From an optimization exercise on the open Yosys and OpenROAD flow, aimed at small area and a short achievable clock period; shortcuts taken in it are not production practice. Where RTL was checked, it was by simulation tests only, not by an equivalence proof against the original. The series may have gaps, and a smaller design here may also do less where the tests do not look. For runs 3 to 9, only the layout was checked, not whether the RTL still works. No driver is modelled on the clock port, so clocking that relies on it looks cheaper here than on a real chip.

--- flow/design.v: outline only ---
// module pe_mac: 1410 lines
// module pe_fa: 4 lines
// module pe_ha: 4 lines
module pe_mac #(
  parameter int WA       = 16,
  parameter int WB       = 16,
  parameter int ACCW     = 40,
  parameter int MULT_LAT = 1,
  parameter int ADD_LAT  = 0
) (
  input  logic                    clk,
  input  logic                    rst_n,
  input  logic                    in_valid,
  output logic                    in_ready,
  input  logic signed [WA-1:0]    a_in,
  input  logic signed [WB-1:0]    b_in,
  input  logic signed [ACCW-1:0]  psum_in,
  output logic                    out_valid,
  input  logic                    out_ready,
  output logic signed [WA-1:0]    a_out,
  output logic signed [WB-1:0]    b_out,
  output logic signed [ACCW-1:0]  psum_out
);
  // ...
==> flow/flow/run.sh <==
#!/bin/bash
# Own flow: the standard layout (standard.sh, unchanged synthesis) with
#  - the port buffers made of the smallest buffer cell (buf_1), and
#  - useful skew for the internal M registers (flow/skew.tcl, run as the
#    PRE_CTS_TCL hook: it wraps clock_tree_synthesis and delays the clock of
#    Ms/Mc, which have no path from an input or to an output).
set -euo pipefail
here=$(pwd)
export BUFFER_PORTS_ARGS="-buffer_cell sky130_fd_sc_hd__buf_1"
export PRE_CTS_TCL="$here/flow/skew.tcl"

export SKEW_CELLS="clkdlybuf4s25_1 clkbuf_4"
export CTS_ARGS="-sink_clustering_enable -repair_clock_nets -buf_list sky130_fd_sc_hd__clkbuf_8 -dont_use_dummy_load"
bash standard.sh > standard.log 2>&1
==> flow/flow/skew.tcl <==
# Useful skew for the register-to-register paths A,B -> M -> S: the clock of
# the M registers (Ms, Mc), whose D and Q pins connect only to other
# registers through logic, is delayed by a chain of clock buffers after CTS,
# so the multiply stage borrows time from the accumulate stage.
rename clock_tree_synthesis my_cts_orig
proc clock_tree_synthesis {args} {
  my_cts_orig {*}$args
  # buffer cells of the delay chain, from the tree's leaf net to the registers
  set cells [expr {[info exists ::env(SKEW_CELLS)] ? $::env(SKEW_CELLS) : "clkbuf_2 clkbuf_4"}]
  set groups [dict create]
  foreach inst [get_cells -quiet {Ms[* Mc[*}] {
    set pin [get_pins -of_objects $inst -filter "name==CLK"]
    set net [get_nets -of_objects $pin]
    dict lappend groups [get_full_name $net] [list $pin [sta::sta_to_db_inst $inst]]
  }
  set block [ord::get_db_block]
  set k 0
  dict for {netname items} $groups {
    set xs 0; set ys 0; set pins {}
    foreach it $items {
      lappend pins [lindex $it 0]
      set bb [[lindex $it 1] getBBox]
      set xs [expr {$xs + (([$bb xMin] + [$bb xMax]) / 2)}]; set ys [expr {$ys + (([$bb yMin] + [$bb yMax]) / 2)}]
    }
    set n [llength $pins]
    set dbu [$block getDbUnitsPerMicron]
    set loc [list [expr {$xs / $n / double($dbu)}] [expr {$ys / $n / double($dbu)}]]
    set cur $netname
    # a stronger last buffer for a large group keeps the clock pin slew low
    set big [expr {[info exists ::env(SKEW_BIG)] ? $::env(SKEW_BIG) : 6}]
    set chain $cells
    if {$n > $big} { set chain [lreplace $chain end end clkbuf_8] }
    set s 0
    foreach cell $chain {
      insert_buffer -buffer_cell sky130_fd_sc_hd__$cell -net $cur -load_pins $pins -location $loc \
        -buffer_name skewbuf_${k}_$s -net_name skewnet_${k}_$s
      incr s
      set cur [get_full_name [get_nets -of_objects [lindex $pins 0]]]
    }
    puts "skew: $n M register clock pins of $netname behind $chain"
    incr k
  }
}
==> flow/standard.sh <==
#!/bin/bash
# synth_recipe.tcl (not shown) runs the flow's synth.tcl, then flattens the netlist and writes it again
# the make line also repeats each setting of config.mk as NAME=value (left out here)
make -C /OpenROAD-flow-scripts/flow DESIGN_CONFIG=/design/flow/config.mk WORK_HOME=/design/flow/orfs CLKGATE_MAP_FILE= SYNTH_SCRIPT=/design/flow/synth_recipe.tcl "${@:-finish}"
==> flow/config.mk <==
export PLATFORM = sky130hd
export DESIGN_NAME = pe_mac
export DESIGN_NICKNAME = pe_mac
export VERILOG_FILES = /design/flow/design.v
export SDC_FILE = /design/flow/constraint.sdc
export NUM_CORES = 4
export LEC_CHECK = 0
export ABC_AREA = 1
export CAP_MARGIN = 20
export CORE_MARGIN = 2
export CORE_UTILIZATION = 55
export CTS_BUF_LIST = sky130_fd_sc_hd__clkbuf_8
export SETUP_SLACK_MARGIN = 3.2
export SLEW_MARGIN = 20
export SYNTH_HIERARCHICAL = 1
export SYNTH_MINIMUM_KEEP_SIZE = 0
export TNS_END_PERCENT = 10
==> flow/constraint.sdc <==
create_clock -name core_clock -period 6.0 [get_ports {clk}]
set_input_delay 1.2000 -clock core_clock [delete_from_list [all_inputs] [get_ports {clk}]]
set_output_delay 1.2000 -clock core_clock [all_outputs]
set_load 0.01 [all_outputs]
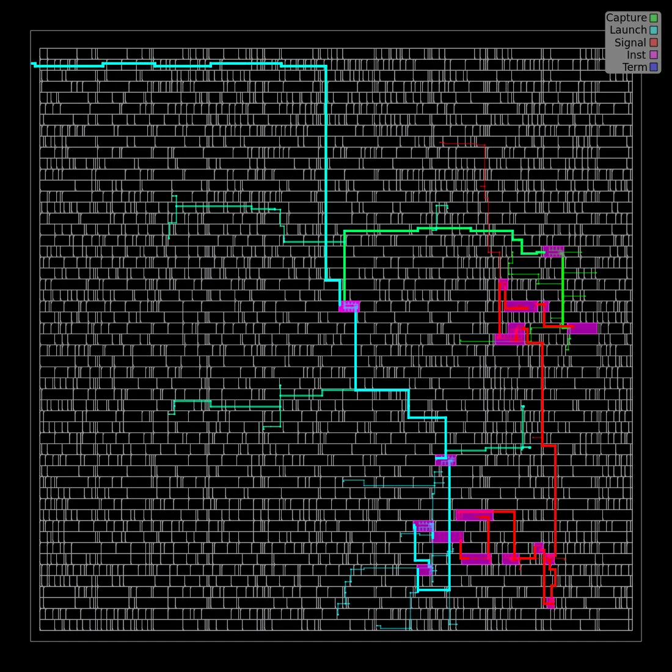
(run_1/final_worst_path.png)
time the worst path needs with I/O delays and setup: 2.85 ns
fin cells: 1750

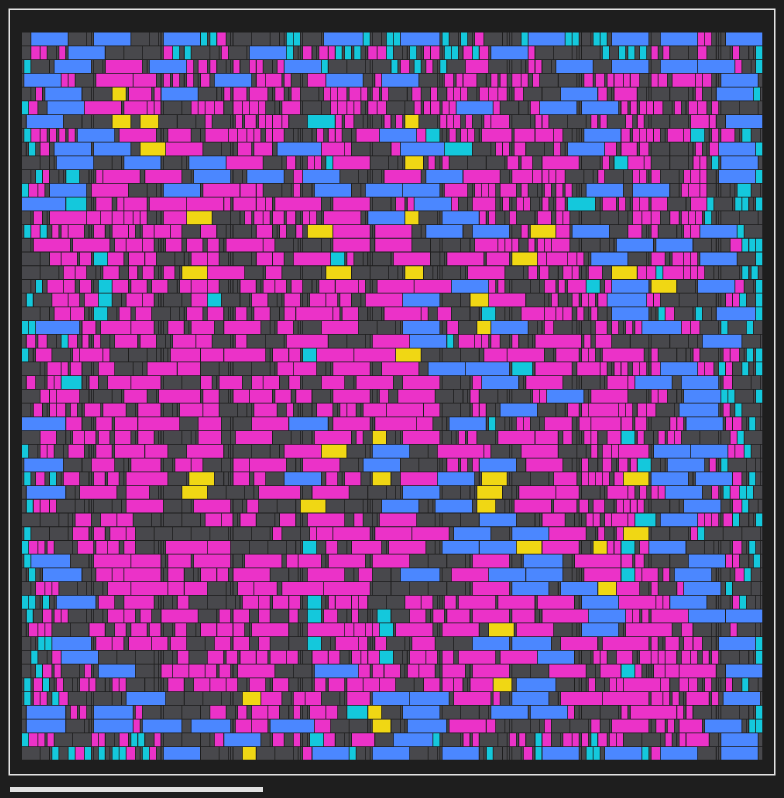
(run_1/cell_classes.png)
Scale bar: 50 um. Fill, decap, tap and diode cells in grey.
| class | colour | cells | share of their area |
|---|---|---|---|
| cells driving clock nets | yellow | 39 | 3.3% |
| flip-flops | blue | 178 | 27% |
| all other logic | magenta | 1074 | 63% |
| other buffers and delay cells | cyan | 184 | 6.4% |

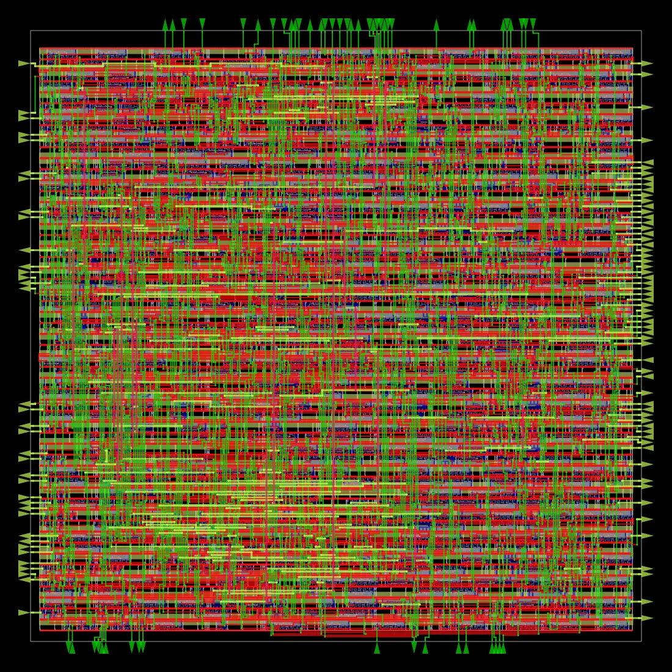
(run_1/final_routing.png)
detailed-route wire length: 33400 um
wire length on met3: 2470 um

==> qor.csv, run 1 <==
metric,value,unit
numCtsBuffers,17,
hold_ws,0.261,ns
syn-cell-area,11900,um2
synth_cells,1328,
dpl-instance-area,12800,um2
drt_iter0_drc,575,
critical_path.startpoint_type,flop,
floorplan.die.height,151,um
synth_adder_area_share,0.270,
grt_start_max_net_pins,72,
dr_wl_met2,14600,um
hold_path.class,reg2reg,
topRoutingLayerUsed,met4,
drt-wirelength-per-cell,19.1,um
syn-num-nets,1588,
average_footprint_of_a_synthesized_cell,8.98,um2
gp_routability_congestion,0.945,
yosys.area.top_type_share,0.299,
core_area,21200,um2
filler_cell_count,1835,
synth_xor_area_frac,0.0991,
final_layout_size_suffix_gt1_frac,0.153,
yosysMostFrequentCell,sky130_fd_sc_hd__nor2_1,
die_area,22900,um2
synth_compound_gate_area_share,0.137,
outcome,no timing/DRC/antenna violations,
seq_area_frac_synth,0.299,
==> run 1: critical path, stage by stage, from the launching register on <==
cell	delay [ns]
sky130_fd_sc_hd__dfxtp_2	0.33
sky130_fd_sc_hd__fa_1	0.50
sky130_fd_sc_hd__ha_4	0.32
sky130_fd_sc_hd__nand2_4	0.05
sky130_fd_sc_hd__nor2_2	0.10
sky130_fd_sc_hd__nand3_1	0.09
sky130_fd_sc_hd__nand2_2	0.16
sky130_fd_sc_hd__nand2_4	0.08
sky130_fd_sc_hd__nand2_8	0.09
sky130_fd_sc_hd__inv_4	0.03
sky130_fd_sc_hd__fa_2	0.50
sky130_fd_sc_hd__nor2_1	0.04
==> run 1: cell usage in the layout, fill, tap and decap left out, types with 9 or more instances in the layout <==
cell	Yosys	routed
sky130_fd_sc_hd__buf_4	5	27
sky130_fd_sc_hd__a21oi_1	56	52
sky130_fd_sc_hd__ha_4	0	10
sky130_fd_sc_hd__dfxtp_2	0	28
sky130_fd_sc_hd__o22ai_1	114	91
sky130_fd_sc_hd__clkbuf_8	0	20
sky130_fd_sc_hd__fa_2	0	12
sky130_fd_sc_hd__fa_1	123	111
sky130_fd_sc_hd__nand3_2	9	9
sky130_fd_sc_hd__xnor2_1	130	122
sky130_fd_sc_hd__inv_1	102	85
sky130_fd_sc_hd__dfxtp_1	178	142
sky130_fd_sc_hd__o21ai_0	90	87
sky130_fd_sc_hd__ha_1	61	50
sky130_fd_sc_hd__o22ai_2	0	21
sky130_fd_sc_hd__nand2_1	116	106
sky130_fd_sc_hd__nor2_1	188	184
sky130_fd_sc_hd__nand3_1	25	25
sky130_fd_sc_hd__clkdlybuf4s25_1	0	11
sky130_fd_sc_hd__buf_1	7	148
sky130_fd_sc_hd__nand2_2	9	15
==> run 1: layout make-up, without the clock buffers <==
cell class / count / area, um2 / area share
timing repair inverter: 2 / 12.5 / 0.000906
multi-input combinational: 965 / 8070 / 0.584
timing repair buffer: 184 / 865 / 0.0626
sequential: 178 / 3630 / 0.263
inverter: 107 / 448 / 0.0324
tap: 275 / 344 / 0.0249
==> run 1: stage by stage <==
step                worst slack [ns]  utilization
floorplan                       3.11            -
global placement                1.99        0.604
detailed placement              1.86        0.604
CTS                             3.15        0.641
global route                    3.05        0.653
finish                          3.15        0.653
--- run 2 (diff from run 1) ---
--- a/flow/config.mk
+++ b/flow/config.mk
@@ -11,7 +11,7 @@
 export CORE_UTILIZATION = 55
 export CTS_BUF_LIST = sky130_fd_sc_hd__clkbuf_8
-export SETUP_SLACK_MARGIN = 3.2
+export SETUP_SLACK_MARGIN = 3.1
 export SLEW_MARGIN = 20
 export SYNTH_HIERARCHICAL = 1
 export SYNTH_MINIMUM_KEEP_SIZE = 0
-export TNS_END_PERCENT = 10
+export TNS_END_PERCENT = 20
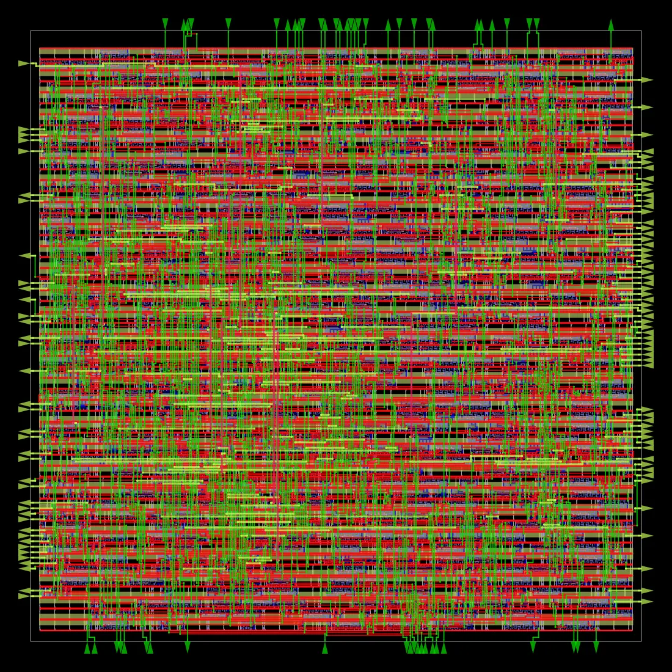
(run_2/final_routing.png)
met1 wire length: 14900 um
total routing usage reported by global routing: 0.283

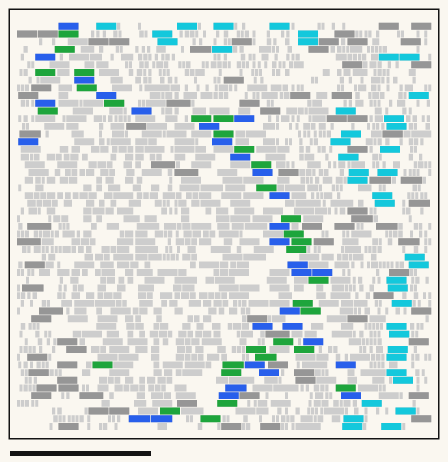
(run_2/registers.png)
Scale bar: 50 um. Other sequential cells in the stronger grey, the rest of the logic in the fainter grey.
| name in the netlist | colour | flops |
|---|---|---|
| `Ms` | green | 31 |
| `S` | cyan | 40 |
| `Mc` | blue | 30 |

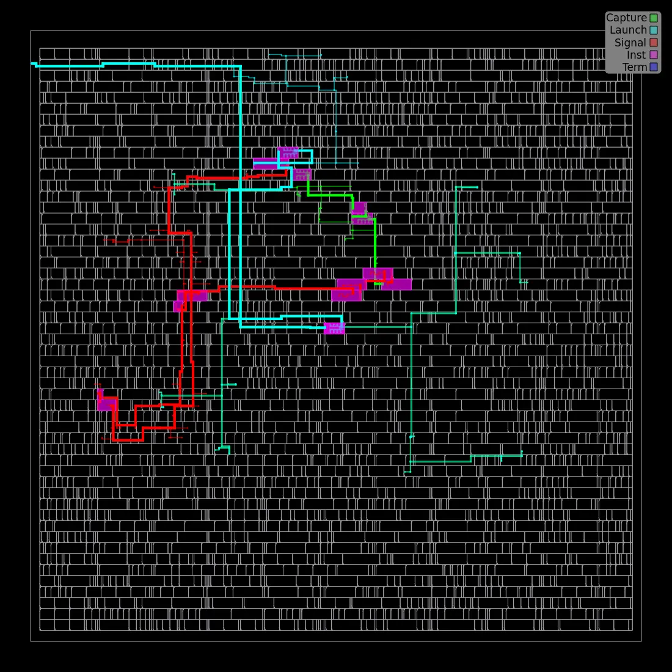
(run_2/final_worst_path.png)
Layout Utilization: 0.638
post-route worst setup slack: 3.09 ns
fin cells: 1731
Post-Route Setup TNS: 0 ns

==> run 2 against run 1 <==
Net effect: critical path depth shrank 4; clock skew down 0.0062 ns; worst setup slack lost 0.060 ns; sequential share of layout area is 0.51 points higher; fmax is 2.1% lower; first-iteration DRC count increased by 13%; global-route usage is 1.9 points lower; sequential cell count did not move; area after synthesis unchanged.
==> qor.csv, run 2 <==
metric,value,unit,change
yosys.area.top_type_share,0.299,,unchanged
unrepaired_setup_endpoints_after_global_routing,yes,,
seq_area_frac_synth,0.299,,unchanged
worst_path_largest_cell_delay,0.57,ns,+0.07 ns
route.antenna.remaining_nets,0,,
routed-via-count,9458,,
crit_path_cell_trace,ha_1 -> inv_2 -> o22ai_1 -> fa_1 -> fa_1 -> fa_1 -> fa_1,,
worst_path_dominant_cell_family,adder cells,,
worstPathBufferInverterCount,1,,unchanged
gp_routability_congestion,0.985,,+4.2%
skew,0.452,ns,
worstHoldPathCells,2,,
critical_path.startpoint_type,flop,,
crit_path_end_kind,flop,,
timing.critical_path.slowest_stage_cell,sky130_fd_sc_hd__dfxtp_4,,
synthesis.yosys.warnings,7,,
synth-async-reset-ratio,0,,
clock_tree_from_tritoncts,built,,
yosysMostFrequentCell,sky130_fd_sc_hd__nor2_1,,
cts.clk_slew.worst_paths,0.07,ns,
r2r_cells,7,,
antenna_violations_before_repair,0,,
final_layout_size_suffix_gt1_frac,0.116,,-0.0371
layout.cells.most_common_list,"185 x sky130_fd_sc_hd__nor2_1, 156 x sky130_fd_sc_hd__dfxtp_1, 148 x sky130_fd_sc_hd__buf_1",,
hold_path.class,reg2reg,,
final_max_slew_viol_count,0,,
die_area,22900,um2,unchanged
drt_iter0_drc,651,,+13%
hpwl,23400,um,
critical_path.most_common_cell,sky130_fd_sc_hd__fa_1,,
outcome,no timing/DRC/antenna violations,,
tightest_slew,0.782,ns,
worstSetupPathType,reg2reg,,
timing.critical_path.depth,7,,-4
core_area,21200,um2,unchanged
timing.fmax,0.344,GHz,
min_period,2.91,ns,+0.0597 ns
placement_rows,53,,
grt_first_pass_wirelength,48300,um,
syn-cell-area,11900,um2,unchanged
design.final.nets,1718,,
tritoncts_num_sinks,178,,
wl,31500,um,-5.9%
grt_start_max_net_pins,72,,unchanged
clkLatencyLatePin,0.87,ns,
drt-wirelength-per-cell,18.2,um,-4.8%
ys_top_cells_by_area,"sky130_fd_sc_hd__dfxtp_1 30%, sky130_fd_sc_hd__fa_1 21%, sky130_fd_sc_hd__xnor2_1 9.5%",,
yosys.area.top_type,sky130_fd_sc_hd__dfxtp_1,,
numCtsBuffers,17,,unchanged
synth_cells,1328,,unchanged
avgViaCountPerCell,5.46,,
syn-num-nets,1588,,unchanged
ioPinCount,150,,
start_util,0.564,,
average_footprint_of_a_synthesized_cell,8.98,um2,unchanged
floorplan.die.height,151,um,unchanged
overflow,0,,
final_common_cell,sky130_fd_sc_hd__nor2_1,,
## run 2: final cells by class, without the clock buffers
class	count	area [um2]
Tap cell	275	344
Multi-Input combinational cell	965	7920
Fill cell	1872	7660
Sequential cell	178	3610
Inverter	107	427
Timing Repair Buffer	169	746
## run 2: what timing repair did
| action | in CTS | in global routing |
|---|---|---|
| setup buffers | 5 | 10 |
| gates resized for setup | 25 | 42 |
| setup endpoints to repair | 40 | 35 |
| pin swaps | 1 | 14 |
## run 2: metal layers
metal  vias to the layer above  GRT usage  part of all wire
met3                        31     0.0593             0.076
li1                       4615          -                 -
met4                         0     0.0710             0.015
met5                         -          0                 0
met2                       356      0.423              0.44
met1                      4456      0.420              0.47
## run 2: worst min-delay path, cell delays in order (launching register included)
cell and delay, ns:
sky130_fd_sc_hd__dfxtp_4 0.40, sky130_fd_sc_hd__nand2_1 0.10, sky130_fd_sc_hd__o21ai_0 0.07
## run 2: cell families after synthesis
kind of cell / after synthesis / synth area share
AO/OA/AOI/OAI: 283 / 0.137
XOR/XNOR: 135 / 0.0991
adder cells (fa/ha/maj): 184 / 0.270
buffers and inverters: 185 / 0.0649
flip-flops: 178 / 0.299
AND/OR/NAND/NOR: 363 / 0.130
## run 2: stage by stage
stage / hold slack [ns] / utilization / area, um2 / worst slack [ns] / cells
final: 0.175 / 0.638 / 13500 / 3.09 / 1731
after global routing: 0.180 / 0.638 / 13500 / 3.02 / 1731
after CTS: 0.225 / 0.625 / 13200 / 3.06 / 1721
after detailed placement: 0.401 / 0.598 / 12700 / 2.24 / 1679
after global placement: 0.393 / 0.598 / 12700 / 2.37 / 1679
after floorplan: 0.389 / - / 12200 / 3.07 / 1328
--- run 3 (diff from run 2) ---
--- a/flow/design.v
+++ b/flow/design.v
@@ -27,15 +27,12 @@
   assign in_ready = out_ready;
   assign acc      = in_valid & out_ready;
-  assign psum_off = {psum_in[39:31] - 9'd1, psum_in[30:0]};
+  assign psum_off = {psum_in[39:32], ~psum_in[31], psum_in[30:0]};
+  logic ld, hold;
+  assign ld   = rst_n & acc;
+  assign hold = rst_n & ~acc;
   always_ff @(posedge clk) begin
-    if (!rst_n) begin
-      A <= '0;
-      B <= '0;
-      P <= 40'hFF80000000;
-    end else if (acc) begin
-      A <= a_in;
-      B <= b_in;
-      P <= psum_off;
-    end
+    A <= (a_in & {16{ld}}) | (A & {16{hold}});
+    B <= (b_in & {16{ld}}) | (B & {16{hold}});
+    P <= (psum_off & {40{ld}}) | (P & {40{hold}}) | (40'h0080000000 & {40{~rst_n}});
   end
   logic bo0;
@@ -1052,6 +1049,6 @@
   assign cs_c = (P[31:0] & Ms) | (P[31:0] & Mc) | (Ms & Mc);
   logic [39:0] xx, yy, sum;
-  assign xx = {P[39:32], cs_s};
-  assign yy = {7'd0, cs_c, 1'b0};
+  assign xx = {P[39:32], P[31], cs_s[30:0]};
+  assign yy = {{8{P[31]}}, cs_c[30:0], 1'b0};
   logic [39:0] a_g0, a_p0;
   assign a_g0 = xx & yy;
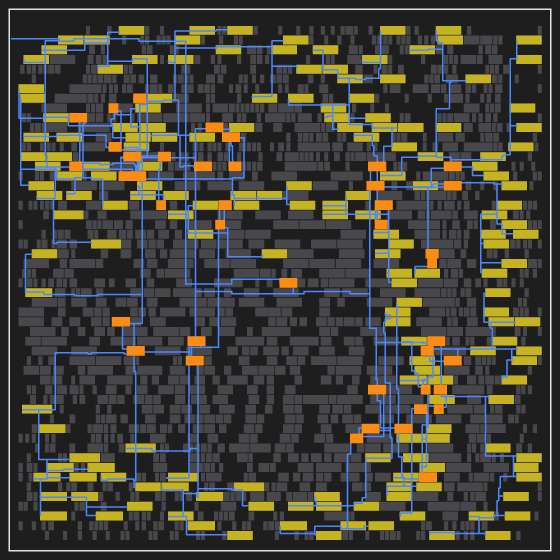
(run_3/clock_map.png)
[clock wires] blue | length: 2850 um
[cells driving clock nets] orange | count: 41
[flip-flops] yellow | count: 178
flops lie: all over the die
routed clock nets: 42

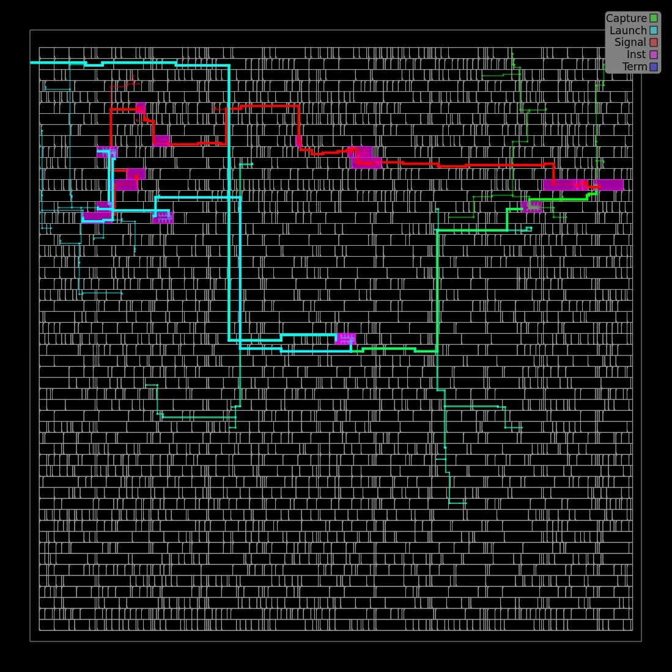
(run_3/final_worst_path.png)
post-route worst setup slack: 3.08 ns
fin cells: 1726

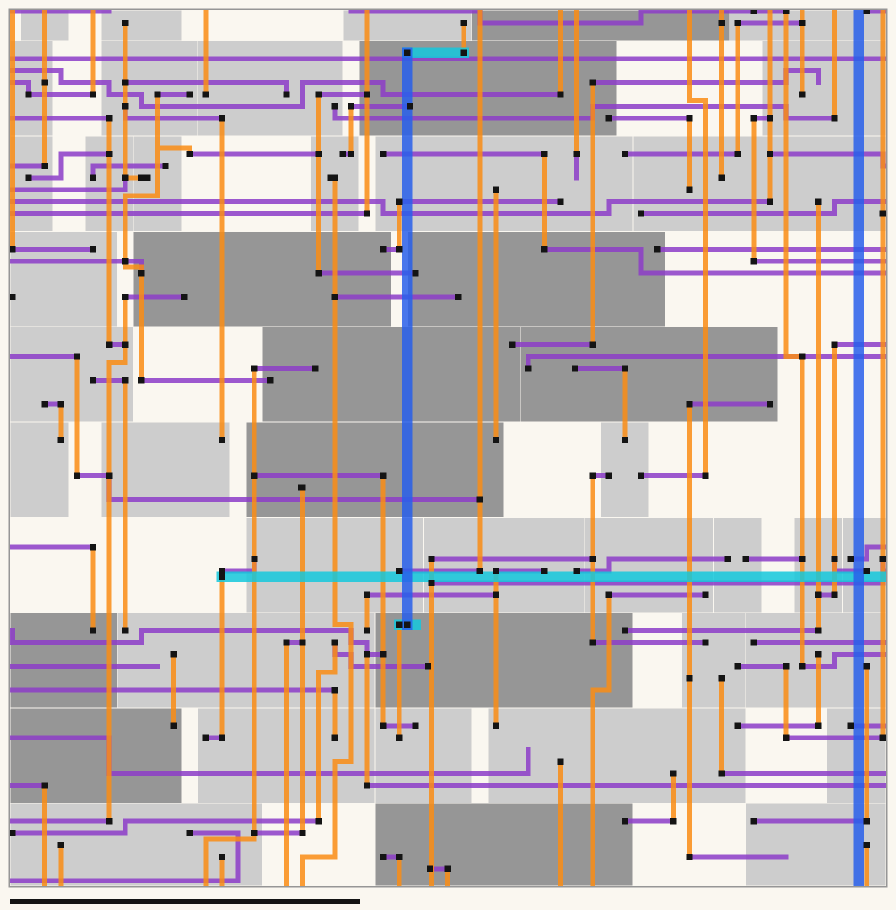
(run_3/zoom.png)
Scale bar: 10 um. Window x 25 to 50, y 101 to 126 um. Cells in grey, sequential cells in the stronger grey; small squares are vias.
| layer | colour |
|---|---|
| met4 | blue |
| met2 | orange |
| met3 | cyan |
| met1 | purple |
cells with their middle in the window: 35
sequential cells in the window: 9
most frequent: dfxtp_1 (9), fa_1 (6), nand2_1 (4)

==> run 3 against run 2 <==
Net effect: synthesized cell count is 1.1% lower; utilization is 0.75 points higher; area after synthesis hardly changed; wire length is 2.2% lower; die area hardly changed; still clean; highest routed layer unchanged; critical path depth is 4 higher; via count is 0.23% higher; clock skew is 0.0034 ns lower; critical path type unchanged.
==> qor.csv, run 3 <==
metric,value,unit,change
drt-met1-wl,14000,um,-6.2%
route.antenna.remaining_nets,0,,unchanged
area_used_by_sequential_logic_in_the_layout,3610,um2,unchanged
cts.clk_slew.worst_paths,0.10,ns,+0.03 ns
skew,0.449,ns,-0.00336 ns
die_area,22900,um2,about the same
design.final.nets,1719,,+0.058%
critical_path.most_common_cell,sky130_fd_sc_hd__nor2_1,,
layout.cells.most_common_list,"210 x sky130_fd_sc_hd__nand2_1, 154 x sky130_fd_sc_hd__dfxtp_1, 148 x sky130_fd_sc_hd__buf_1",,
seq_area_frac_synth,0.299,,about the same
final_layout_size_suffix_gt1_frac,0.130,,+0.0142
crit_path_max_fanout,4,,
min_period,2.92,ns,+0.00866 ns
final_common_cell,sky130_fd_sc_hd__nand2_1,,
synthesis.yosys.warnings,7,,unchanged
placement_rows,53,,unchanged
hpwl,22100,um,-5.5%
worstHoldPathCells,1,,-1
timing.critical_path.slowest_stage_cell,sky130_fd_sc_hd__fa_1,,
synth_cells,1313,,-1.1%
core_area,21200,um2,unchanged
avgViaCountPerCell,5.49,,+0.52%
crit_path_cell_trace,fa_1 -> ha_1 -> nand2_2 -> nor2_4 -> nand2_1 -> nor2_1 -> nand2_4 -> nand2_8 -> fa_2 -> inv_1 -> nor2_1,,
yosys.area.top_type_share,0.299,,about the same
yosys.area.top_type,sky130_fd_sc_hd__dfxtp_1,,
timing.fmax,0.343,GHz,-0.30%
worst_path_largest_cell_delay,0.45,ns,-0.12 ns
gp_routability_congestion,0.986,,about the same
grt_first_pass_wirelength,47300,um,-2.1%
start_util,0.563,,about the same
tightest_slew,0.872,ns,+0.0905 ns
dr_wl_met2,14100,um,+3.0%
synth-async-reset-ratio,0,,unchanged
floorplan.die.height,151,um,about the same
synth_cell_types,41,,
gr-usage-all-layers,0.271,,-0.0113
filler_cell_count,1876,,+0.21%
outcome,no timing/DRC/antenna violations,,
drt_iter0_drc,526,,-19%
critical_path.startpoint_type,flop,,
hold_path.class,reg2reg,,
crit_path_end_kind,flop,,
topRoutingLayerUsed,met4,,
final_max_slew_viol_count,0,,unchanged
yosys-top-cells-count,"221 x sky130_fd_sc_hd__nand2_1, 178 x sky130_fd_sc_hd__dfxtp_1, 129 x sky130_fd_sc_hd__xnor2_1, 124 x sky130_fd_sc_hd__fa_1, 114 x sky130_fd_sc_hd__o22ai_1",,
average_footprint_of_a_synthesized_cell,9.08,um2,+1.1%
clock_tree_from_tritoncts,built,,
antenna_violations_before_repair,0,,unchanged
multiInputGateArea,8050,um2,+1.6%
wl,30800,um,-2.2%
ys_top_cells_by_area,"sky130_fd_sc_hd__dfxtp_1 30%, sky130_fd_sc_hd__fa_1 21%, sky130_fd_sc_hd__xnor2_1 9.5%",,
r2r_cells,11,,+4
fin_setup_tns,0,ns,unchanged
syn-num-nets,1579,,-0.57%
[run 3: cell count changes in the layout (fill, tap and decap cells not counted), sizes merged, moves of 5 or more]
cell	previous run	this run
a21oi	59	47
ha	61	66
nand2	129	240
nand3	34	95
nor2	190	71
o21ai	90	37
[run 3: critical path: cells and delay by family (launching register included)]
family / cells / cell delay, ns
AND/OR/NAND/NOR: 7 / 0.77
buffers and inverters: 1 / 0.06
adder cells (fa/ha/maj): 3 / 1.25
flip-flops: 1 / 0.32
[run 3: timing repair]
action	CTS	global route
setup buffers	3	12
pin swaps	8	20
setup endpoints to repair	25	62
cloned	0	1
gates resized for setup	26	45
[run 3: layout make-up, without the clock buffers]
cell class,instances,area share
inverter,106,0.0307
multi-input combinational,955,0.590
sequential,178,0.265
tap,275,0.0252
timing repair buffer,171,0.0548
[run 3: stage by stage]
step	hold WS [ns]	setup slack, ns	cell area, um2	cells	utilization
6_report	0.246	3.08	13600	1726	0.645
5_1_grt	0.249	2.96	13600	1726	0.645
4_1_cts	0.248	3.06	13300	1713	0.630
3_5_place_dp	0.398	2.32	12700	1669	0.600
3_3_place_gp	0.393	2.41	12700	1669	0.600
2_1_floorplan	0.380	3.09	12200	1313	-
[run 3: metal layers]
layer / track usage / vias up
li1: - / 4583
met1: 0.363 / 4541
met2: 0.438 / 301
met3: 0.0596 / 55
met4: 0.0925 / 0
met5: 0 / -
[run 3: logic make-up after synthesis]
group / Yosys count / synth area share
DFF: 178 / 0.299
adders and majority gates: 190 / 0.278
xor gates and xnor gates: 134 / 0.0985
and+or+nand+nor: 418 / 0.156
buffers and inverters: 181 / 0.0620
AOI/OAI and AO/OA: 212 / 0.107
--- run 4 (diff from run 3) ---
--- a/flow/flow/run.sh
+++ b/flow/flow/run.sh
@@ -11,4 +11,4 @@
 
 export SKEW_CELLS="clkdlybuf4s25_1 clkbuf_4"
-export CTS_ARGS="-sink_clustering_enable -repair_clock_nets -buf_list sky130_fd_sc_hd__clkbuf_8 -dont_use_dummy_load"
+export CTS_ARGS="-sink_clustering_enable -repair_clock_nets -buf_list sky130_fd_sc_hd__clkbuf_8 -dont_use_dummy_load -sink_clustering_size 30 -sink_clustering_max_diameter 80"
 bash standard.sh > standard.log 2>&1
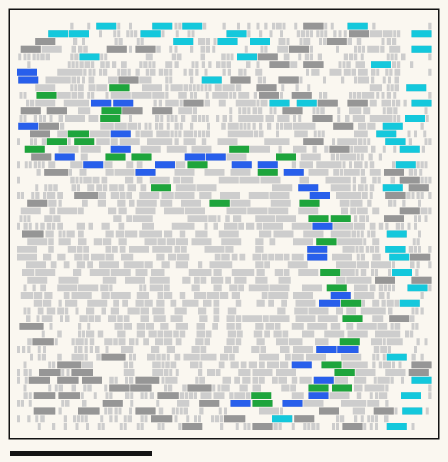
(run_4/registers.png)
Scale bar: 50 um. Other sequential cells in the stronger grey, the rest of the logic in the fainter grey.
Layout Utilization: 0.645
fraction of area in registers: 0.265
area used by sequential logic in the layout: 3610 um2

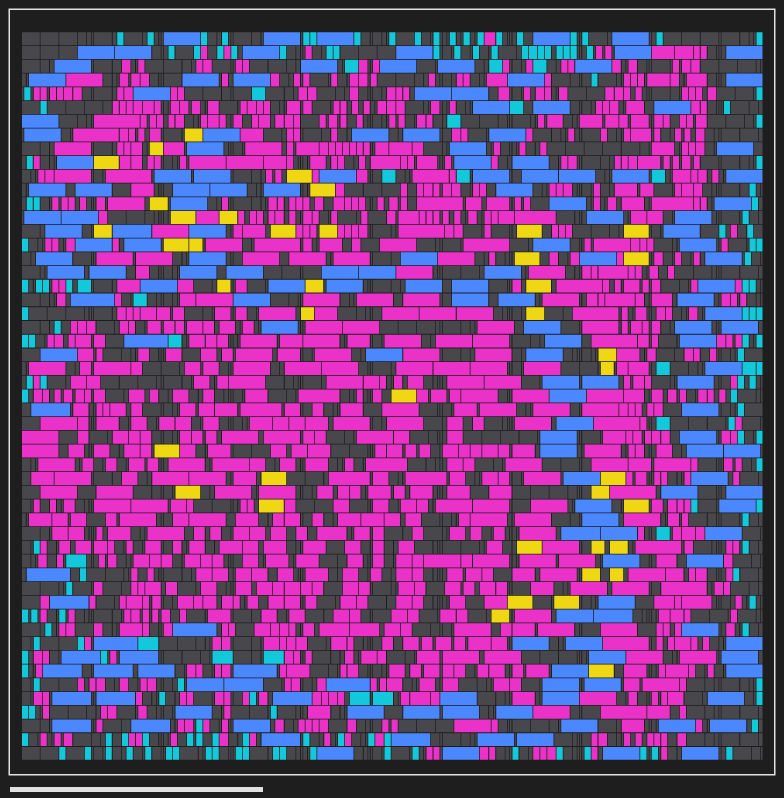
(run_4/cell_classes.png)
Scale bar: 50 um. Fill, decap, tap and diode cells in grey.
placeable core region: 21200 um2
area of all placed cells without fillers: 13600 um2
Placement Rows: 53

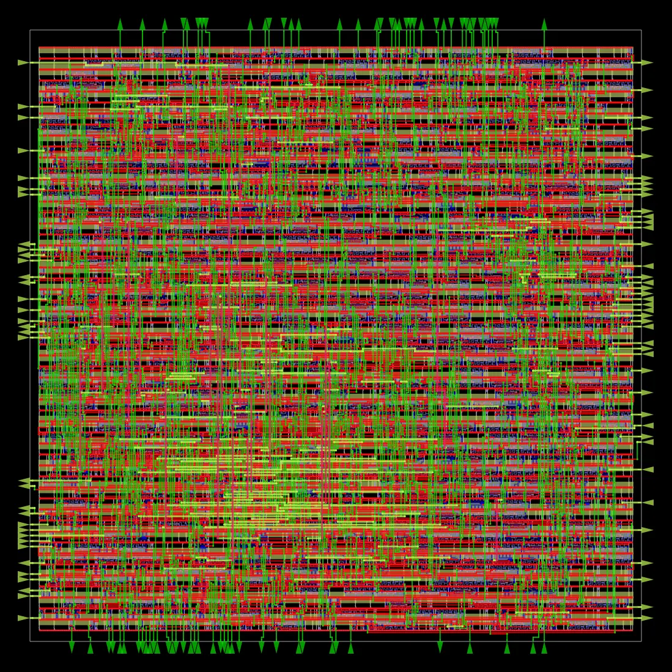
(run_4/final_routing.png)
top layer reached by signal wires: met4
wire length on met3: 1890 um
routed via count: 9480
met1 wire length: 14000 um

==> run 4 against run 3 <==
Net effect: still clean on timing, DRC and antenna; die area unchanged; area after synthesis stayed put; clock skew unchanged; wire length did not move.
==> qor.csv, run 4 <==
metric,value,unit,change
outcome,no timing/DRC/antenna violations,,
wl,30800,um,unchanged
average_footprint_of_a_synthesized_cell,9.08,um2,unchanged
route.antenna.remaining_nets,0,,unchanged
worst_path_largest_cell_delay,0.45,ns,about the same
instances_no_fill,1726,,unchanged
final_common_cell,sky130_fd_sc_hd__nand2_1,,
worstPathBufferInverterCount,1,,unchanged
critical_path.startpoint_type,flop,,
synth_cells,1313,,unchanged
grt.busiest_layer,met2,,
globalRouteMet1Util,0.363,,unchanged
synth_xor_area_frac,0.0985,,unchanged
min_period,2.92,ns,unchanged
timing.critical_path.slowest_stage_cell,sky130_fd_sc_hd__fa_1,,
worstHoldPathCells,1,,unchanged
final_layout_size_suffix_gt1_frac,0.130,,unchanged
synthesis.yosys.warnings,7,,unchanged
floorplan.die.height,151,um,unchanged
timing.critical_path.depth,11,,unchanged
gr-usage-all-layers,0.271,,unchanged
fin_setup_tns,0,ns,unchanged
hold_path.class,reg2reg,,
grtUsageMet3,0.0596,,unchanged
layout.cells.most_common_list,"210 x sky130_fd_sc_hd__nand2_1, 154 x sky130_fd_sc_hd__dfxtp_1, 148 x sky130_fd_sc_hd__buf_1",,
seq_area_frac_synth,0.299,,unchanged
synth-async-reset-ratio,0,,unchanged
final_max_slew_viol_count,0,,unchanged
yosys.area.top_type_share,0.299,,unchanged
tightest_slew,0.872,ns,unchanged
start_util,0.563,,unchanged
clock_tree_from_tritoncts,built,,
yosys.area.top_type,sky130_fd_sc_hd__dfxtp_1,,
drt_iter0_drc,526,,unchanged
synth_cell_types,41,,unchanged
use_met2,0.438,,unchanged
fraction_of_synthesized_area_in_multiplexers,0,,unchanged
critical_path.most_common_cell,sky130_fd_sc_hd__nor2_1,,
gp_routability_congestion,0.986,,unchanged
largest_family_of_logic_cells_by_synthesized_area,adder cells,,
avgViaCountPerCell,5.49,,unchanged
skew,0.449,ns,unchanged
syn-num-nets,1579,,unchanged
synth_compound_gate_area_share,0.107,,unchanged
hpwl,22100,um,unchanged
==> run 4: cell counts in the layout (fill, tap and decap cells not counted) <==
No cell type changed its count.
==> run 4: kinds of logic (layout without fill, tap and decap cells) <==
logic type,after synthesis,after routing
and+or+nand+nor,418,419
AOI/OAI and AO/OA,212,212
adders and majority gates,190,190
buffers and inverters,181,318
DFF,178,178
xor gates and xnor gates,134,134
==> run 4: per-layer routing <==
metal	routed length [um]	vias to the layer above	share of wire
met5	0	-	0
met4	811	0	0.026
met3	1890	55	0.062
met2	14100	301	0.46
met1	14000	4541	0.45
li1	-	4583	-
==> run 4: repair_timing <==
action | 4_1_cts | 5_1_grt
gates resized for setup | 26 | 45
endpoints found under the setup margin | 25 | 62
pin swaps | 8 | 20
setup buffers | 3 | 12
hold buffers | 0 | 0
gates cloned | 0 | 1
==> run 4: cell type report, without the clock buffers <==
| class | count | area (um2) |
|---|---|---|
| multi-input combinational | 955 | 8050 |
| timing repair buffer | 171 | 748 |
| fill | 1876 | 7510 |
| tap | 275 | 344 |
| inverter | 106 | 419 |
| sequential | 178 | 3610 |
==> run 4: through the flow <==
step | cell area, um2 | hold WS, ns | setup slack [ns]
CTS | 13300 | 0.248 | 3.06
floorplan | 12200 | 0.380 | 3.09
global placement | 12700 | 0.393 | 2.41
finish | 13600 | 0.246 | 3.08
global route | 13600 | 0.249 | 2.96
detailed placement | 12700 | 0.398 | 2.32
--- run 5 (diff from run 4) ---
--- a/flow/design.v
+++ b/flow/design.v
@@ -21,5 +21,5 @@
   logic        acc;
   logic [15:0] A, B;
-  logic [39:0] P;           
+  logic [39:0] P;
   logic [39:0] S;
   logic [3:0]  V;
@@ -28,12 +28,60 @@
   assign acc      = in_valid & out_ready;
   assign psum_off = {psum_in[39:32], ~psum_in[31], psum_in[30:0]};
-  logic ld, hold;
-  assign ld   = rst_n & acc;
-  assign hold = rst_n & ~acc;
+  logic [7:0] BN, BO, BT, bn_in, bo_in, bt_in;
+  assign bn_in[0] = b_in[1];
+  assign bo_in[0] = b_in[0] ^ 1'b0;
+  assign bt_in[0] = (b_in[1] & ~b_in[0] & ~1'b0) | (~b_in[1] & b_in[0] & 1'b0);
+  assign bn_in[1] = b_in[3];
+  assign bo_in[1] = b_in[2] ^ b_in[1];
+  assign bt_in[1] = (b_in[3] & ~b_in[2] & ~b_in[1]) | (~b_in[3] & b_in[2] & b_in[1]);
+  assign bn_in[2] = b_in[5];
+  assign bo_in[2] = b_in[4] ^ b_in[3];
+  assign bt_in[2] = (b_in[5] & ~b_in[4] & ~b_in[3]) | (~b_in[5] & b_in[4] & b_in[3]);
+  assign bn_in[3] = b_in[7];
+  assign bo_in[3] = b_in[6] ^ b_in[5];
+  assign bt_in[3] = (b_in[7] & ~b_in[6] & ~b_in[5]) | (~b_in[7] & b_in[6] & b_in[5]);
+  assign bn_in[4] = b_in[9];
+  assign bo_in[4] = b_in[8] ^ b_in[7];
+  assign bt_in[4] = (b_in[9] & ~b_in[8] & ~b_in[7]) | (~b_in[9] & b_in[8] & b_in[7]);
+  assign bn_in[5] = b_in[11];
+  assign bo_in[5] = b_in[10] ^ b_in[9];
+  assign bt_in[5] = (b_in[11] & ~b_in[10] & ~b_in[9]) | (~b_in[11] & b_in[10] & b_in[9]);
+  assign bn_in[6] = b_in[13];
+  assign bo_in[6] = b_in[12] ^ b_in[11];
+  assign bt_in[6] = (b_in[13] & ~b_in[12] & ~b_in[11]) | (~b_in[13] & b_in[12] & b_in[11]);
+  assign bn_in[7] = b_in[15];
+  assign bo_in[7] = b_in[14] ^ b_in[13];
+  assign bt_in[7] = (b_in[15] & ~b_in[14] & ~b_in[13]) | (~b_in[15] & b_in[14] & b_in[13]);
   always_ff @(posedge clk) begin
-    A <= (a_in & {16{ld}}) | (A & {16{hold}});
-    B <= (b_in & {16{ld}}) | (B & {16{hold}});
-    P <= (psum_off & {40{ld}}) | (P & {40{hold}}) | (40'h0080000000 & {40{~rst_n}});
+    if (!rst_n) begin
+      A  <= '0;
+      BN <= '0;
+      BO <= '0;
+      BT <= '0;
+      P  <= 40'h0080000000;
+    end else if (acc) begin
+      A  <= a_in;
+      BN <= bn_in;
+      BO <= bo_in;
+      BT <= bt_in;
+      P  <= psum_off;
+    end
   end
+  assign B[1] = BN[0];
+  assign B[0] = BO[0];
+  assign B[3] = BN[1];
+  assign B[2] = BO[1] ^ BN[0];
+  assign B[5] = BN[2];
+  assign B[4] = BO[2] ^ BN[1];
+  assign B[7] = BN[3];
+  assign B[6] = BO[3] ^ BN[2];
+  assign B[9] = BN[4];
+  assign B[8] = BO[4] ^ BN[3];
+  assign B[11] = BN[5];
+  assign B[10] = BO[5] ^ BN[4];
+  assign B[13] = BN[6];
+  assign B[12] = BO[6] ^ BN[5];
+  assign B[15] = BN[7];
+  assign B[14] = BO[7] ^ BN[6];
   logic bo0;
   logic bt0;
@@ -558,24 +606,24 @@
   logic hs112;
   logic hc112;
-  assign bo0 = B[0] ^ 1'b0;
-  assign bt0 = (B[1] & ~B[0] & ~1'b0) | (~B[1] & B[0] & 1'b0);
-  assign bn0 = B[1] & ~(B[0] & 1'b0);
-  assign ax0_0 = A[0] ^ B[1];
-  assign ax0_1 = A[1] ^ B[1];
-  assign ax0_2 = A[2] ^ B[1];
-  assign ax0_3 = A[3] ^ B[1];
-  assign ax0_4 = A[4] ^ B[1];
-  assign ax0_5 = A[5] ^ B[1];
-  assign ax0_6 = A[6] ^ B[1];
-  assign ax0_7 = A[7] ^ B[1];
-  assign ax0_8 = A[8] ^ B[1];
-  assign ax0_9 = A[9] ^ B[1];
-  assign ax0_10 = A[10] ^ B[1];
-  assign ax0_11 = A[11] ^ B[1];
-  assign ax0_12 = A[12] ^ B[1];
-  assign ax0_13 = A[13] ^ B[1];
-  assign ax0_14 = A[14] ^ B[1];
-  assign ax0_15 = A[15] ^ B[1];
-  assign pp0_0 = (bo0 & ax0_0) | (bt0 & B[1]);
+  assign bo0 = BO[0];
+  assign bt0 = BT[0];
+  assign bn0 = BN[0] & (bo0 | bt0);
+  assign ax0_0 = A[0] ^ BN[0];
+  assign ax0_1 = A[1] ^ BN[0];
+  assign ax0_2 = A[2] ^ BN[0];
+  assign ax0_3 = A[3] ^ BN[0];
+  assign ax0_4 = A[4] ^ BN[0];
+  assign ax0_5 = A[5] ^ BN[0];
+  assign ax0_6 = A[6] ^ BN[0];
+  assign ax0_7 = A[7] ^ BN[0];
+  assign ax0_8 = A[8] ^ BN[0];
+  assign ax0_9 = A[9] ^ BN[0];
+  assign ax0_10 = A[10] ^ BN[0];
+  assign ax0_11 = A[11] ^ BN[0];
+  assign ax0_12 = A[12] ^ BN[0];
+  assign ax0_13 = A[13] ^ BN[0];
+  assign ax0_14 = A[14] ^ BN[0];
+  assign ax0_15 = A[15] ^ BN[0];
+  assign pp0_0 = (bo0 & ax0_0) | (bt0 & BN[0]);
   assign pp0_1 = (bo0 & ax0_1) | (bt0 & ax0_0);
   assign pp0_2 = (bo0 & ax0_2) | (bt0 & ax0_1);
@@ -595,24 +643,24 @@
   assign pp0_16 = (bo0 & ax0_15) | (bt0 & ax0_15);
   assign ns0 = ~pp0_16;
-  assign bo1 = B[2] ^ B[1];
-  assign bt1 = (B[3] & ~B[2] & ~B[1]) | (~B[3] & B[2] & B[1]);
-  assign bn1 = B[3] & ~(B[2] & B[1]);
-  assign ax1_0 = A[0] ^ B[3];
-  assign ax1_1 = A[1] ^ B[3];
-  assign ax1_2 = A[2] ^ B[3];
-  assign ax1_3 = A[3] ^ B[3];
-  assign ax1_4 = A[4] ^ B[3];
-  assign ax1_5 = A[5] ^ B[3];
-  assign ax1_6 = A[6] ^ B[3];
-  assign ax1_7 = A[7] ^ B[3];
-  assign ax1_8 = A[8] ^ B[3];
-  assign ax1_9 = A[9] ^ B[3];
-  assign ax1_10 = A[10] ^ B[3];
-  assign ax1_11 = A[11] ^ B[3];
-  assign ax1_12 = A[12] ^ B[3];
-  assign ax1_13 = A[13] ^ B[3];
-  assign ax1_14 = A[14] ^ B[3];
-  assign ax1_15 = A[15] ^ B[3];
-  assign pp1_0 = (bo1 & ax1_0) | (bt1 & B[3]);
+  assign bo1 = BO[1];
+  assign bt1 = BT[1];
+  assign bn1 = BN[1] & (bo1 | bt1);
+  assign ax1_0 = A[0] ^ BN[1];
+  assign ax1_1 = A[1] ^ BN[1];
+  assign ax1_2 = A[2] ^ BN[1];
+  assign ax1_3 = A[3] ^ BN[1];
+  assign ax1_4 = A[4] ^ BN[1];
+  assign ax1_5 = A[5] ^ BN[1];
+  assign ax1_6 = A[6] ^ BN[1];
+  assign ax1_7 = A[7] ^ BN[1];
+  assign ax1_8 = A[8] ^ BN[1];
+  assign ax1_9 = A[9] ^ BN[1];
+  assign ax1_10 = A[10] ^ BN[1];
+  assign ax1_11 = A[11] ^ BN[1];
+  assign ax1_12 = A[12] ^ BN[1];
+  assign ax1_13 = A[13] ^ BN[1];
+  assign ax1_14 = A[14] ^ BN[1];
+  assign ax1_15 = A[15] ^ BN[1];
+  assign pp1_0 = (bo1 & ax1_0) | (bt1 & BN[1]);
   assign pp1_1 = (bo1 & ax1_1) | (bt1 & ax1_0);
   assign pp1_2 = (bo1 & ax1_2) | (bt1 & ax1_1);
@@ -632,24 +680,24 @@
   assign pp1_16 = (bo1 & ax1_15) | (bt1 & ax1_15);
   assign ns1 = ~pp1_16;
-  assign bo2 = B[4] ^ B[3];
-  assign bt2 = (B[5] & ~B[4] & ~B[3]) | (~B[5] & B[4] & B[3]);
-  assign bn2 = B[5] & ~(B[4] & B[3]);
-  assign ax2_0 = A[0] ^ B[5];
-  assign ax2_1 = A[1] ^ B[5];
-  assign ax2_2 = A[2] ^ B[5];
-  assign ax2_3 = A[3] ^ B[5];
-  assign ax2_4 = A[4] ^ B[5];
-  assign ax2_5 = A[5] ^ B[5];
-  assign ax2_6 = A[6] ^ B[5];
-  assign ax2_7 = A[7] ^ B[5];
-  assign ax2_8 = A[8] ^ B[5];
-  assign ax2_9 = A[9] ^ B[5];
-  assign ax2_10 = A[10] ^ B[5];
-  assign ax2_11 = A[11] ^ B[5];
-  assign ax2_12 = A[12] ^ B[5];
-  assign ax2_13 = A[13] ^ B[5];
-  assign ax2_14 = A[14] ^ B[5];
-  assign ax2_15 = A[15] ^ B[5];
-  assign pp2_0 = (bo2 & ax2_0) | (bt2 & B[5]);
+  assign bo2 = BO[2];
+  assign bt2 = BT[2];
+  assign bn2 = BN[2] & (bo2 | bt2);
+  assign ax2_0 = A[0] ^ BN[2];
+  assign ax2_1 = A[1] ^ BN[2];
+  assign ax2_2 = A[2] ^ BN[2];
+  assign ax2_3 = A[3] ^ BN[2];
+  assign ax2_4 = A[4] ^ BN[2];
+  assign ax2_5 = A[5] ^ BN[2];
+  assign ax2_6 = A[6] ^ BN[2];
+  assign ax2_7 = A[7] ^ BN[2];
+  assign ax2_8 = A[8] ^ BN[2];
+  assign ax2_9 = A[9] ^ BN[2];
+  assign ax2_10 = A[10] ^ BN[2];
+  assign ax2_11 = A[11] ^ BN[2];
+  assign ax2_12 = A[12] ^ BN[2];
+  assign ax2_13 = A[13] ^ BN[2];
+  assign ax2_14 = A[14] ^ BN[2];
+  assign ax2_15 = A[15] ^ BN[2];
+  assign pp2_0 = (bo2 & ax2_0) | (bt2 & BN[2]);
   assign pp2_1 = (bo2 & ax2_1) | (bt2 & ax2_0);
   assign pp2_2 = (bo2 & ax2_2) | (bt2 & ax2_1);
@@ -669,24 +717,24 @@
   assign pp2_16 = (bo2 & ax2_15) | (bt2 & ax2_15);
   assign ns2 = ~pp2_16;
-  assign bo3 = B[6] ^ B[5];
-  assign bt3 = (B[7] & ~B[6] & ~B[5]) | (~B[7] & B[6] & B[5]);
-  assign bn3 = B[7] & ~(B[6] & B[5]);
-  assign ax3_0 = A[0] ^ B[7];
-  assign ax3_1 = A[1] ^ B[7];
-  assign ax3_2 = A[2] ^ B[7];
-  assign ax3_3 = A[3] ^ B[7];
-  assign ax3_4 = A[4] ^ B[7];
-  assign ax3_5 = A[5] ^ B[7];
-  assign ax3_6 = A[6] ^ B[7];
-  assign ax3_7 = A[7] ^ B[7];
-  assign ax3_8 = A[8] ^ B[7];
-  assign ax3_9 = A[9] ^ B[7];
-  assign ax3_10 = A[10] ^ B[7];
-  assign ax3_11 = A[11] ^ B[7];
-  assign ax3_12 = A[12] ^ B[7];
-  assign ax3_13 = A[13] ^ B[7];
-  assign ax3_14 = A[14] ^ B[7];
-  assign ax3_15 = A[15] ^ B[7];
-  assign pp3_0 = (bo3 & ax3_0) | (bt3 & B[7]);
+  assign bo3 = BO[3];
+  assign bt3 = BT[3];
+  assign bn3 = BN[3] & (bo3 | bt3);
+  assign ax3_0 = A[0] ^ BN[3];
+  assign ax3_1 = A[1] ^ BN[3];
+  assign ax3_2 = A[2] ^ BN[3];
+  assign ax3_3 = A[3] ^ BN[3];
+  assign ax3_4 = A[4] ^ BN[3];
+  assign ax3_5 = A[5] ^ BN[3];
+  assign ax3_6 = A[6] ^ BN[3];
+  assign ax3_7 = A[7] ^ BN[3];
+  assign ax3_8 = A[8] ^ BN[3];
+  assign ax3_9 = A[9] ^ BN[3];
+  assign ax3_10 = A[10] ^ BN[3];
+  assign ax3_11 = A[11] ^ BN[3];
+  assign ax3_12 = A[12] ^ BN[3];
+  assign ax3_13 = A[13] ^ BN[3];
+  assign ax3_14 = A[14] ^ BN[3];
+  assign ax3_15 = A[15] ^ BN[3];
+  assign pp3_0 = (bo3 & ax3_0) | (bt3 & BN[3]);
   assign pp3_1 = (bo3 & ax3_1) | (bt3 & ax3_0);
   assign pp3_2 = (bo3 & ax3_2) | (bt3 & ax3_1);
@@ -706,24 +754,24 @@
   assign pp3_16 = (bo3 & ax3_15) | (bt3 & ax3_15);
   assign ns3 = ~pp3_16;
-  assign bo4 = B[8] ^ B[7];
-  assign bt4 = (B[9] & ~B[8] & ~B[7]) | (~B[9] & B[8] & B[7]);
-  assign bn4 = B[9] & ~(B[8] & B[7]);
-  assign ax4_0 = A[0] ^ B[9];
-  assign ax4_1 = A[1] ^ B[9];
-  assign ax4_2 = A[2] ^ B[9];
-  assign ax4_3 = A[3] ^ B[9];
-  assign ax4_4 = A[4] ^ B[9];
-  assign ax4_5 = A[5] ^ B[9];
-  assign ax4_6 = A[6] ^ B[9];
-  assign ax4_7 = A[7] ^ B[9];
-  assign ax4_8 = A[8] ^ B[9];
-  assign ax4_9 = A[9] ^ B[9];
-  assign ax4_10 = A[10] ^ B[9];
-  assign ax4_11 = A[11] ^ B[9];
-  assign ax4_12 = A[12] ^ B[9];
-  assign ax4_13 = A[13] ^ B[9];
-  assign ax4_14 = A[14] ^ B[9];
-  assign ax4_15 = A[15] ^ B[9];
-  assign pp4_0 = (bo4 & ax4_0) | (bt4 & B[9]);
+  assign bo4 = BO[4];
+  assign bt4 = BT[4];
+  assign bn4 = BN[4] & (bo4 | bt4);
+  assign ax4_0 = A[0] ^ BN[4];
+  assign ax4_1 = A[1] ^ BN[4];
+  assign ax4_2 = A[2] ^ BN[4];
+  assign ax4_3 = A[3] ^ BN[4];
+  assign ax4_4 = A[4] ^ BN[4];
+  assign ax4_5 = A[5] ^ BN[4];
+  assign ax4_6 = A[6] ^ BN[4];
+  assign ax4_7 = A[7] ^ BN[4];
+  assign ax4_8 = A[8] ^ BN[4];
+  assign ax4_9 = A[9] ^ BN[4];
+  assign ax4_10 = A[10] ^ BN[4];
+  assign ax4_11 = A[11] ^ BN[4];
+  assign ax4_12 = A[12] ^ BN[4];
+  assign ax4_13 = A[13] ^ BN[4];
+  assign ax4_14 = A[14] ^ BN[4];
+  assign ax4_15 = A[15] ^ BN[4];
+  assign pp4_0 = (bo4 & ax4_0) | (bt4 & BN[4]);
   assign pp4_1 = (bo4 & ax4_1) | (bt4 & ax4_0);
   assign pp4_2 = (bo4 & ax4_2) | (bt4 & ax4_1);
@@ -743,24 +791,24 @@
   assign pp4_16 = (bo4 & ax4_15) | (bt4 & ax4_15);
   assign ns4 = ~pp4_16;
-  assign bo5 = B[10] ^ B[9];
-  assign bt5 = (B[11] & ~B[10] & ~B[9]) | (~B[11] & B[10] & B[9]);
-  assign bn5 = B[11] & ~(B[10] & B[9]);
-  assign ax5_0 = A[0] ^ B[11];
-  assign ax5_1 = A[1] ^ B[11];
-  assign ax5_2 = A[2] ^ B[11];
-  assign ax5_3 = A[3] ^ B[11];
-  assign ax5_4 = A[4] ^ B[11];
-  assign ax5_5 = A[5] ^ B[11];
-  assign ax5_6 = A[6] ^ B[11];
-  assign ax5_7 = A[7] ^ B[11];
-  assign ax5_8 = A[8] ^ B[11];
-  assign ax5_9 = A[9] ^ B[11];
-  assign ax5_10 = A[10] ^ B[11];
-  assign ax5_11 = A[11] ^ B[11];
-  assign ax5_12 = A[12] ^ B[11];
-  assign ax5_13 = A[13] ^ B[11];
-  assign ax5_14 = A[14] ^ B[11];
-  assign ax5_15 = A[15] ^ B[11];
-  assign pp5_0 = (bo5 & ax5_0) | (bt5 & B[11]);
+  assign bo5 = BO[5];
+  assign bt5 = BT[5];
+  assign bn5 = BN[5] & (bo5 | bt5);
+  assign ax5_0 = A[0] ^ BN[5];
+  assign ax5_1 = A[1] ^ BN[5];
+  assign ax5_2 = A[2] ^ BN[5];
+  assign ax5_3 = A[3] ^ BN[5];
+  assign ax5_4 = A[4] ^ BN[5];
+  assign ax5_5 = A[5] ^ BN[5];
+  assign ax5_6 = A[6] ^ BN[5];
+  assign ax5_7 = A[7] ^ BN[5];
+  assign ax5_8 = A[8] ^ BN[5];
+  assign ax5_9 = A[9] ^ BN[5];
+  assign ax5_10 = A[10] ^ BN[5];
+  assign ax5_11 = A[11] ^ BN[5];
+  assign ax5_12 = A[12] ^ BN[5];
+  assign ax5_13 = A[13] ^ BN[5];
+  assign ax5_14 = A[14] ^ BN[5];
+  assign ax5_15 = A[15] ^ BN[5];
+  assign pp5_0 = (bo5 & ax5_0) | (bt5 & BN[5]);
   assign pp5_1 = (bo5 & ax5_1) | (bt5 & ax5_0);
   assign pp5_2 = (bo5 & ax5_2) | (bt5 & ax5_1);
@@ -780,24 +828,24 @@
   assign pp5_16 = (bo5 & ax5_15) | (bt5 & ax5_15);
   assign ns5 = ~pp5_16;
-  assign bo6 = B[12] ^ B[11];
-  assign bt6 = (B[13] & ~B[12] & ~B[11]) | (~B[13] & B[12] & B[11]);
-  assign bn6 = B[13] & ~(B[12] & B[11]);
-  assign ax6_0 = A[0] ^ B[13];
-  assign ax6_1 = A[1] ^ B[13];
-  assign ax6_2 = A[2] ^ B[13];
-  assign ax6_3 = A[3] ^ B[13];
-  assign ax6_4 = A[4] ^ B[13];
-  assign ax6_5 = A[5] ^ B[13];
-  assign ax6_6 = A[6] ^ B[13];
-  assign ax6_7 = A[7] ^ B[13];
-  assign ax6_8 = A[8] ^ B[13];
-  assign ax6_9 = A[9] ^ B[13];
-  assign ax6_10 = A[10] ^ B[13];
-  assign ax6_11 = A[11] ^ B[13];
-  assign ax6_12 = A[12] ^ B[13];
-  assign ax6_13 = A[13] ^ B[13];
-  assign ax6_14 = A[14] ^ B[13];
-  assign ax6_15 = A[15] ^ B[13];
-  assign pp6_0 = (bo6 & ax6_0) | (bt6 & B[13]);
+  assign bo6 = BO[6];
+  assign bt6 = BT[6];
+  assign bn6 = BN[6] & (bo6 | bt6);
+  assign ax6_0 = A[0] ^ BN[6];
+  assign ax6_1 = A[1] ^ BN[6];
+  assign ax6_2 = A[2] ^ BN[6];
+  assign ax6_3 = A[3] ^ BN[6];
+  assign ax6_4 = A[4] ^ BN[6];
+  assign ax6_5 = A[5] ^ BN[6];
+  assign ax6_6 = A[6] ^ BN[6];
+  assign ax6_7 = A[7] ^ BN[6];
+  assign ax6_8 = A[8] ^ BN[6];
+  assign ax6_9 = A[9] ^ BN[6];
+  assign ax6_10 = A[10] ^ BN[6];
+  assign ax6_11 = A[11] ^ BN[6];
+  assign ax6_12 = A[12] ^ BN[6];
+  assign ax6_13 = A[13] ^ BN[6];
+  assign ax6_14 = A[14] ^ BN[6];
+  assign ax6_15 = A[15] ^ BN[6];
+  assign pp6_0 = (bo6 & ax6_0) | (bt6 & BN[6]);
   assign pp6_1 = (bo6 & ax6_1) | (bt6 & ax6_0);
   assign pp6_2 = (bo6 & ax6_2) | (bt6 & ax6_1);
@@ -817,24 +865,24 @@
   assign pp6_16 = (bo6 & ax6_15) | (bt6 & ax6_15);
   assign ns6 = ~pp6_16;
-  assign bo7 = B[14] ^ B[13];
-  assign bt7 = (B[15] & ~B[14] & ~B[13]) | (~B[15] & B[14] & B[13]);
-  assign bn7 = B[15] & ~(B[14] & B[13]);
-  assign ax7_0 = A[0] ^ B[15];
-  assign ax7_1 = A[1] ^ B[15];
-  assign ax7_2 = A[2] ^ B[15];
-  assign ax7_3 = A[3] ^ B[15];
-  assign ax7_4 = A[4] ^ B[15];
-  assign ax7_5 = A[5] ^ B[15];
-  assign ax7_6 = A[6] ^ B[15];
-  assign ax7_7 = A[7] ^ B[15];
-  assign ax7_8 = A[8] ^ B[15];
-  assign ax7_9 = A[9] ^ B[15];
-  assign ax7_10 = A[10] ^ B[15];
-  assign ax7_11 = A[11] ^ B[15];
-  assign ax7_12 = A[12] ^ B[15];
-  assign ax7_13 = A[13] ^ B[15];
-  assign ax7_14 = A[14] ^ B[15];
-  assign ax7_15 = A[15] ^ B[15];
-  assign pp7_0 = (bo7 & ax7_0) | (bt7 & B[15]);
+  assign bo7 = BO[7];
+  assign bt7 = BT[7];
+  assign bn7 = BN[7] & (bo7 | bt7);
+  assign ax7_0 = A[0] ^ BN[7];
+  assign ax7_1 = A[1] ^ BN[7];
+  assign ax7_2 = A[2] ^ BN[7];
+  assign ax7_3 = A[3] ^ BN[7];
+  assign ax7_4 = A[4] ^ BN[7];
+  assign ax7_5 = A[5] ^ BN[7];
+  assign ax7_6 = A[6] ^ BN[7];
+  assign ax7_7 = A[7] ^ BN[7];
+  assign ax7_8 = A[8] ^ BN[7];
+  assign ax7_9 = A[9] ^ BN[7];
+  assign ax7_10 = A[10] ^ BN[7];
+  assign ax7_11 = A[11] ^ BN[7];
+  assign ax7_12 = A[12] ^ BN[7];
+  assign ax7_13 = A[13] ^ BN[7];
+  assign ax7_14 = A[14] ^ BN[7];
+  assign ax7_15 = A[15] ^ BN[7];
+  assign pp7_0 = (bo7 & ax7_0) | (bt7 & BN[7]);
   assign pp7_1 = (bo7 & ax7_1) | (bt7 & ax7_0);
   assign pp7_2 = (bo7 & ax7_2) | (bt7 & ax7_1);
--- a/flow/flow/run.sh
+++ b/flow/flow/run.sh
@@ -10,5 +10,5 @@
 export PRE_CTS_TCL="$here/flow/skew.tcl"
 
-export SKEW_CELLS="clkdlybuf4s25_1 clkbuf_4"
-export CTS_ARGS="-sink_clustering_enable -repair_clock_nets -buf_list sky130_fd_sc_hd__clkbuf_8 -dont_use_dummy_load -sink_clustering_size 30 -sink_clustering_max_diameter 80"
+export SKEW_CELLS="clkbuf_2 clkbuf_4"
+export CTS_ARGS="-sink_clustering_enable -repair_clock_nets -buf_list sky130_fd_sc_hd__clkbuf_8 -dont_use_dummy_load"
 bash standard.sh > standard.log 2>&1
--- a/flow/config.mk
+++ b/flow/config.mk
@@ -11,5 +11,5 @@
 export CORE_UTILIZATION = 55
 export CTS_BUF_LIST = sky130_fd_sc_hd__clkbuf_8
-export SETUP_SLACK_MARGIN = 3.1
+export SETUP_SLACK_MARGIN = 3.2
 export SLEW_MARGIN = 20
 export SYNTH_HIERARCHICAL = 1
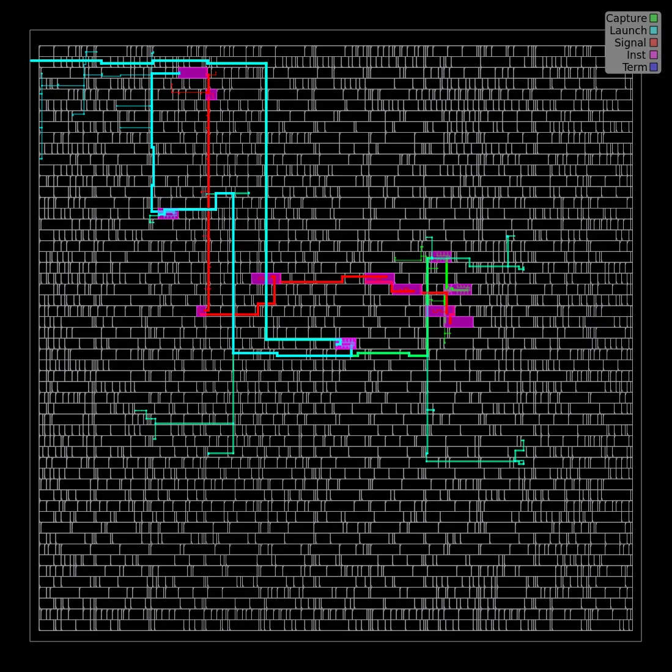
(run_5/final_worst_path.png)
time the worst path needs with I/O delays and setup: 2.80 ns
Layout Utilization: 0.641

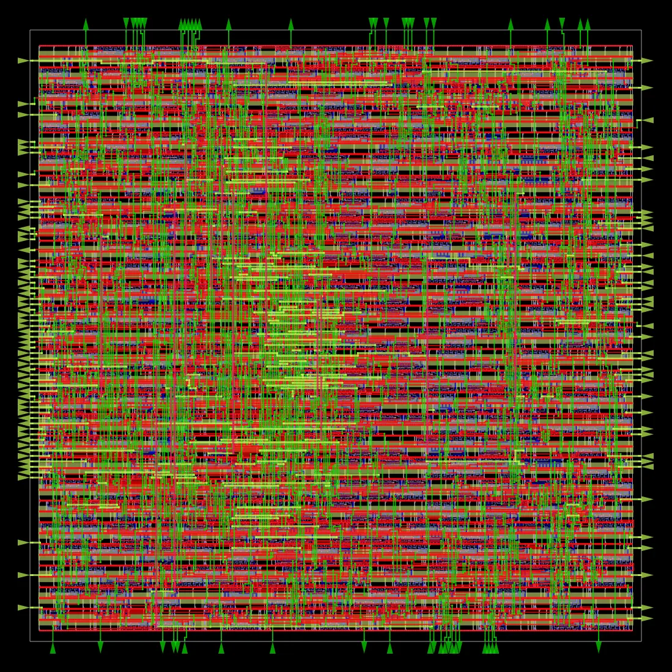
(run_5/final_routing.png)
met2 WL: 13100 um
wire length on met3: 1830 um
routed via count: 9776

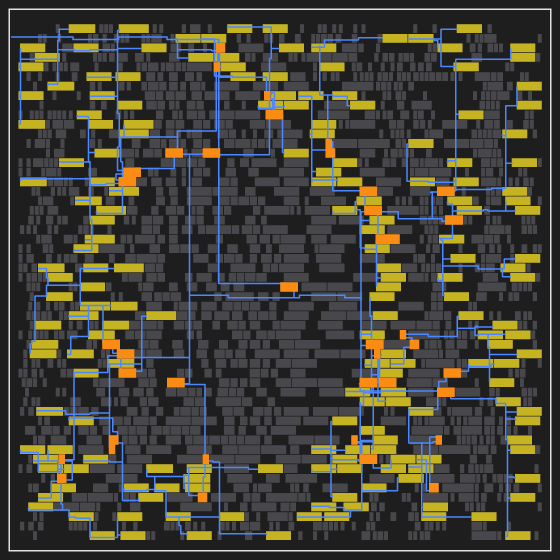
(run_5/clock_map.png)
[clock wires] blue | length: 2560 um
[flip-flops] yellow | count: 186
[cells driving clock nets] orange | count: 39
routed clock nets: 40
flops lie: all over the die

==> run 5 against run 4 <==
Net effect: sequential cell count is 8 higher; via count is 3.1% higher; clock skew is 0.19 ns lower; highest routed layer unchanged; critical path depth is 5 lower; fmax is 4.4% higher; hold slack better by 0.15 ns; worst setup slack better by 0.12 ns; sequential share of layout area is 0.52 points higher.
==> qor.csv, run 5 <==
metric,value,unit,change
outcome,no timing/DRC/antenna violations,,
area_of_all_placed_cells_without_fillers,14000,um2,+2.8%
instances_no_fill,1792,,+3.8%
critical_path.startpoint_type,flop,,
placement_rows,54,,+1.9%
final_common_cell,sky130_fd_sc_hd__nor2_1,,
timing.critical_path.slowest_stage_cell,sky130_fd_sc_hd__fa_1,,
multiInputGateArea,8090,um2,+0.54%
final_layout_size_suffix_gt1_frac,0.138,,+0.00731
post_cts.resized_instances,54,,+110%
gr-usage-all-layers,0.259,,-0.0126
fin_setup_tns,0,ns,unchanged
ctsHoldBuffers,0,,unchanged
final_max_slew_viol_count,0,,unchanged
seq_area_frac_synth,0.303,,+0.00371
worstHoldPathCells,1,,unchanged
dpl-instance-area,12900,um2,+2.0%
hpwl,22400,um,+1.3%
timing.critical_path.depth,6,,-5
grtUsageMet3,0.0423,,-0.0174
worstPathBufferInverterCount,1,,unchanged
yosys.area.top_type,sky130_fd_sc_hd__dfxtp_1,,
topRoutingLayerUsed,met4,,
wl,30700,um,-0.31%
yosys.area.top_type_share,0.303,,+0.00371
globalRouteMet1Util,0.390,,+0.0264
hold_path.class,reg2reg,,
core_area,21900,um2,+3.5%
cts_post_setup_buffers_inserted,10,,+7
syn-num-nets,1618,,+2.5%
average_footprint_of_a_synthesized_cell,9.05,um2,-0.28%
route.antenna.remaining_nets,0,,unchanged
drt-met1-wl,15100,um,+8.0%
critical_path.most_common_cell,sky130_fd_sc_hd__fa_1,,
drt_iter0_drc,624,,+19%
start_util,0.562,,-0.00148
use_met2,0.383,,-0.0545
synth-async-reset-ratio,0,,unchanged
synthesis.yosys.warnings,7,,unchanged
floorplan.die.height,154,um,+1.6%
==> run 5: cell count changes after synthesis, moves of 12 or more <==
cell                       delta
sky130_fd_sc_hd__a21oi_1     +20
sky130_fd_sc_hd__nand3_1     -68
sky130_fd_sc_hd__o21ai_0     +48
sky130_fd_sc_hd__xor2_1      +12
sky130_fd_sc_hd__nor2_1     +107
sky130_fd_sc_hd__nand2_1    -110
sky130_fd_sc_hd__buf_2       -12
sky130_fd_sc_hd__clkbuf_1    +20
==> run 5: kinds of logic (layout without fill, tap and decap cells) <==
| logic type | after synthesis | in the layout | share of synthesized area |
|---|---|---|---|
| compound gates | 301 | 301 | 0.145 |
| xor+xnor | 140 | 140 | 0.0997 |
| fa+ha+maj | 183 | 183 | 0.262 |
| buf+inv | 198 | 351 | 0.0643 |
| flops | 186 | 186 | 0.303 |
| simple gates | 351 | 351 | 0.127 |
==> run 5: worst register-to-register path: stages (launching register included) <==
cell and delay (ns):
sky130_fd_sc_hd__dfxtp_1 0.45, sky130_fd_sc_hd__clkinvlp_4 0.23, sky130_fd_sc_hd__o22ai_1 0.31, sky130_fd_sc_hd__fa_1 0.51, sky130_fd_sc_hd__fa_1 0.41, sky130_fd_sc_hd__fa_1 0.52, sky130_fd_sc_hd__fa_1 0.40
==> run 5: layout make-up, without the clock buffers <==
class / instances / share of cell area
multi-input combinational: 975 / 0.577
sequential: 186 / 0.270
timing repair buffer: 192 / 0.0650
inverter: 120 / 0.0350
tap: 280 / 0.0250
==> run 5: stage by stage <==
step / hold WS (ns) / setup slack [ns] / util
finish: 0.393 / 3.20 / 0.641
global route: 0.428 / 3.10 / 0.641
CTS: 0.334 / 3.10 / 0.622
detailed placement: 0.403 / 2.60 / 0.591
global placement: 0.398 / 2.65 / 0.591
floorplan: 0.390 / 3.14 / -
--- run 6 (diff from run 5) ---
--- a/flow/flow/run.sh
+++ b/flow/flow/run.sh
@@ -10,5 +10,5 @@
 export PRE_CTS_TCL="$here/flow/skew.tcl"
 
-export SKEW_CELLS="clkbuf_2 clkbuf_4"
+export SKEW_CELLS="clkdlybuf4s25_1 clkbuf_4"
 export CTS_ARGS="-sink_clustering_enable -repair_clock_nets -buf_list sky130_fd_sc_hd__clkbuf_8 -dont_use_dummy_load"
 bash standard.sh > standard.log 2>&1
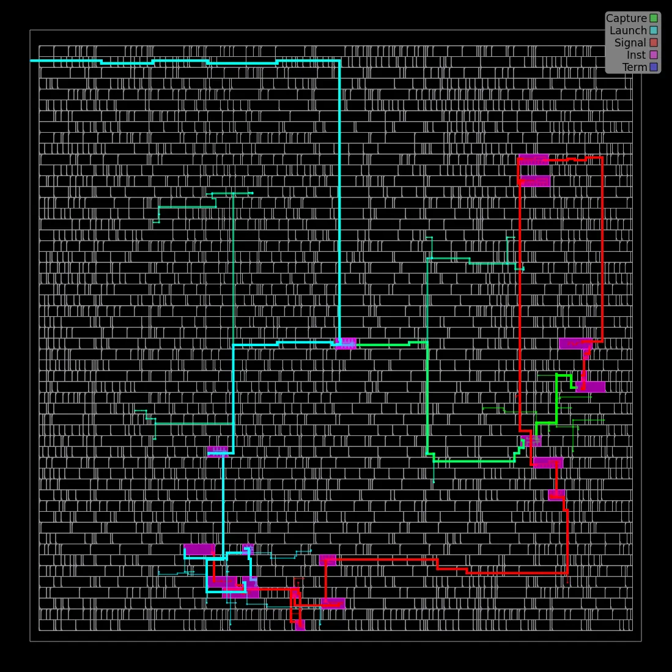
(run_6/final_worst_path.png)
post-route worst setup slack: 3.06 ns
time the worst path needs with I/O delays and setup: 2.94 ns
fin cells: 1770

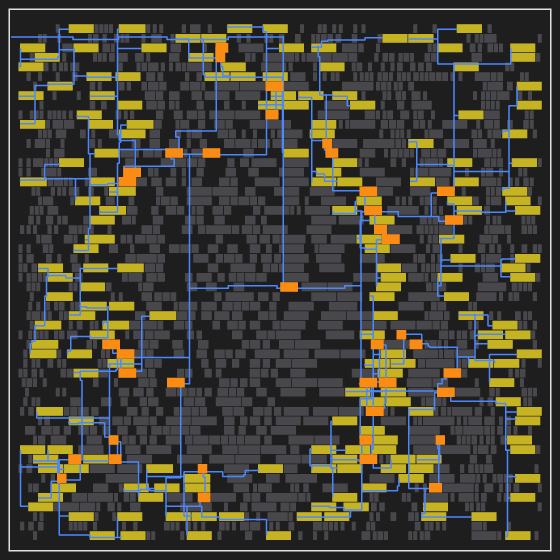
(run_6/clock_map.png)
[cells driving clock nets] orange | count: 39
[flip-flops] yellow | count: 186
[clock wires] blue | length: 2580 um
flops lie: all over the die

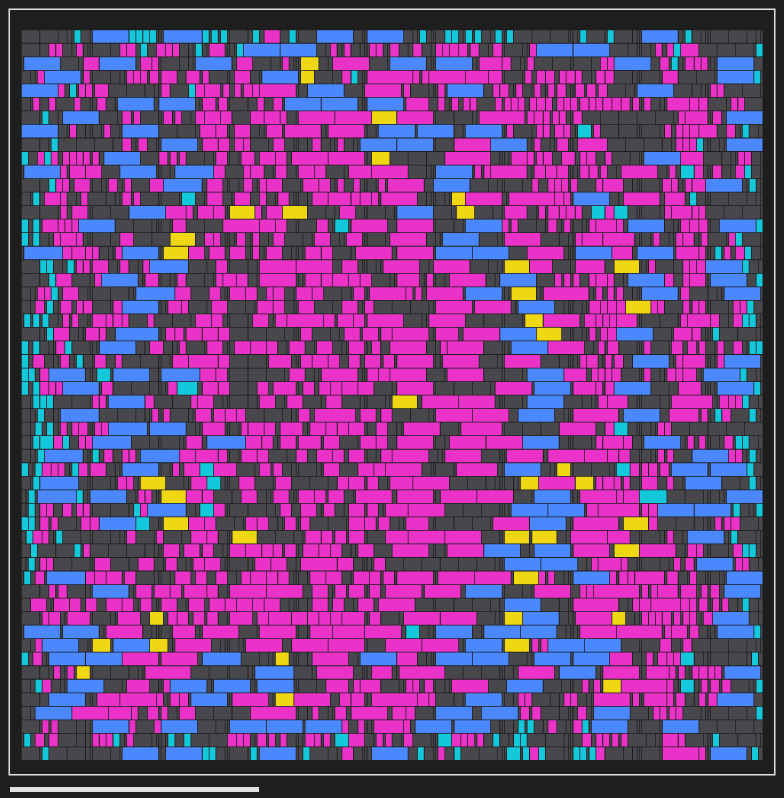
(run_6/cell_classes.png)
Scale bar: 50 um. Fill, decap, tap and diode cells in grey.
| class | colour | cells | share of their area |
|---|---|---|---|
| flip-flops | blue | 186 | 28% |
| other buffers and delay cells | cyan | 170 | 5.4% |
| all other logic | magenta | 1095 | 64% |
| cells driving clock nets | yellow | 39 | 3.3% |

==> run 6 against run 5 <==
Net effect: critical path depth grew 7; still clean; worst setup slack got worse by 0.14 ns; largest cell class unchanged; hold slack worse by 0.16 ns; utilization shrank 0.63 points; clock skew up 0.17 ns; final area down 0.98%; fmax decreased by 4.8%; global-route usage up 0.21 points; area after synthesis stayed put.
==> qor.csv, run 6 <==
metric,value,unit,change
yosys.area.top_type,sky130_fd_sc_hd__dfxtp_1,,
seq_area_frac_synth,0.303,,unchanged
wl,30500,um,-0.65%
finalCoreUtilization,0.634,,-0.00629
gr-usage-all-layers,0.261,,+0.00207
start_util,0.562,,unchanged
core_area,21900,um2,unchanged
dpl-instance-area,12900,um2,unchanged
final_max_slew_viol_count,0,,unchanged
timing.critical_path.slowest_stage_cell,sky130_fd_sc_hd__fa_1,,
hpwl,22400,um,unchanged
average_footprint_of_a_synthesized_cell,9.05,um2,unchanged
worstPathBufferInverterCount,1,,unchanged
synth-async-reset-ratio,0,,unchanged
routed-via-count,9697,,-0.81%
syn-num-nets,1618,,unchanged
route.antenna.remaining_nets,0,,unchanged
hold_path.class,reg2reg,,
placement_rows,54,,unchanged
outcome,no timing/DRC/antenna violations,,
synthesis.yosys.warnings,7,,unchanged
worstHoldPathCells,1,,unchanged
fin_setup_tns,0,ns,unchanged
ctsHoldBuffers,0,,unchanged
final_common_cell,sky130_fd_sc_hd__nor2_1,,
==> run 6: stage by stage <==
| step | worst slack (ns) | hold slack (ns) |
|---|---|---|
| after floorplan | 3.14 | 0.390 |
| after global placement | 2.65 | 0.398 |
| after detailed placement | 2.60 | 0.403 |
| after CTS | 3.03 | 0.172 |
| after global routing | 2.94 | 0.253 |
| final | 3.06 | 0.236 |
==> run 6: repair_timing <==
action	4_1_cts	5_1_grt
pin swaps	10	22
resized for setup	30	51
buffers inserted	4	10
endpoints found under the setup margin	37	61
==> run 6: cells by family after synthesis <==
kind of cell / after synthesis / share of synthesized area
adders and majority gates: 183 / 0.262
and+or+nand+nor: 351 / 0.127
AOI/OAI and AO/OA: 301 / 0.145
DFF: 186 / 0.303
buffers and inverters: 198 / 0.0643
xor gates and xnor gates: 140 / 0.0997
==> run 6: layout make-up, without the clock buffers <==
cell class,count,area (um2)
fillers,1987,8000
inverters,120,482
multi-input cells,975,8120
flip-flops and latches,186,3750
well taps,280,350
repair buffers,170,732
==> run 6: routing by layer <==
metal,up-vias,GRT usage,part of all wire
met1,4566,0.390,0.49
met3,38,0.0414,0.066
met4,0,0.0799,0.022
li1,4736,-,-
met5,-,0,0
met2,357,0.391,0.43
--- run 7 (diff from run 6) ---
--- a/flow/flow/run.sh
+++ b/flow/flow/run.sh
@@ -10,5 +10,5 @@
 export PRE_CTS_TCL="$here/flow/skew.tcl"
 
-export SKEW_CELLS="clkdlybuf4s25_1 clkbuf_4"
+export SKEW_CELLS="clkbuf_2 clkbuf_4"
 export CTS_ARGS="-sink_clustering_enable -repair_clock_nets -buf_list sky130_fd_sc_hd__clkbuf_8 -dont_use_dummy_load"
 bash standard.sh > standard.log 2>&1
--- a/flow/config.mk
+++ b/flow/config.mk
@@ -11,5 +11,5 @@
 export CORE_UTILIZATION = 55
 export CTS_BUF_LIST = sky130_fd_sc_hd__clkbuf_8
-export SETUP_SLACK_MARGIN = 3.2
+export SETUP_SLACK_MARGIN = 3.3
 export SLEW_MARGIN = 20
 export SYNTH_HIERARCHICAL = 1
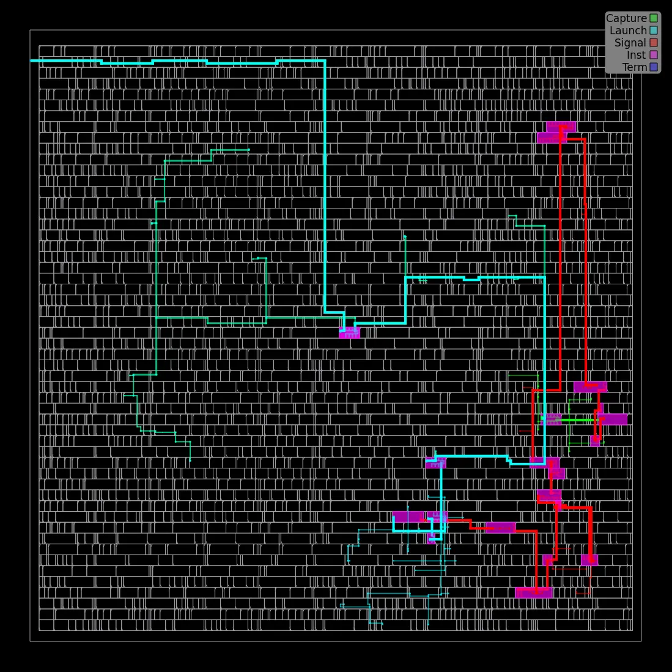
(run_7/final_worst_path.png)
fin cells: 1808
post-route worst setup slack: 3.19 ns
Layout Utilization: 0.659
time the worst path needs with I/O delays and setup: 2.81 ns

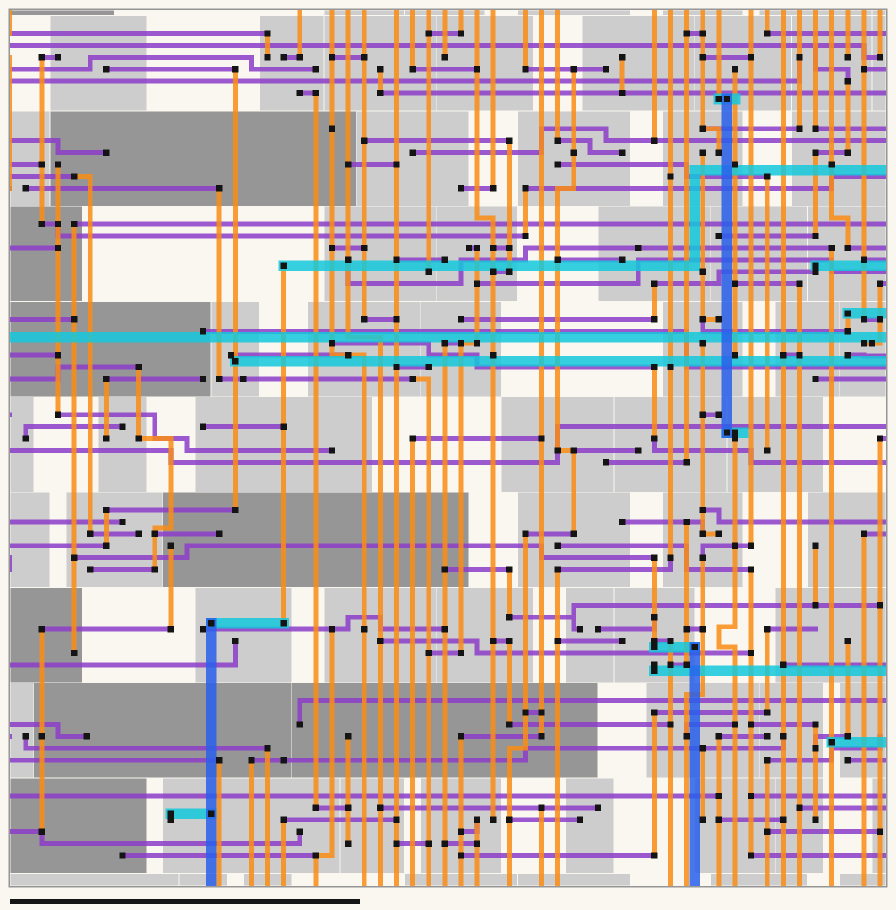
(run_7/zoom.png)
Scale bar: 10 um. Window x 26 to 51, y 103 to 128 um. Cells in grey, sequential cells in the stronger grey; small squares are vias.

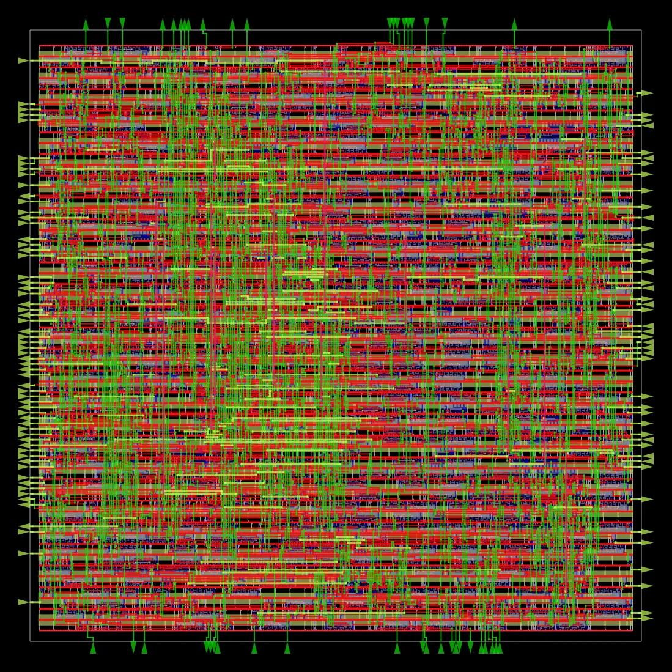
(run_7/final_routing.png)
detailed-route wire length: 31400 um
total routing usage reported by global routing: 0.268
met1 wire length: 15200 um
routed via count: 9840

==> run 7 against run 6 <==
Net effect: via count grew 1.5%; cell count is 2.1% higher; sequential cell count is the same; die area unchanged; utilization up 2.4 points; area after synthesis is the same.
==> qor.csv, run 7 <==
metric,value,unit,change
synthesis.yosys.warnings,7,,unchanged
fraction_of_synthesized_area_in_multiplexers,0,,unchanged
average_footprint_of_a_synthesized_cell,9.05,um2,unchanged
worstHoldPathCells,1,,unchanged
synthSimpleGateAreaFrac,0.127,,unchanged
outcome,no timing/DRC/antenna violations,,
synth_compound_gate_area_share,0.145,,unchanged
yosys.area.top_type,sky130_fd_sc_hd__dfxtp_1,,
hpwl,22800,um,+1.6%
start_util,0.562,,unchanged
hold_ws,0.343,ns,+0.107 ns
placement_rows,54,,unchanged
final_common_cell,sky130_fd_sc_hd__nor2_1,,
route.antenna.remaining_nets,0,,unchanged
largest_family_of_logic_cells_by_synthesized_area,adder cells,,
syn-num-nets,1618,,unchanged
seq_area_frac_synth,0.303,,unchanged
hold_path.class,reg2reg,,
synth-async-reset-ratio,0,,unchanged
synth_xor_area_frac,0.0997,,unchanged
filler_cell_count,1885,,-5.1%
timing.critical_path.slowest_stage_cell,sky130_fd_sc_hd__fa_1,,
fin_setup_tns,0,ns,unchanged
ctsHoldBuffers,0,,unchanged
==> run 7: cell counts after synthesis <==
Identical to the previous run, type by type.
==> run 7: what timing repair did <==
item                       4_1_cts  5_1_grt
resized for setup               80       83
setup endpoints to repair       37       83
setup buffers                   21       33
gates cloned                     1        1
pin swaps                       19       30
==> run 7: cells by family (layout without fill, tap and decap cells) <==
family,Yosys count,in the layout
simple gates,351,352
compound gates,301,301
buf+inv,198,366
flops,186,186
fa+ha+maj,183,183
xor+xnor,140,140
==> run 7: per-layer routing <==
| layer | GRT usage | part of all wire | up-vias |
|---|---|---|---|
| met1 | 0.401 | 0.48 | 4655 |
| met2 | 0.406 | 0.43 | 322 |
| met3 | 0.0505 | 0.069 | 33 |
| met5 | 0 | 0 | - |
| met4 | 0.0642 | 0.016 | 0 |
| li1 | - | - | 4830 |
==> run 7: area by class of cell, without the clock buffers <==
class | instances | area (um2) | share of cell area
inverter | 120 | 502 | 0.0348
timing repair buffer | 209 | 1060 | 0.0737
tap | 280 | 350 | 0.0243
multi-input combinational | 976 | 8310 | 0.576
sequential | 186 | 3820 | 0.265
==> run 7: critical path: cells and delay by family (launching register included) <==
family,cells,cell delay [ns]
buffers and inverters,2,0.15
DFF,1,0.33
and+or+nand+nor,8,0.68
adders and majority gates,3,1.26
==> run 7: stage by stage <==
| stage | utilization | cell area [um2] | setup WS [ns] |
|---|---|---|---|
| 6_report | 0.659 | 14400 | 3.19 |
| 2_1_floorplan | - | 12500 | 3.21 |
| 3_3_place_gp | 0.592 | 13000 | 2.66 |
| 5_1_grt | 0.659 | 14400 | 3.09 |
| 4_1_cts | 0.631 | 13800 | 3.16 |
| 3_5_place_dp | 0.592 | 13000 | 2.60 |
--- run 8 (diff from run 7) ---
--- a/flow/config.mk
+++ b/flow/config.mk
@@ -15,3 +15,3 @@
 export SYNTH_HIERARCHICAL = 1
 export SYNTH_MINIMUM_KEEP_SIZE = 0
-export TNS_END_PERCENT = 20
+export TNS_END_PERCENT = 5
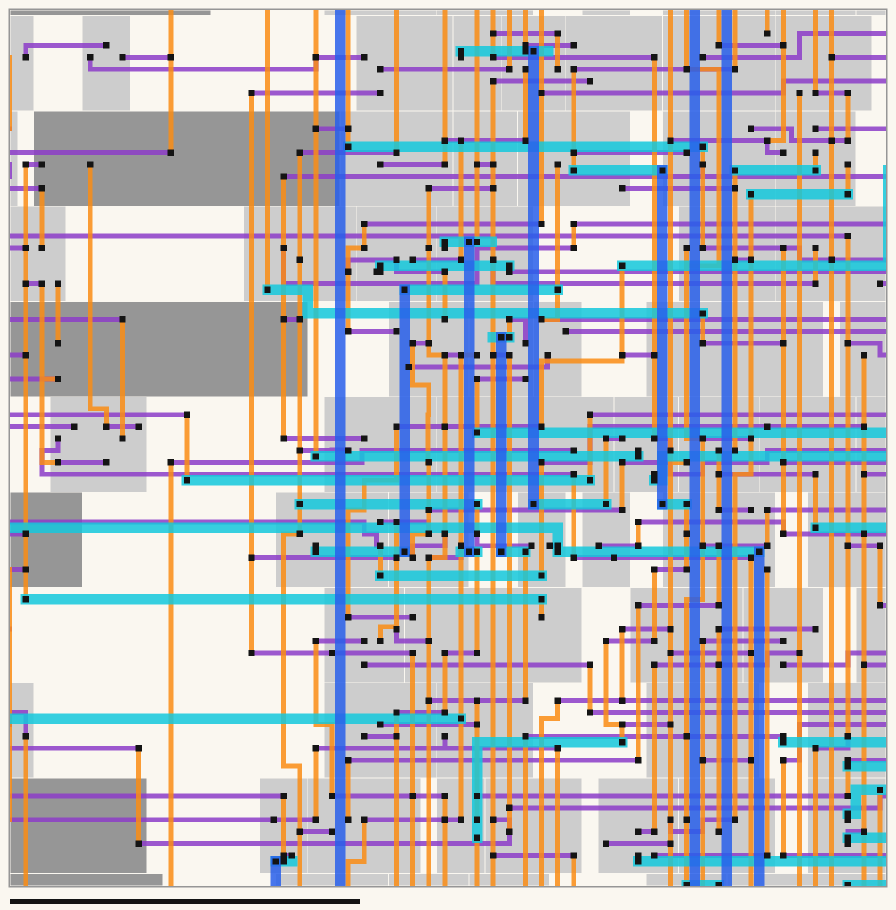
(run_8/zoom.png)
Scale bar: 10 um. Window x 26 to 51, y 103 to 128 um. Cells in grey, sequential cells in the stronger grey; small squares are vias.

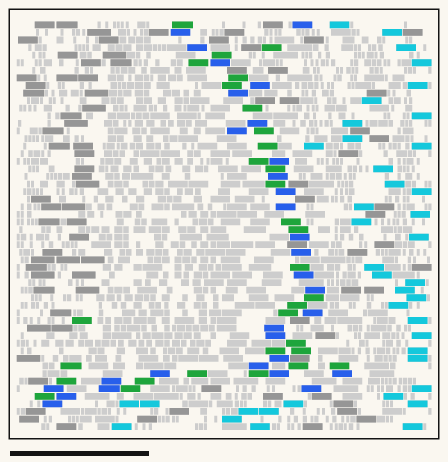
(run_8/registers.png)
Scale bar: 50 um. Other sequential cells in the stronger grey, the rest of the logic in the fainter grey.
| name in the netlist | colour | flops |
|---|---|---|
| `Ms` | green | 31 |
| `Mc` | blue | 30 |
| `S` | cyan | 40 |
not coloured: 85

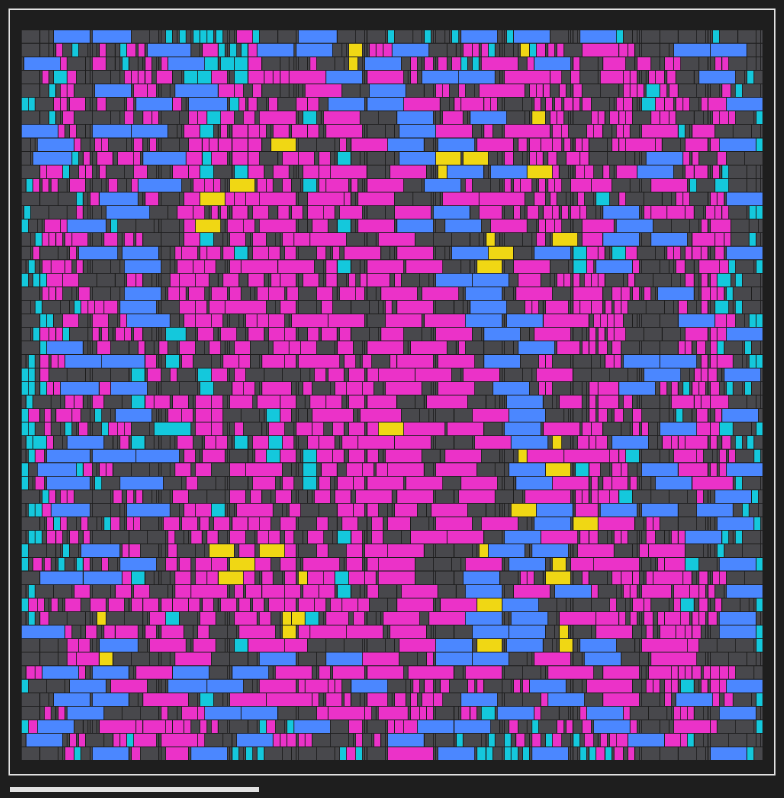
(run_8/cell_classes.png)
Scale bar: 50 um. Fill, decap, tap and diode cells in grey.
| class | colour | cells | share of their area |
|---|---|---|---|
| flip-flops | blue | 186 | 27% |
| cells driving clock nets | yellow | 39 | 2.9% |
| all other logic | magenta | 1097 | 62% |
| other buffers and delay cells | cyan | 211 | 7.5% |

==> run 8 against run 7 <==
Net effect: critical path depth unchanged; clock skew up 0.013 ns; register-to-register slack worse by 0.04 ns; sequential cell count unchanged; hold slack better by 0.020 ns; synthesized cell count unchanged; worst setup slack worse by 0.042 ns; critical path type unchanged; critical endpoint unchanged; largest cell class unchanged; highest routed layer unchanged.
==> qor.csv, run 8 <==
metric,value,unit,change
timing.critical_path.slowest_stage_cell,sky130_fd_sc_hd__fa_1,,
floorplan.die.height,154,um,
routed-via-count,9918,,+0.79%
yosys.area.top_type,sky130_fd_sc_hd__dfxtp_1,,
tritoncts_num_sinks,186,,
wl,31600,um,+0.49%
final_common_cell,sky130_fd_sc_hd__nor2_1,,
syn-num-nets,1618,,unchanged
fin_setup_tns,0,ns,unchanged
synth_ff_type,sky130_fd_sc_hd__dfxtp_1,,
start_util,0.562,,unchanged
skew,0.282,ns,
finalWorstSetupSlack,3.14,ns,-0.0421 ns
instances_no_fill,1813,,+0.28%
filler_cell_count,1905,,+1.1%
remaining_drc_errors,0,,
synthesis.yosys.warnings,7,,unchanged
hold_path.class,reg2reg,,
dpl-instance-area,13000,um2,about the same
post-place-ws,2.64,ns,+0.0393 ns
area_used_by_sequential_logic_in_the_layout,3800,um2,-0.56%
area_of_all_placed_cells_without_fillers,14200,um2,-1.5%
synth-async-reset-ratio,0,,unchanged
placement_rows,54,,unchanged
gr-usage-all-layers,0.262,,-0.00616
outcome,no timing/DRC/antenna violations,,
## run 8: metal layers
metal  vias to the layer above  routed length [um]  GRT usage
met5                         -                   0          0
met3                        54                2160     0.0476
met2                       386               13300      0.386
met1                      4645               15500      0.397
li1                       4833                   -          -
met4                         0                 694     0.0725
## run 8: critical path: cells and delay by family, from the launching register on
family / cells / cell delay, ns
simple gates: 9 / 0.86
fa+ha+maj: 3 / 1.23
buf+inv: 1 / 0.06
flops: 1 / 0.33
## run 8: cell type report, without the clock buffers
class                   count  share of cell area
well taps                 280              0.0247
multi-input cells         976               0.571
inverters                 120              0.0354
repair inverters            1            0.000352
flip-flops and latches    186               0.267
repair buffers            211              0.0730
## run 8: through the flow
step	hold WS (ns)	util
2_1_floorplan	0.390	-
3_3_place_gp	0.395	0.592
3_5_place_dp	0.400	0.592
4_1_cts	0.367	0.617
5_1_grt	0.352	0.649
6_report	0.364	0.649
## run 8: repair_timing
item | in CTS | in global routing
pin swaps | 6 | 25
gates resized for setup | 32 | 70
setup buffers | 2 | 54
endpoints found under the setup margin | 39 | 63
gates cloned | 1 | 1
## run 8: kinds of logic (layout without fill, tap and decap cells)
family | after synthesis | in the layout | share of synthesized area
and+or+nand+nor | 351 | 352 | 0.127
AOI/OAI and AO/OA | 301 | 301 | 0.145
buffers and inverters | 198 | 371 | 0.0643
DFF | 186 | 186 | 0.303
adders and majority gates | 183 | 183 | 0.262
xor gates and xnor gates | 140 | 140 | 0.0997
--- run 9 (diff from run 8) ---
--- a/flow/config.mk
+++ b/flow/config.mk
@@ -9,9 +9,9 @@
 export CAP_MARGIN = 20
 export CORE_MARGIN = 2
-export CORE_UTILIZATION = 55
+export CORE_UTILIZATION = 68
 export CTS_BUF_LIST = sky130_fd_sc_hd__clkbuf_8
-export SETUP_SLACK_MARGIN = 3.3
+export SETUP_SLACK_MARGIN = 3.2
 export SLEW_MARGIN = 20
 export SYNTH_HIERARCHICAL = 1
 export SYNTH_MINIMUM_KEEP_SIZE = 0
-export TNS_END_PERCENT = 5
+export TNS_END_PERCENT = 20
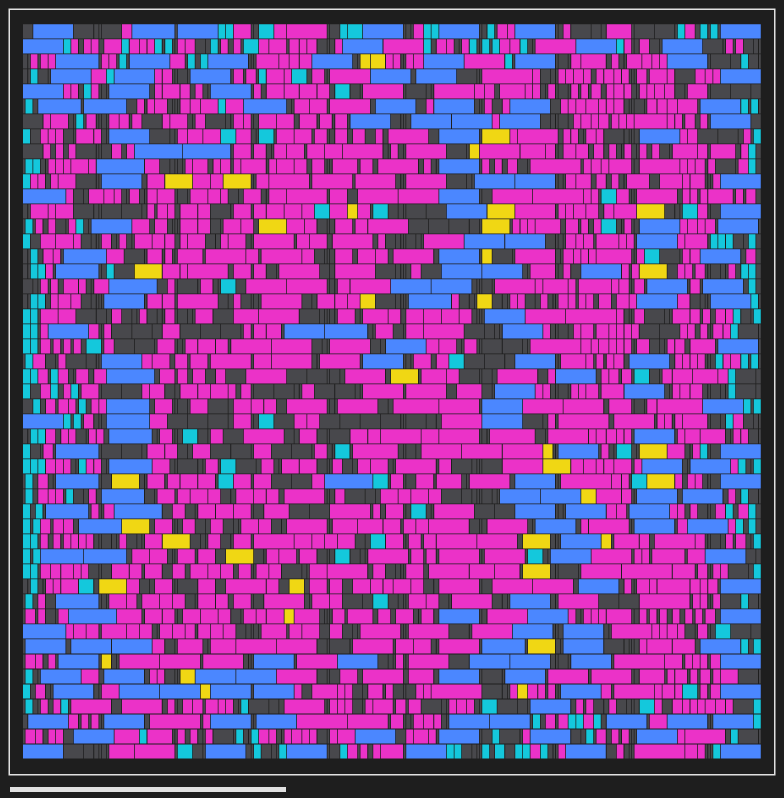
(run_9/cell_classes.png)
Scale bar: 50 um. Fill, decap, tap and diode cells in grey.
| class | colour | cells | share of their area |
|---|---|---|---|
| all other logic | magenta | 1097 | 63% |
| cells driving clock nets | yellow | 37 | 2.8% |
| flip-flops | blue | 186 | 28% |
| other buffers and delay cells | cyan | 185 | 6.1% |

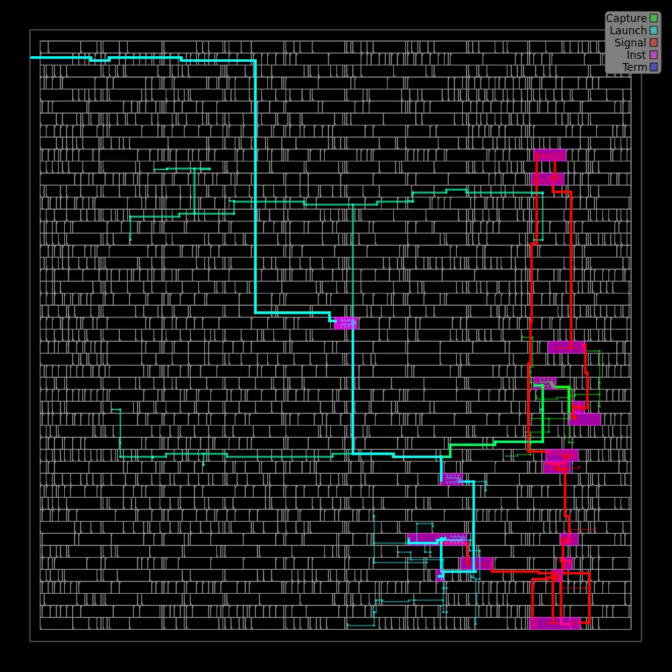
(run_9/final_worst_path.png)
time the worst path needs with I/O delays and setup: 2.82 ns
post-route worst setup slack: 3.18 ns
Layout Utilization: 0.775

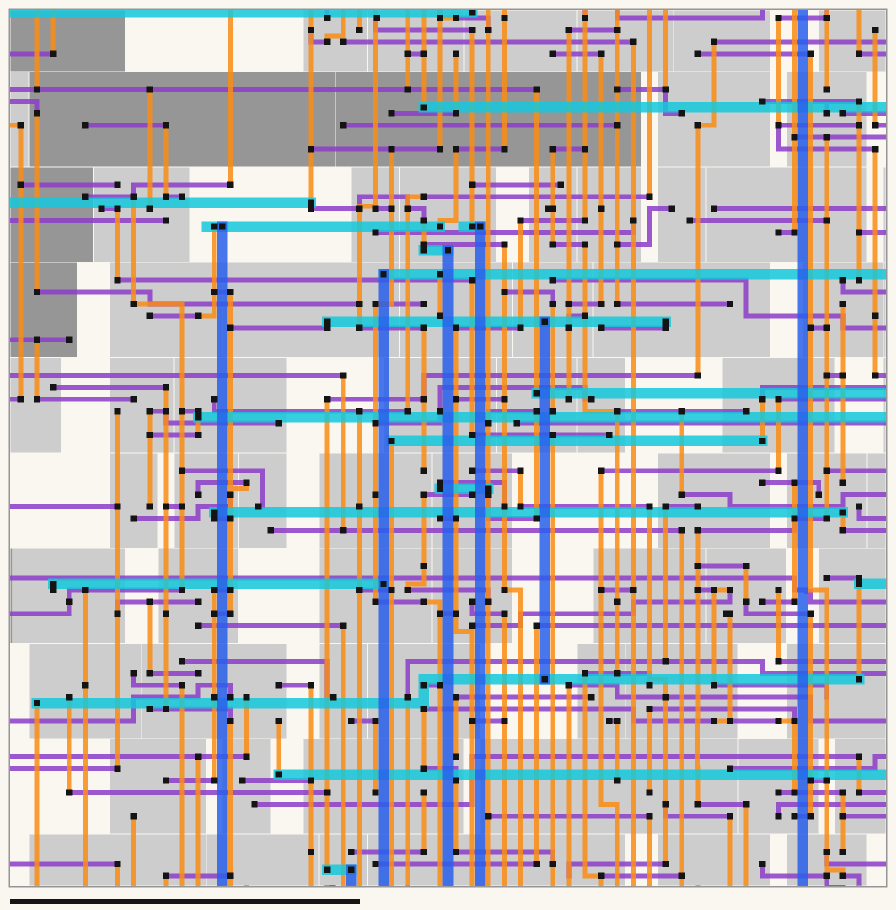
(run_9/zoom.png)
Scale bar: 10 um. Window x 22 to 47, y 91 to 116 um. Cells in grey, sequential cells in the stronger grey; small squares are vias.
| layer | colour |
|---|---|
| met2 | orange |
| met3 | cyan |
| met4 | blue |
| met1 | purple |
cells with their middle in the window: 61
sequential cells in the window: 2
most frequent: xnor2_1 (14), o22ai_1 (12), inv_1 (8)

==> run 9 against run 8 <==
Net effect: clock skew grew 0.0075 ns; synthesized cell count unchanged; via count is 0.95% higher; worst setup slack improved by 0.037 ns.
==> qor.csv, run 9 <==
metric,value,unit,change
routed-via-count,10000,,+0.95%
remaining_drc_errors,0,,unchanged
yosys.area.top_type,sky130_fd_sc_hd__dfxtp_1,,
instances_no_fill,1734,,-4.4%
syn-num-nets,1618,,unchanged
grt_pass1_vias,9639,,
gr-usage-all-layers,0.324,,+0.0619
synth-async-reset-ratio,0,,unchanged
synthesis.yosys.warnings,7,,unchanged
worstPathBufferInverterCount,1,,unchanged
outcome,no timing/DRC/antenna violations,,
skew,0.289,ns,+0.00754 ns
hold_path.class,reg2reg,,
number_of_synthesized_flops_with_an_enable_pin,0,,
post-place-ws,2.53,ns,-0.109 ns
synth_ff_type,sky130_fd_sc_hd__dfxtp_1,,
timing.critical_path.depth,13,,unchanged
start_util,0.690,,+0.128
worst_path_dominant_cell_family,adder cells,,
timing.critical_path.slowest_stage_cell,sky130_fd_sc_hd__fa_1,,
hold_ws,0.290,ns,-0.0734 ns
final_common_cell,sky130_fd_sc_hd__nor2_1,,
placement_rows,49,,-9.3%
r2r_cells,13,,
worst_path_largest_cell_delay,0.58,ns,
critPathArrivalTime,3.21,ns,
tritoncts_num_sinks,186,,unchanged
floorplan.die.height,139,um,-9.8%
==> run 9: changes by cell type in the layout (fill, tap and decap cells not counted), moves of 3 or more <==
cell / before / now
sky130_fd_sc_hd__a21oi_2: 3 / 6
sky130_fd_sc_hd__buf_4: 58 / 34
sky130_fd_sc_hd__clkinv_2: 3 / 7
sky130_fd_sc_hd__dfxtp_2: 15 / 24
sky130_fd_sc_hd__dfxtp_4: 15 / 8
sky130_fd_sc_hd__fa_1: 115 / 120
sky130_fd_sc_hd__fa_2: 9 / 4
sky130_fd_sc_hd__nand2_2: 20 / 17
==> run 9: layer usage <==
layer	global-route usage	vias up	part of all wire
li1	-	4773	-
met1	0.457	4742	0.45
met2	0.516	437	0.45
met3	0.0707	60	0.081
met4	0.0806	0	0.023
met5	0	-	0
==> run 9: through the flow <==
stage               area [um2]  utilization
CTS                      13500        0.755
global placement         12900        0.721
floorplan                12400            -
detailed placement       12900        0.721
finish                   13800        0.775
global route             13800        0.775
==> run 9: area by class of cell, without the clock buffers <==
type                       instances  area [um2]
timing repair buffer             185         831
multi-input combinational        976        8040
sequential                       186        3780
inverter                         120         492
tap                              229         287
fill                            1267        4010
timing repair inverter             1        7.51
==> run 9: worst register-to-register path: cells and delay by family (launching register included) <==
family	cells	cell delay (ns)
AND/OR/NAND/NOR	8	0.60
adder cells (fa/ha/maj)	3	1.36
flip-flops	1	0.32
AO/OA/AOI/OAI	1	0.19
buffers and inverters	1	0.03
==> run 9: logic make-up after synthesis <==
| group | after synthesis | synth area share |
|---|---|---|
| AOI/OAI and AO/OA | 301 | 0.145 |
| buffers and inverters | 198 | 0.0643 |
| DFF | 186 | 0.303 |
| and+or+nand+nor | 351 | 0.127 |
| xor gates and xnor gates | 140 | 0.0997 |
| adders and majority gates | 183 | 0.262 |
==> run 9: repair_timing <==
action	in CTS	in global routing
cloned	1	1
setup buffers	6	25
resized for setup	43	45
pin swaps	13	20
endpoints found under the setup margin	40	35
--- run 10 (diff from run 9) ---
--- a/flow/design.v
+++ b/flow/design.v
@@ -28,29 +28,21 @@
   assign acc      = in_valid & out_ready;
   assign psum_off = {psum_in[39:32], ~psum_in[31], psum_in[30:0]};
-  logic [7:0] BN, BO, BT, bn_in, bo_in, bt_in;
+  logic [7:0] BN, BO, bn_in, bo_in;
   assign bn_in[0] = b_in[1];
   assign bo_in[0] = b_in[0] ^ 1'b0;
-  assign bt_in[0] = (b_in[1] & ~b_in[0] & ~1'b0) | (~b_in[1] & b_in[0] & 1'b0);
   assign bn_in[1] = b_in[3];
   assign bo_in[1] = b_in[2] ^ b_in[1];
-  assign bt_in[1] = (b_in[3] & ~b_in[2] & ~b_in[1]) | (~b_in[3] & b_in[2] & b_in[1]);
   assign bn_in[2] = b_in[5];
   assign bo_in[2] = b_in[4] ^ b_in[3];
-  assign bt_in[2] = (b_in[5] & ~b_in[4] & ~b_in[3]) | (~b_in[5] & b_in[4] & b_in[3]);
   assign bn_in[3] = b_in[7];
   assign bo_in[3] = b_in[6] ^ b_in[5];
-  assign bt_in[3] = (b_in[7] & ~b_in[6] & ~b_in[5]) | (~b_in[7] & b_in[6] & b_in[5]);
   assign bn_in[4] = b_in[9];
   assign bo_in[4] = b_in[8] ^ b_in[7];
-  assign bt_in[4] = (b_in[9] & ~b_in[8] & ~b_in[7]) | (~b_in[9] & b_in[8] & b_in[7]);
   assign bn_in[5] = b_in[11];
   assign bo_in[5] = b_in[10] ^ b_in[9];
-  assign bt_in[5] = (b_in[11] & ~b_in[10] & ~b_in[9]) | (~b_in[11] & b_in[10] & b_in[9]);
   assign bn_in[6] = b_in[13];
   assign bo_in[6] = b_in[12] ^ b_in[11];
-  assign bt_in[6] = (b_in[13] & ~b_in[12] & ~b_in[11]) | (~b_in[13] & b_in[12] & b_in[11]);
   assign bn_in[7] = b_in[15];
   assign bo_in[7] = b_in[14] ^ b_in[13];
-  assign bt_in[7] = (b_in[15] & ~b_in[14] & ~b_in[13]) | (~b_in[15] & b_in[14] & b_in[13]);
   always_ff @(posedge clk) begin
     if (!rst_n) begin
@@ -58,5 +50,4 @@
       BN <= '0;
       BO <= '0;
-      BT <= '0;
       P  <= 40'h0080000000;
     end else if (acc) begin
@@ -64,5 +55,4 @@
       BN <= bn_in;
       BO <= bo_in;
-      BT <= bt_in;
       P  <= psum_off;
     end
@@ -607,5 +597,5 @@
   logic hc112;
   assign bo0 = BO[0];
-  assign bt0 = BT[0];
+  assign bt0 = ~BO[0] & (BN[0] ^ 1'b0);
   assign bn0 = BN[0] & (bo0 | bt0);
   assign ax0_0 = A[0] ^ BN[0];
@@ -644,5 +634,5 @@
   assign ns0 = ~pp0_16;
   assign bo1 = BO[1];
-  assign bt1 = BT[1];
+  assign bt1 = ~BO[1] & (BN[1] ^ BN[0]);
   assign bn1 = BN[1] & (bo1 | bt1);
   assign ax1_0 = A[0] ^ BN[1];
@@ -681,5 +671,5 @@
   assign ns1 = ~pp1_16;
   assign bo2 = BO[2];
-  assign bt2 = BT[2];
+  assign bt2 = ~BO[2] & (BN[2] ^ BN[1]);
   assign bn2 = BN[2] & (bo2 | bt2);
   assign ax2_0 = A[0] ^ BN[2];
@@ -718,5 +708,5 @@
   assign ns2 = ~pp2_16;
   assign bo3 = BO[3];
-  assign bt3 = BT[3];
+  assign bt3 = ~BO[3] & (BN[3] ^ BN[2]);
   assign bn3 = BN[3] & (bo3 | bt3);
   assign ax3_0 = A[0] ^ BN[3];
@@ -755,5 +745,5 @@
   assign ns3 = ~pp3_16;
   assign bo4 = BO[4];
-  assign bt4 = BT[4];
+  assign bt4 = ~BO[4] & (BN[4] ^ BN[3]);
   assign bn4 = BN[4] & (bo4 | bt4);
   assign ax4_0 = A[0] ^ BN[4];
@@ -792,5 +782,5 @@
   assign ns4 = ~pp4_16;
   assign bo5 = BO[5];
-  assign bt5 = BT[5];
+  assign bt5 = ~BO[5] & (BN[5] ^ BN[4]);
   assign bn5 = BN[5] & (bo5 | bt5);
   assign ax5_0 = A[0] ^ BN[5];
@@ -829,5 +819,5 @@
   assign ns5 = ~pp5_16;
   assign bo6 = BO[6];
-  assign bt6 = BT[6];
+  assign bt6 = ~BO[6] & (BN[6] ^ BN[5]);
   assign bn6 = BN[6] & (bo6 | bt6);
   assign ax6_0 = A[0] ^ BN[6];
@@ -866,5 +856,5 @@
   assign ns6 = ~pp6_16;
   assign bo7 = BO[7];
-  assign bt7 = BT[7];
+  assign bt7 = ~BO[7] & (BN[7] ^ BN[6]);
   assign bn7 = BN[7] & (bo7 | bt7);
   assign ax7_0 = A[0] ^ BN[7];
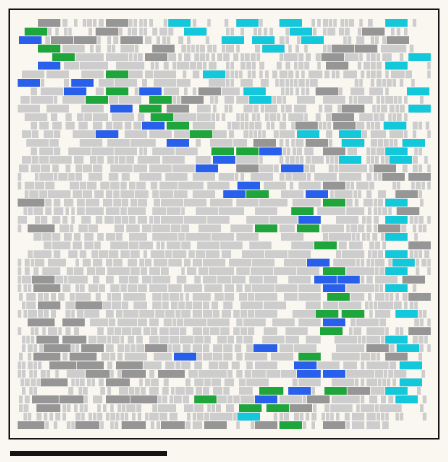
(run_10/registers.png)
Scale bar: 50 um. Other sequential cells in the stronger grey, the rest of the logic in the fainter grey.
| name in the netlist | colour | flops |
|---|---|---|
| `Ms` | green | 31 |
| `Mc` | blue | 30 |
| `S` | cyan | 40 |
not coloured: 77

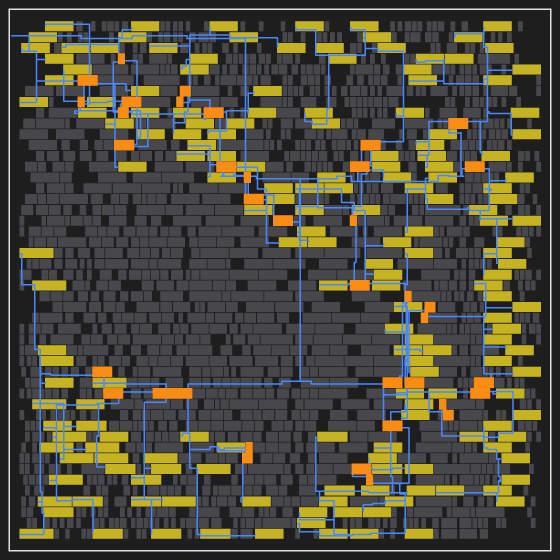
(run_10/clock_map.png)
insertion delay to the later sink of the worst-skew pair: 0.70 ns
clock tree skew after final layout: 0.267 ns

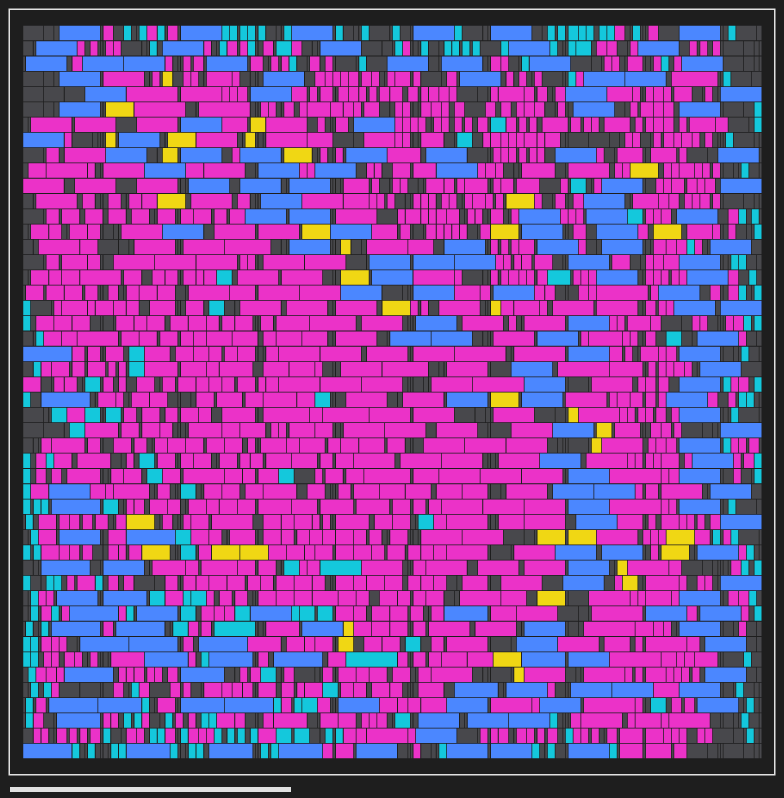
(run_10/cell_classes.png)
Scale bar: 50 um. Fill, decap, tap and diode cells in grey.
Layout Utilization: 0.811
area of all placed cells without fillers: 13900 um2
placeable core region: 17200 um2
fraction of area in registers: 0.261
Placement Rows: 48

==> run 10 against run 9 <==
Net effect: critical path type unchanged; cell count fell by 3.0%; clock skew fell by 0.022 ns; still clean on timing, DRC and antenna; final area rose by 0.72%; critical path depth did not move; sequential share of layout area fell by 1.2 points; hold slack improved by 0.090 ns.
==> qor.csv, run 10 <==
metric,value,unit,change
layout_worst_path_cycle_share,0.467,,
worst_path_largest_cell_delay,0.46,ns,-0.12 ns
yosysMostFrequentCell,sky130_fd_sc_hd__dfxtp_1,,
die_w,136,um,
tightest_slew,0.894,ns,
crit_path_max_fanout,5,,
wl,30700,um,
final_layout_size_suffix_gt1_frac,0.170,,
timing.fmax,0.357,GHz,
syn-num-nets,1560,,-3.6%
timing.critical_path.slowest_stage_cell,sky130_fd_sc_hd__fa_1,,
outcome,no timing/DRC/antenna violations,,
hold_path.class,reg2reg,,
io_buffer_count,149,,
critPathArrivalTime,3.14,ns,-0.07 ns
remaining_drc_errors,0,,unchanged
number_of_synthesized_flops_with_an_enable_pin,0,,unchanged
dpl-instance-area,12600,um2,-2.1%
yosys.area.top_type,sky130_fd_sc_hd__dfxtp_1,,
final_common_cell,sky130_fd_sc_hd__nor2_1,,
synthesis.yosys.warnings,7,,unchanged
min_period,2.80,ns,-0.0179 ns
r2r_cells,13,,unchanged
synth_cells,1301,,
gr-usage-all-layers,0.330,,+0.00603
worst_path_dominant_cell_family,adder cells,,
filler_cell_count,1126,,-11%
tritoncts_num_sinks,178,,-4.3%
floorplan.die.height,136,um,-1.8%
routed-via-count,9996,,-0.16%
synth_ff_type,sky130_fd_sc_hd__dfxtp_1,,
antenna_cells,0,,
synth-async-reset-ratio,0,,unchanged
final_max_slew_viol_count,0,,
fin_setup_tns,0,ns,
syn-cell-area,11900,um2,
start_util,0.690,,about the same
drt_iter0_drc,896,,
worstPathBufferInverterCount,1,,unchanged
grt_pass1_vias,9425,,-2.2%
timing.critical_path.depth,13,,unchanged
relSlewSlack,0.404,,
grt_start_max_net_pins,76,,
run 10: changes by cell type in the layout (fill, tap and decap cells not counted), sizes merged, moves of 10 or more:
cell,previous run,this run
xnor2,123,134
nand2,129,112
inv,105,85
buf,182,192
o21ai,84,94
run 10: repair_timing:
action,in CTS,in global routing
endpoints found under the hold margin,0,0
cloned,0,3
buffers inserted,30,9
endpoints found under the setup margin,31,35
gates resized for setup,60,78
pin swaps,13,30
run 10: area by class of cell, without the clock buffers:
| class | instances | area, um2 | share of cell area |
|---|---|---|---|
| Multi-Input combinational cell | 959 | 8290 | 0.595 |
| Inverter | 89 | 380 | 0.0273 |
| Tap cell | 225 | 282 | 0.0202 |
| Timing Repair Buffer | 194 | 945 | 0.0678 |
| Sequential cell | 178 | 3640 | 0.261 |
run 10: cells by family after synthesis:
group	Yosys count	synth area share
flops	178	0.301
xor+xnor	148	0.109
simple gates	327	0.116
buf+inv	166	0.0566
fa+ha+maj	183	0.272
compound gates	299	0.146
run 10: metrics by stage:
step / hold WS (ns) / worst slack [ns] / cells / util
final: 0.381 / 3.20 / 1682 / 0.811
after global routing: 0.379 / 3.12 / 1682 / 0.811
after CTS: 0.348 / 3.18 / 1670 / 0.785
after detailed placement: 0.403 / 2.42 / 1603 / 0.733
after global placement: 0.395 / 2.53 / 1603 / 0.733
after floorplan: 0.390 / 3.03 / 1301 / -
run 10: per-layer routing:
metal,wire [um],global-route usage
met5,0,0
met4,987,0.113
met3,3150,0.0820
met2,14000,0.521
met1,12600,0.446
run 10: worst min-delay path, cell delays in order, from the launching register on:
cell and delay (ns):
sky130_fd_sc_hd__dfxtp_4 0.36, sky130_fd_sc_hd__inv_4 0.07, sky130_fd_sc_hd__o22ai_1 0.16

## Gallery

Cell classes on the final placement.
Scale bar: 50 um. Fill, decap, tap and diode cells in grey.
Plate I
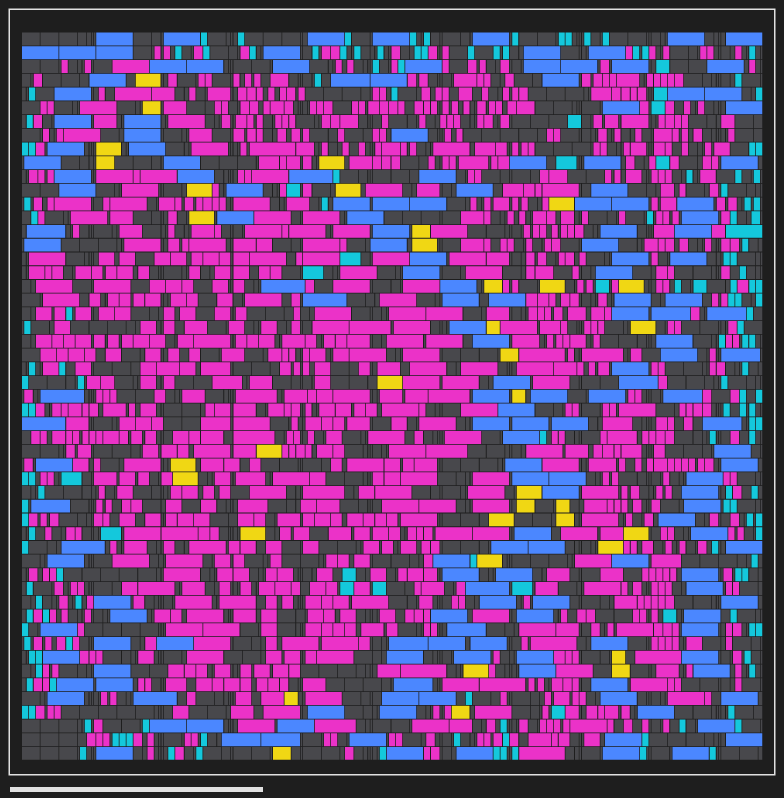
Plate II
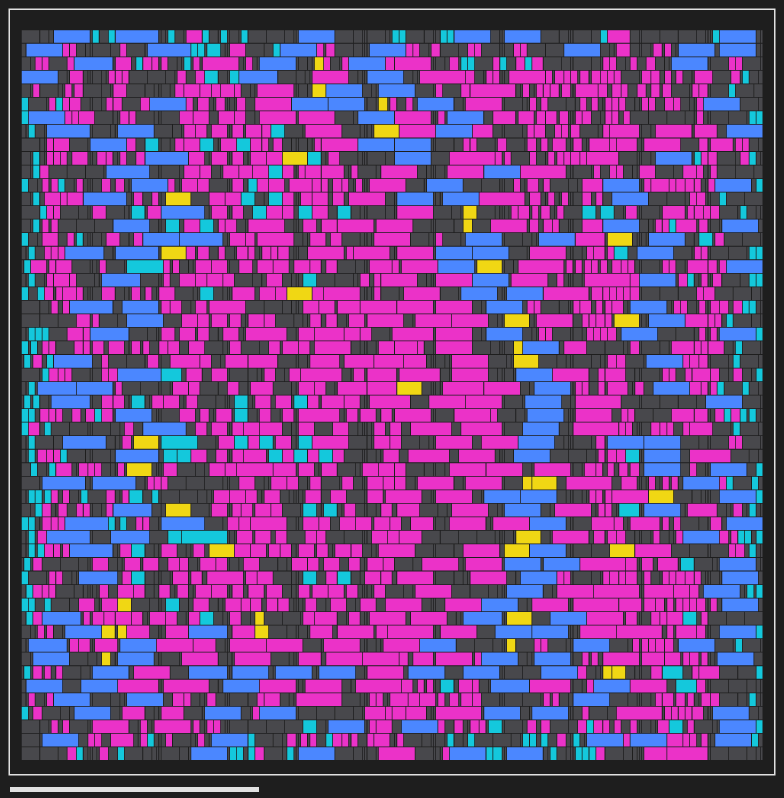
| from | picture |
|---|---|
| run 2 | Plate I |
| run 7 | Plate II |

Key to Plate II:
| class | colour | cells | share of their area |
|---|---|---|---|
| flip-flops | blue | 186 | 27% |
| other buffers and delay cells | cyan | 209 | 7.6% |
| cells driving clock nets | yellow | 37 | 2.7% |
| all other logic | magenta | 1096 | 63% |


==> screenshots <==
Wires after detailed routing.
image #1
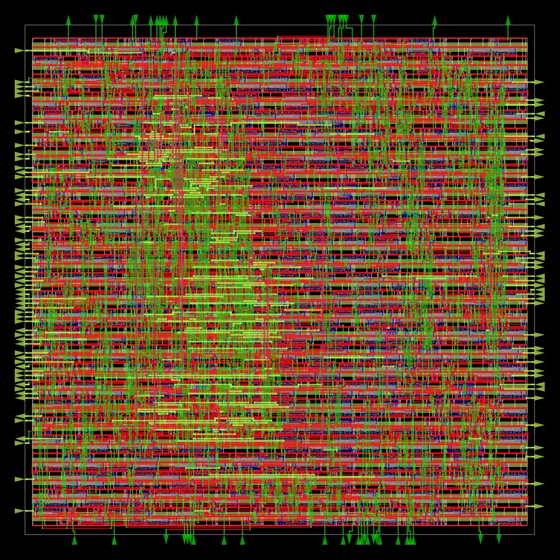
image #2
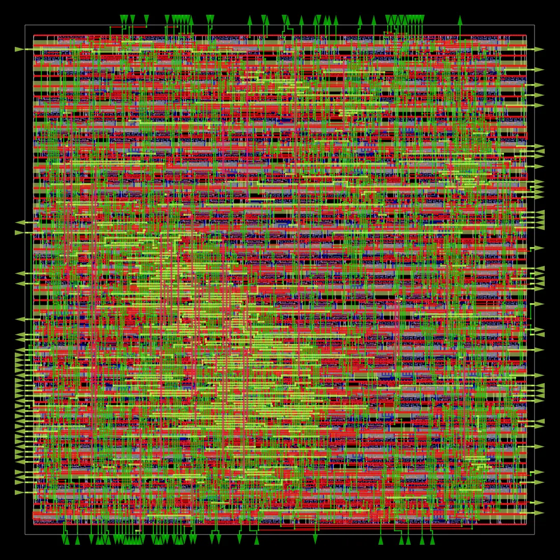
Image #2 is run 10.
Image #1 is run 8.
- highest track usage: image #2

[separate check: timing with driven ports]
The results above use ideal ports. As a check the final layouts listed here were re-extracted and re-timed, cells and wires unchanged. Step 1 sets driving cells, clkbuf_16 on the clock port and buf_2 on the other inputs (assumed; they add their load-dependent delay and slew). Step 2, shift: input delay + t, output delay - t, t = (earliest + latest rising clock arrival at the registers) / 2. This alone moves slack from input paths to output paths. Three values: ideal ports, drivers, drivers and shift; two values: the first two.
run | shift t [ns] | setup WS [ns] | worst setup path after step 2 | latest minus earliest clock arrival (ns) | cell pins on the clock port's net
run 1 | 0.675 | 3.150 / 3.150 / 2.506 | input to register | 0.468 / 0.468 | 1
run 2 | 0.684 | 3.090 / 3.090 / 2.632 | input to register | 0.452 / 0.452 | 1
run 3 | 0.677 | 3.082 / 3.082 / 2.729 | input to register | 0.472 / 0.472 | 1
run 4 | 0.677 | 3.082 / 3.082 / 2.729 | input to register | 0.472 / 0.472 | 1
run 5 | 0.595 | 3.204 / 3.204 / 2.826 | input to register | 0.288 / 0.288 | 1
run 6 | 0.670 | 3.061 / 3.061 / 2.723 | input to register | 0.450 / 0.449 | 1
run 7 | 0.604 | 3.185 / 3.185 / 2.729 | input to register | 0.290 / 0.289 | 1
run 8 | 0.601 | 3.143 / 3.143 / 2.810 | input to register | 0.301 / 0.301 | 1
run 9 | 0.604 | 3.180 / 3.180 / 2.867 | input to register | 0.289 / 0.289 | 1
run 10 | 0.595 | 3.198 / 3.198 / 2.690 | input to register | 0.279 / 0.279 | 1
In 6 of these runs the clock reaches the registers at very different times; t lies between them, and the last value is a rough guide only. The setup slack of run 1, which loses most, moves by 0.000 ns with the drivers and by -0.644 ns with both steps.
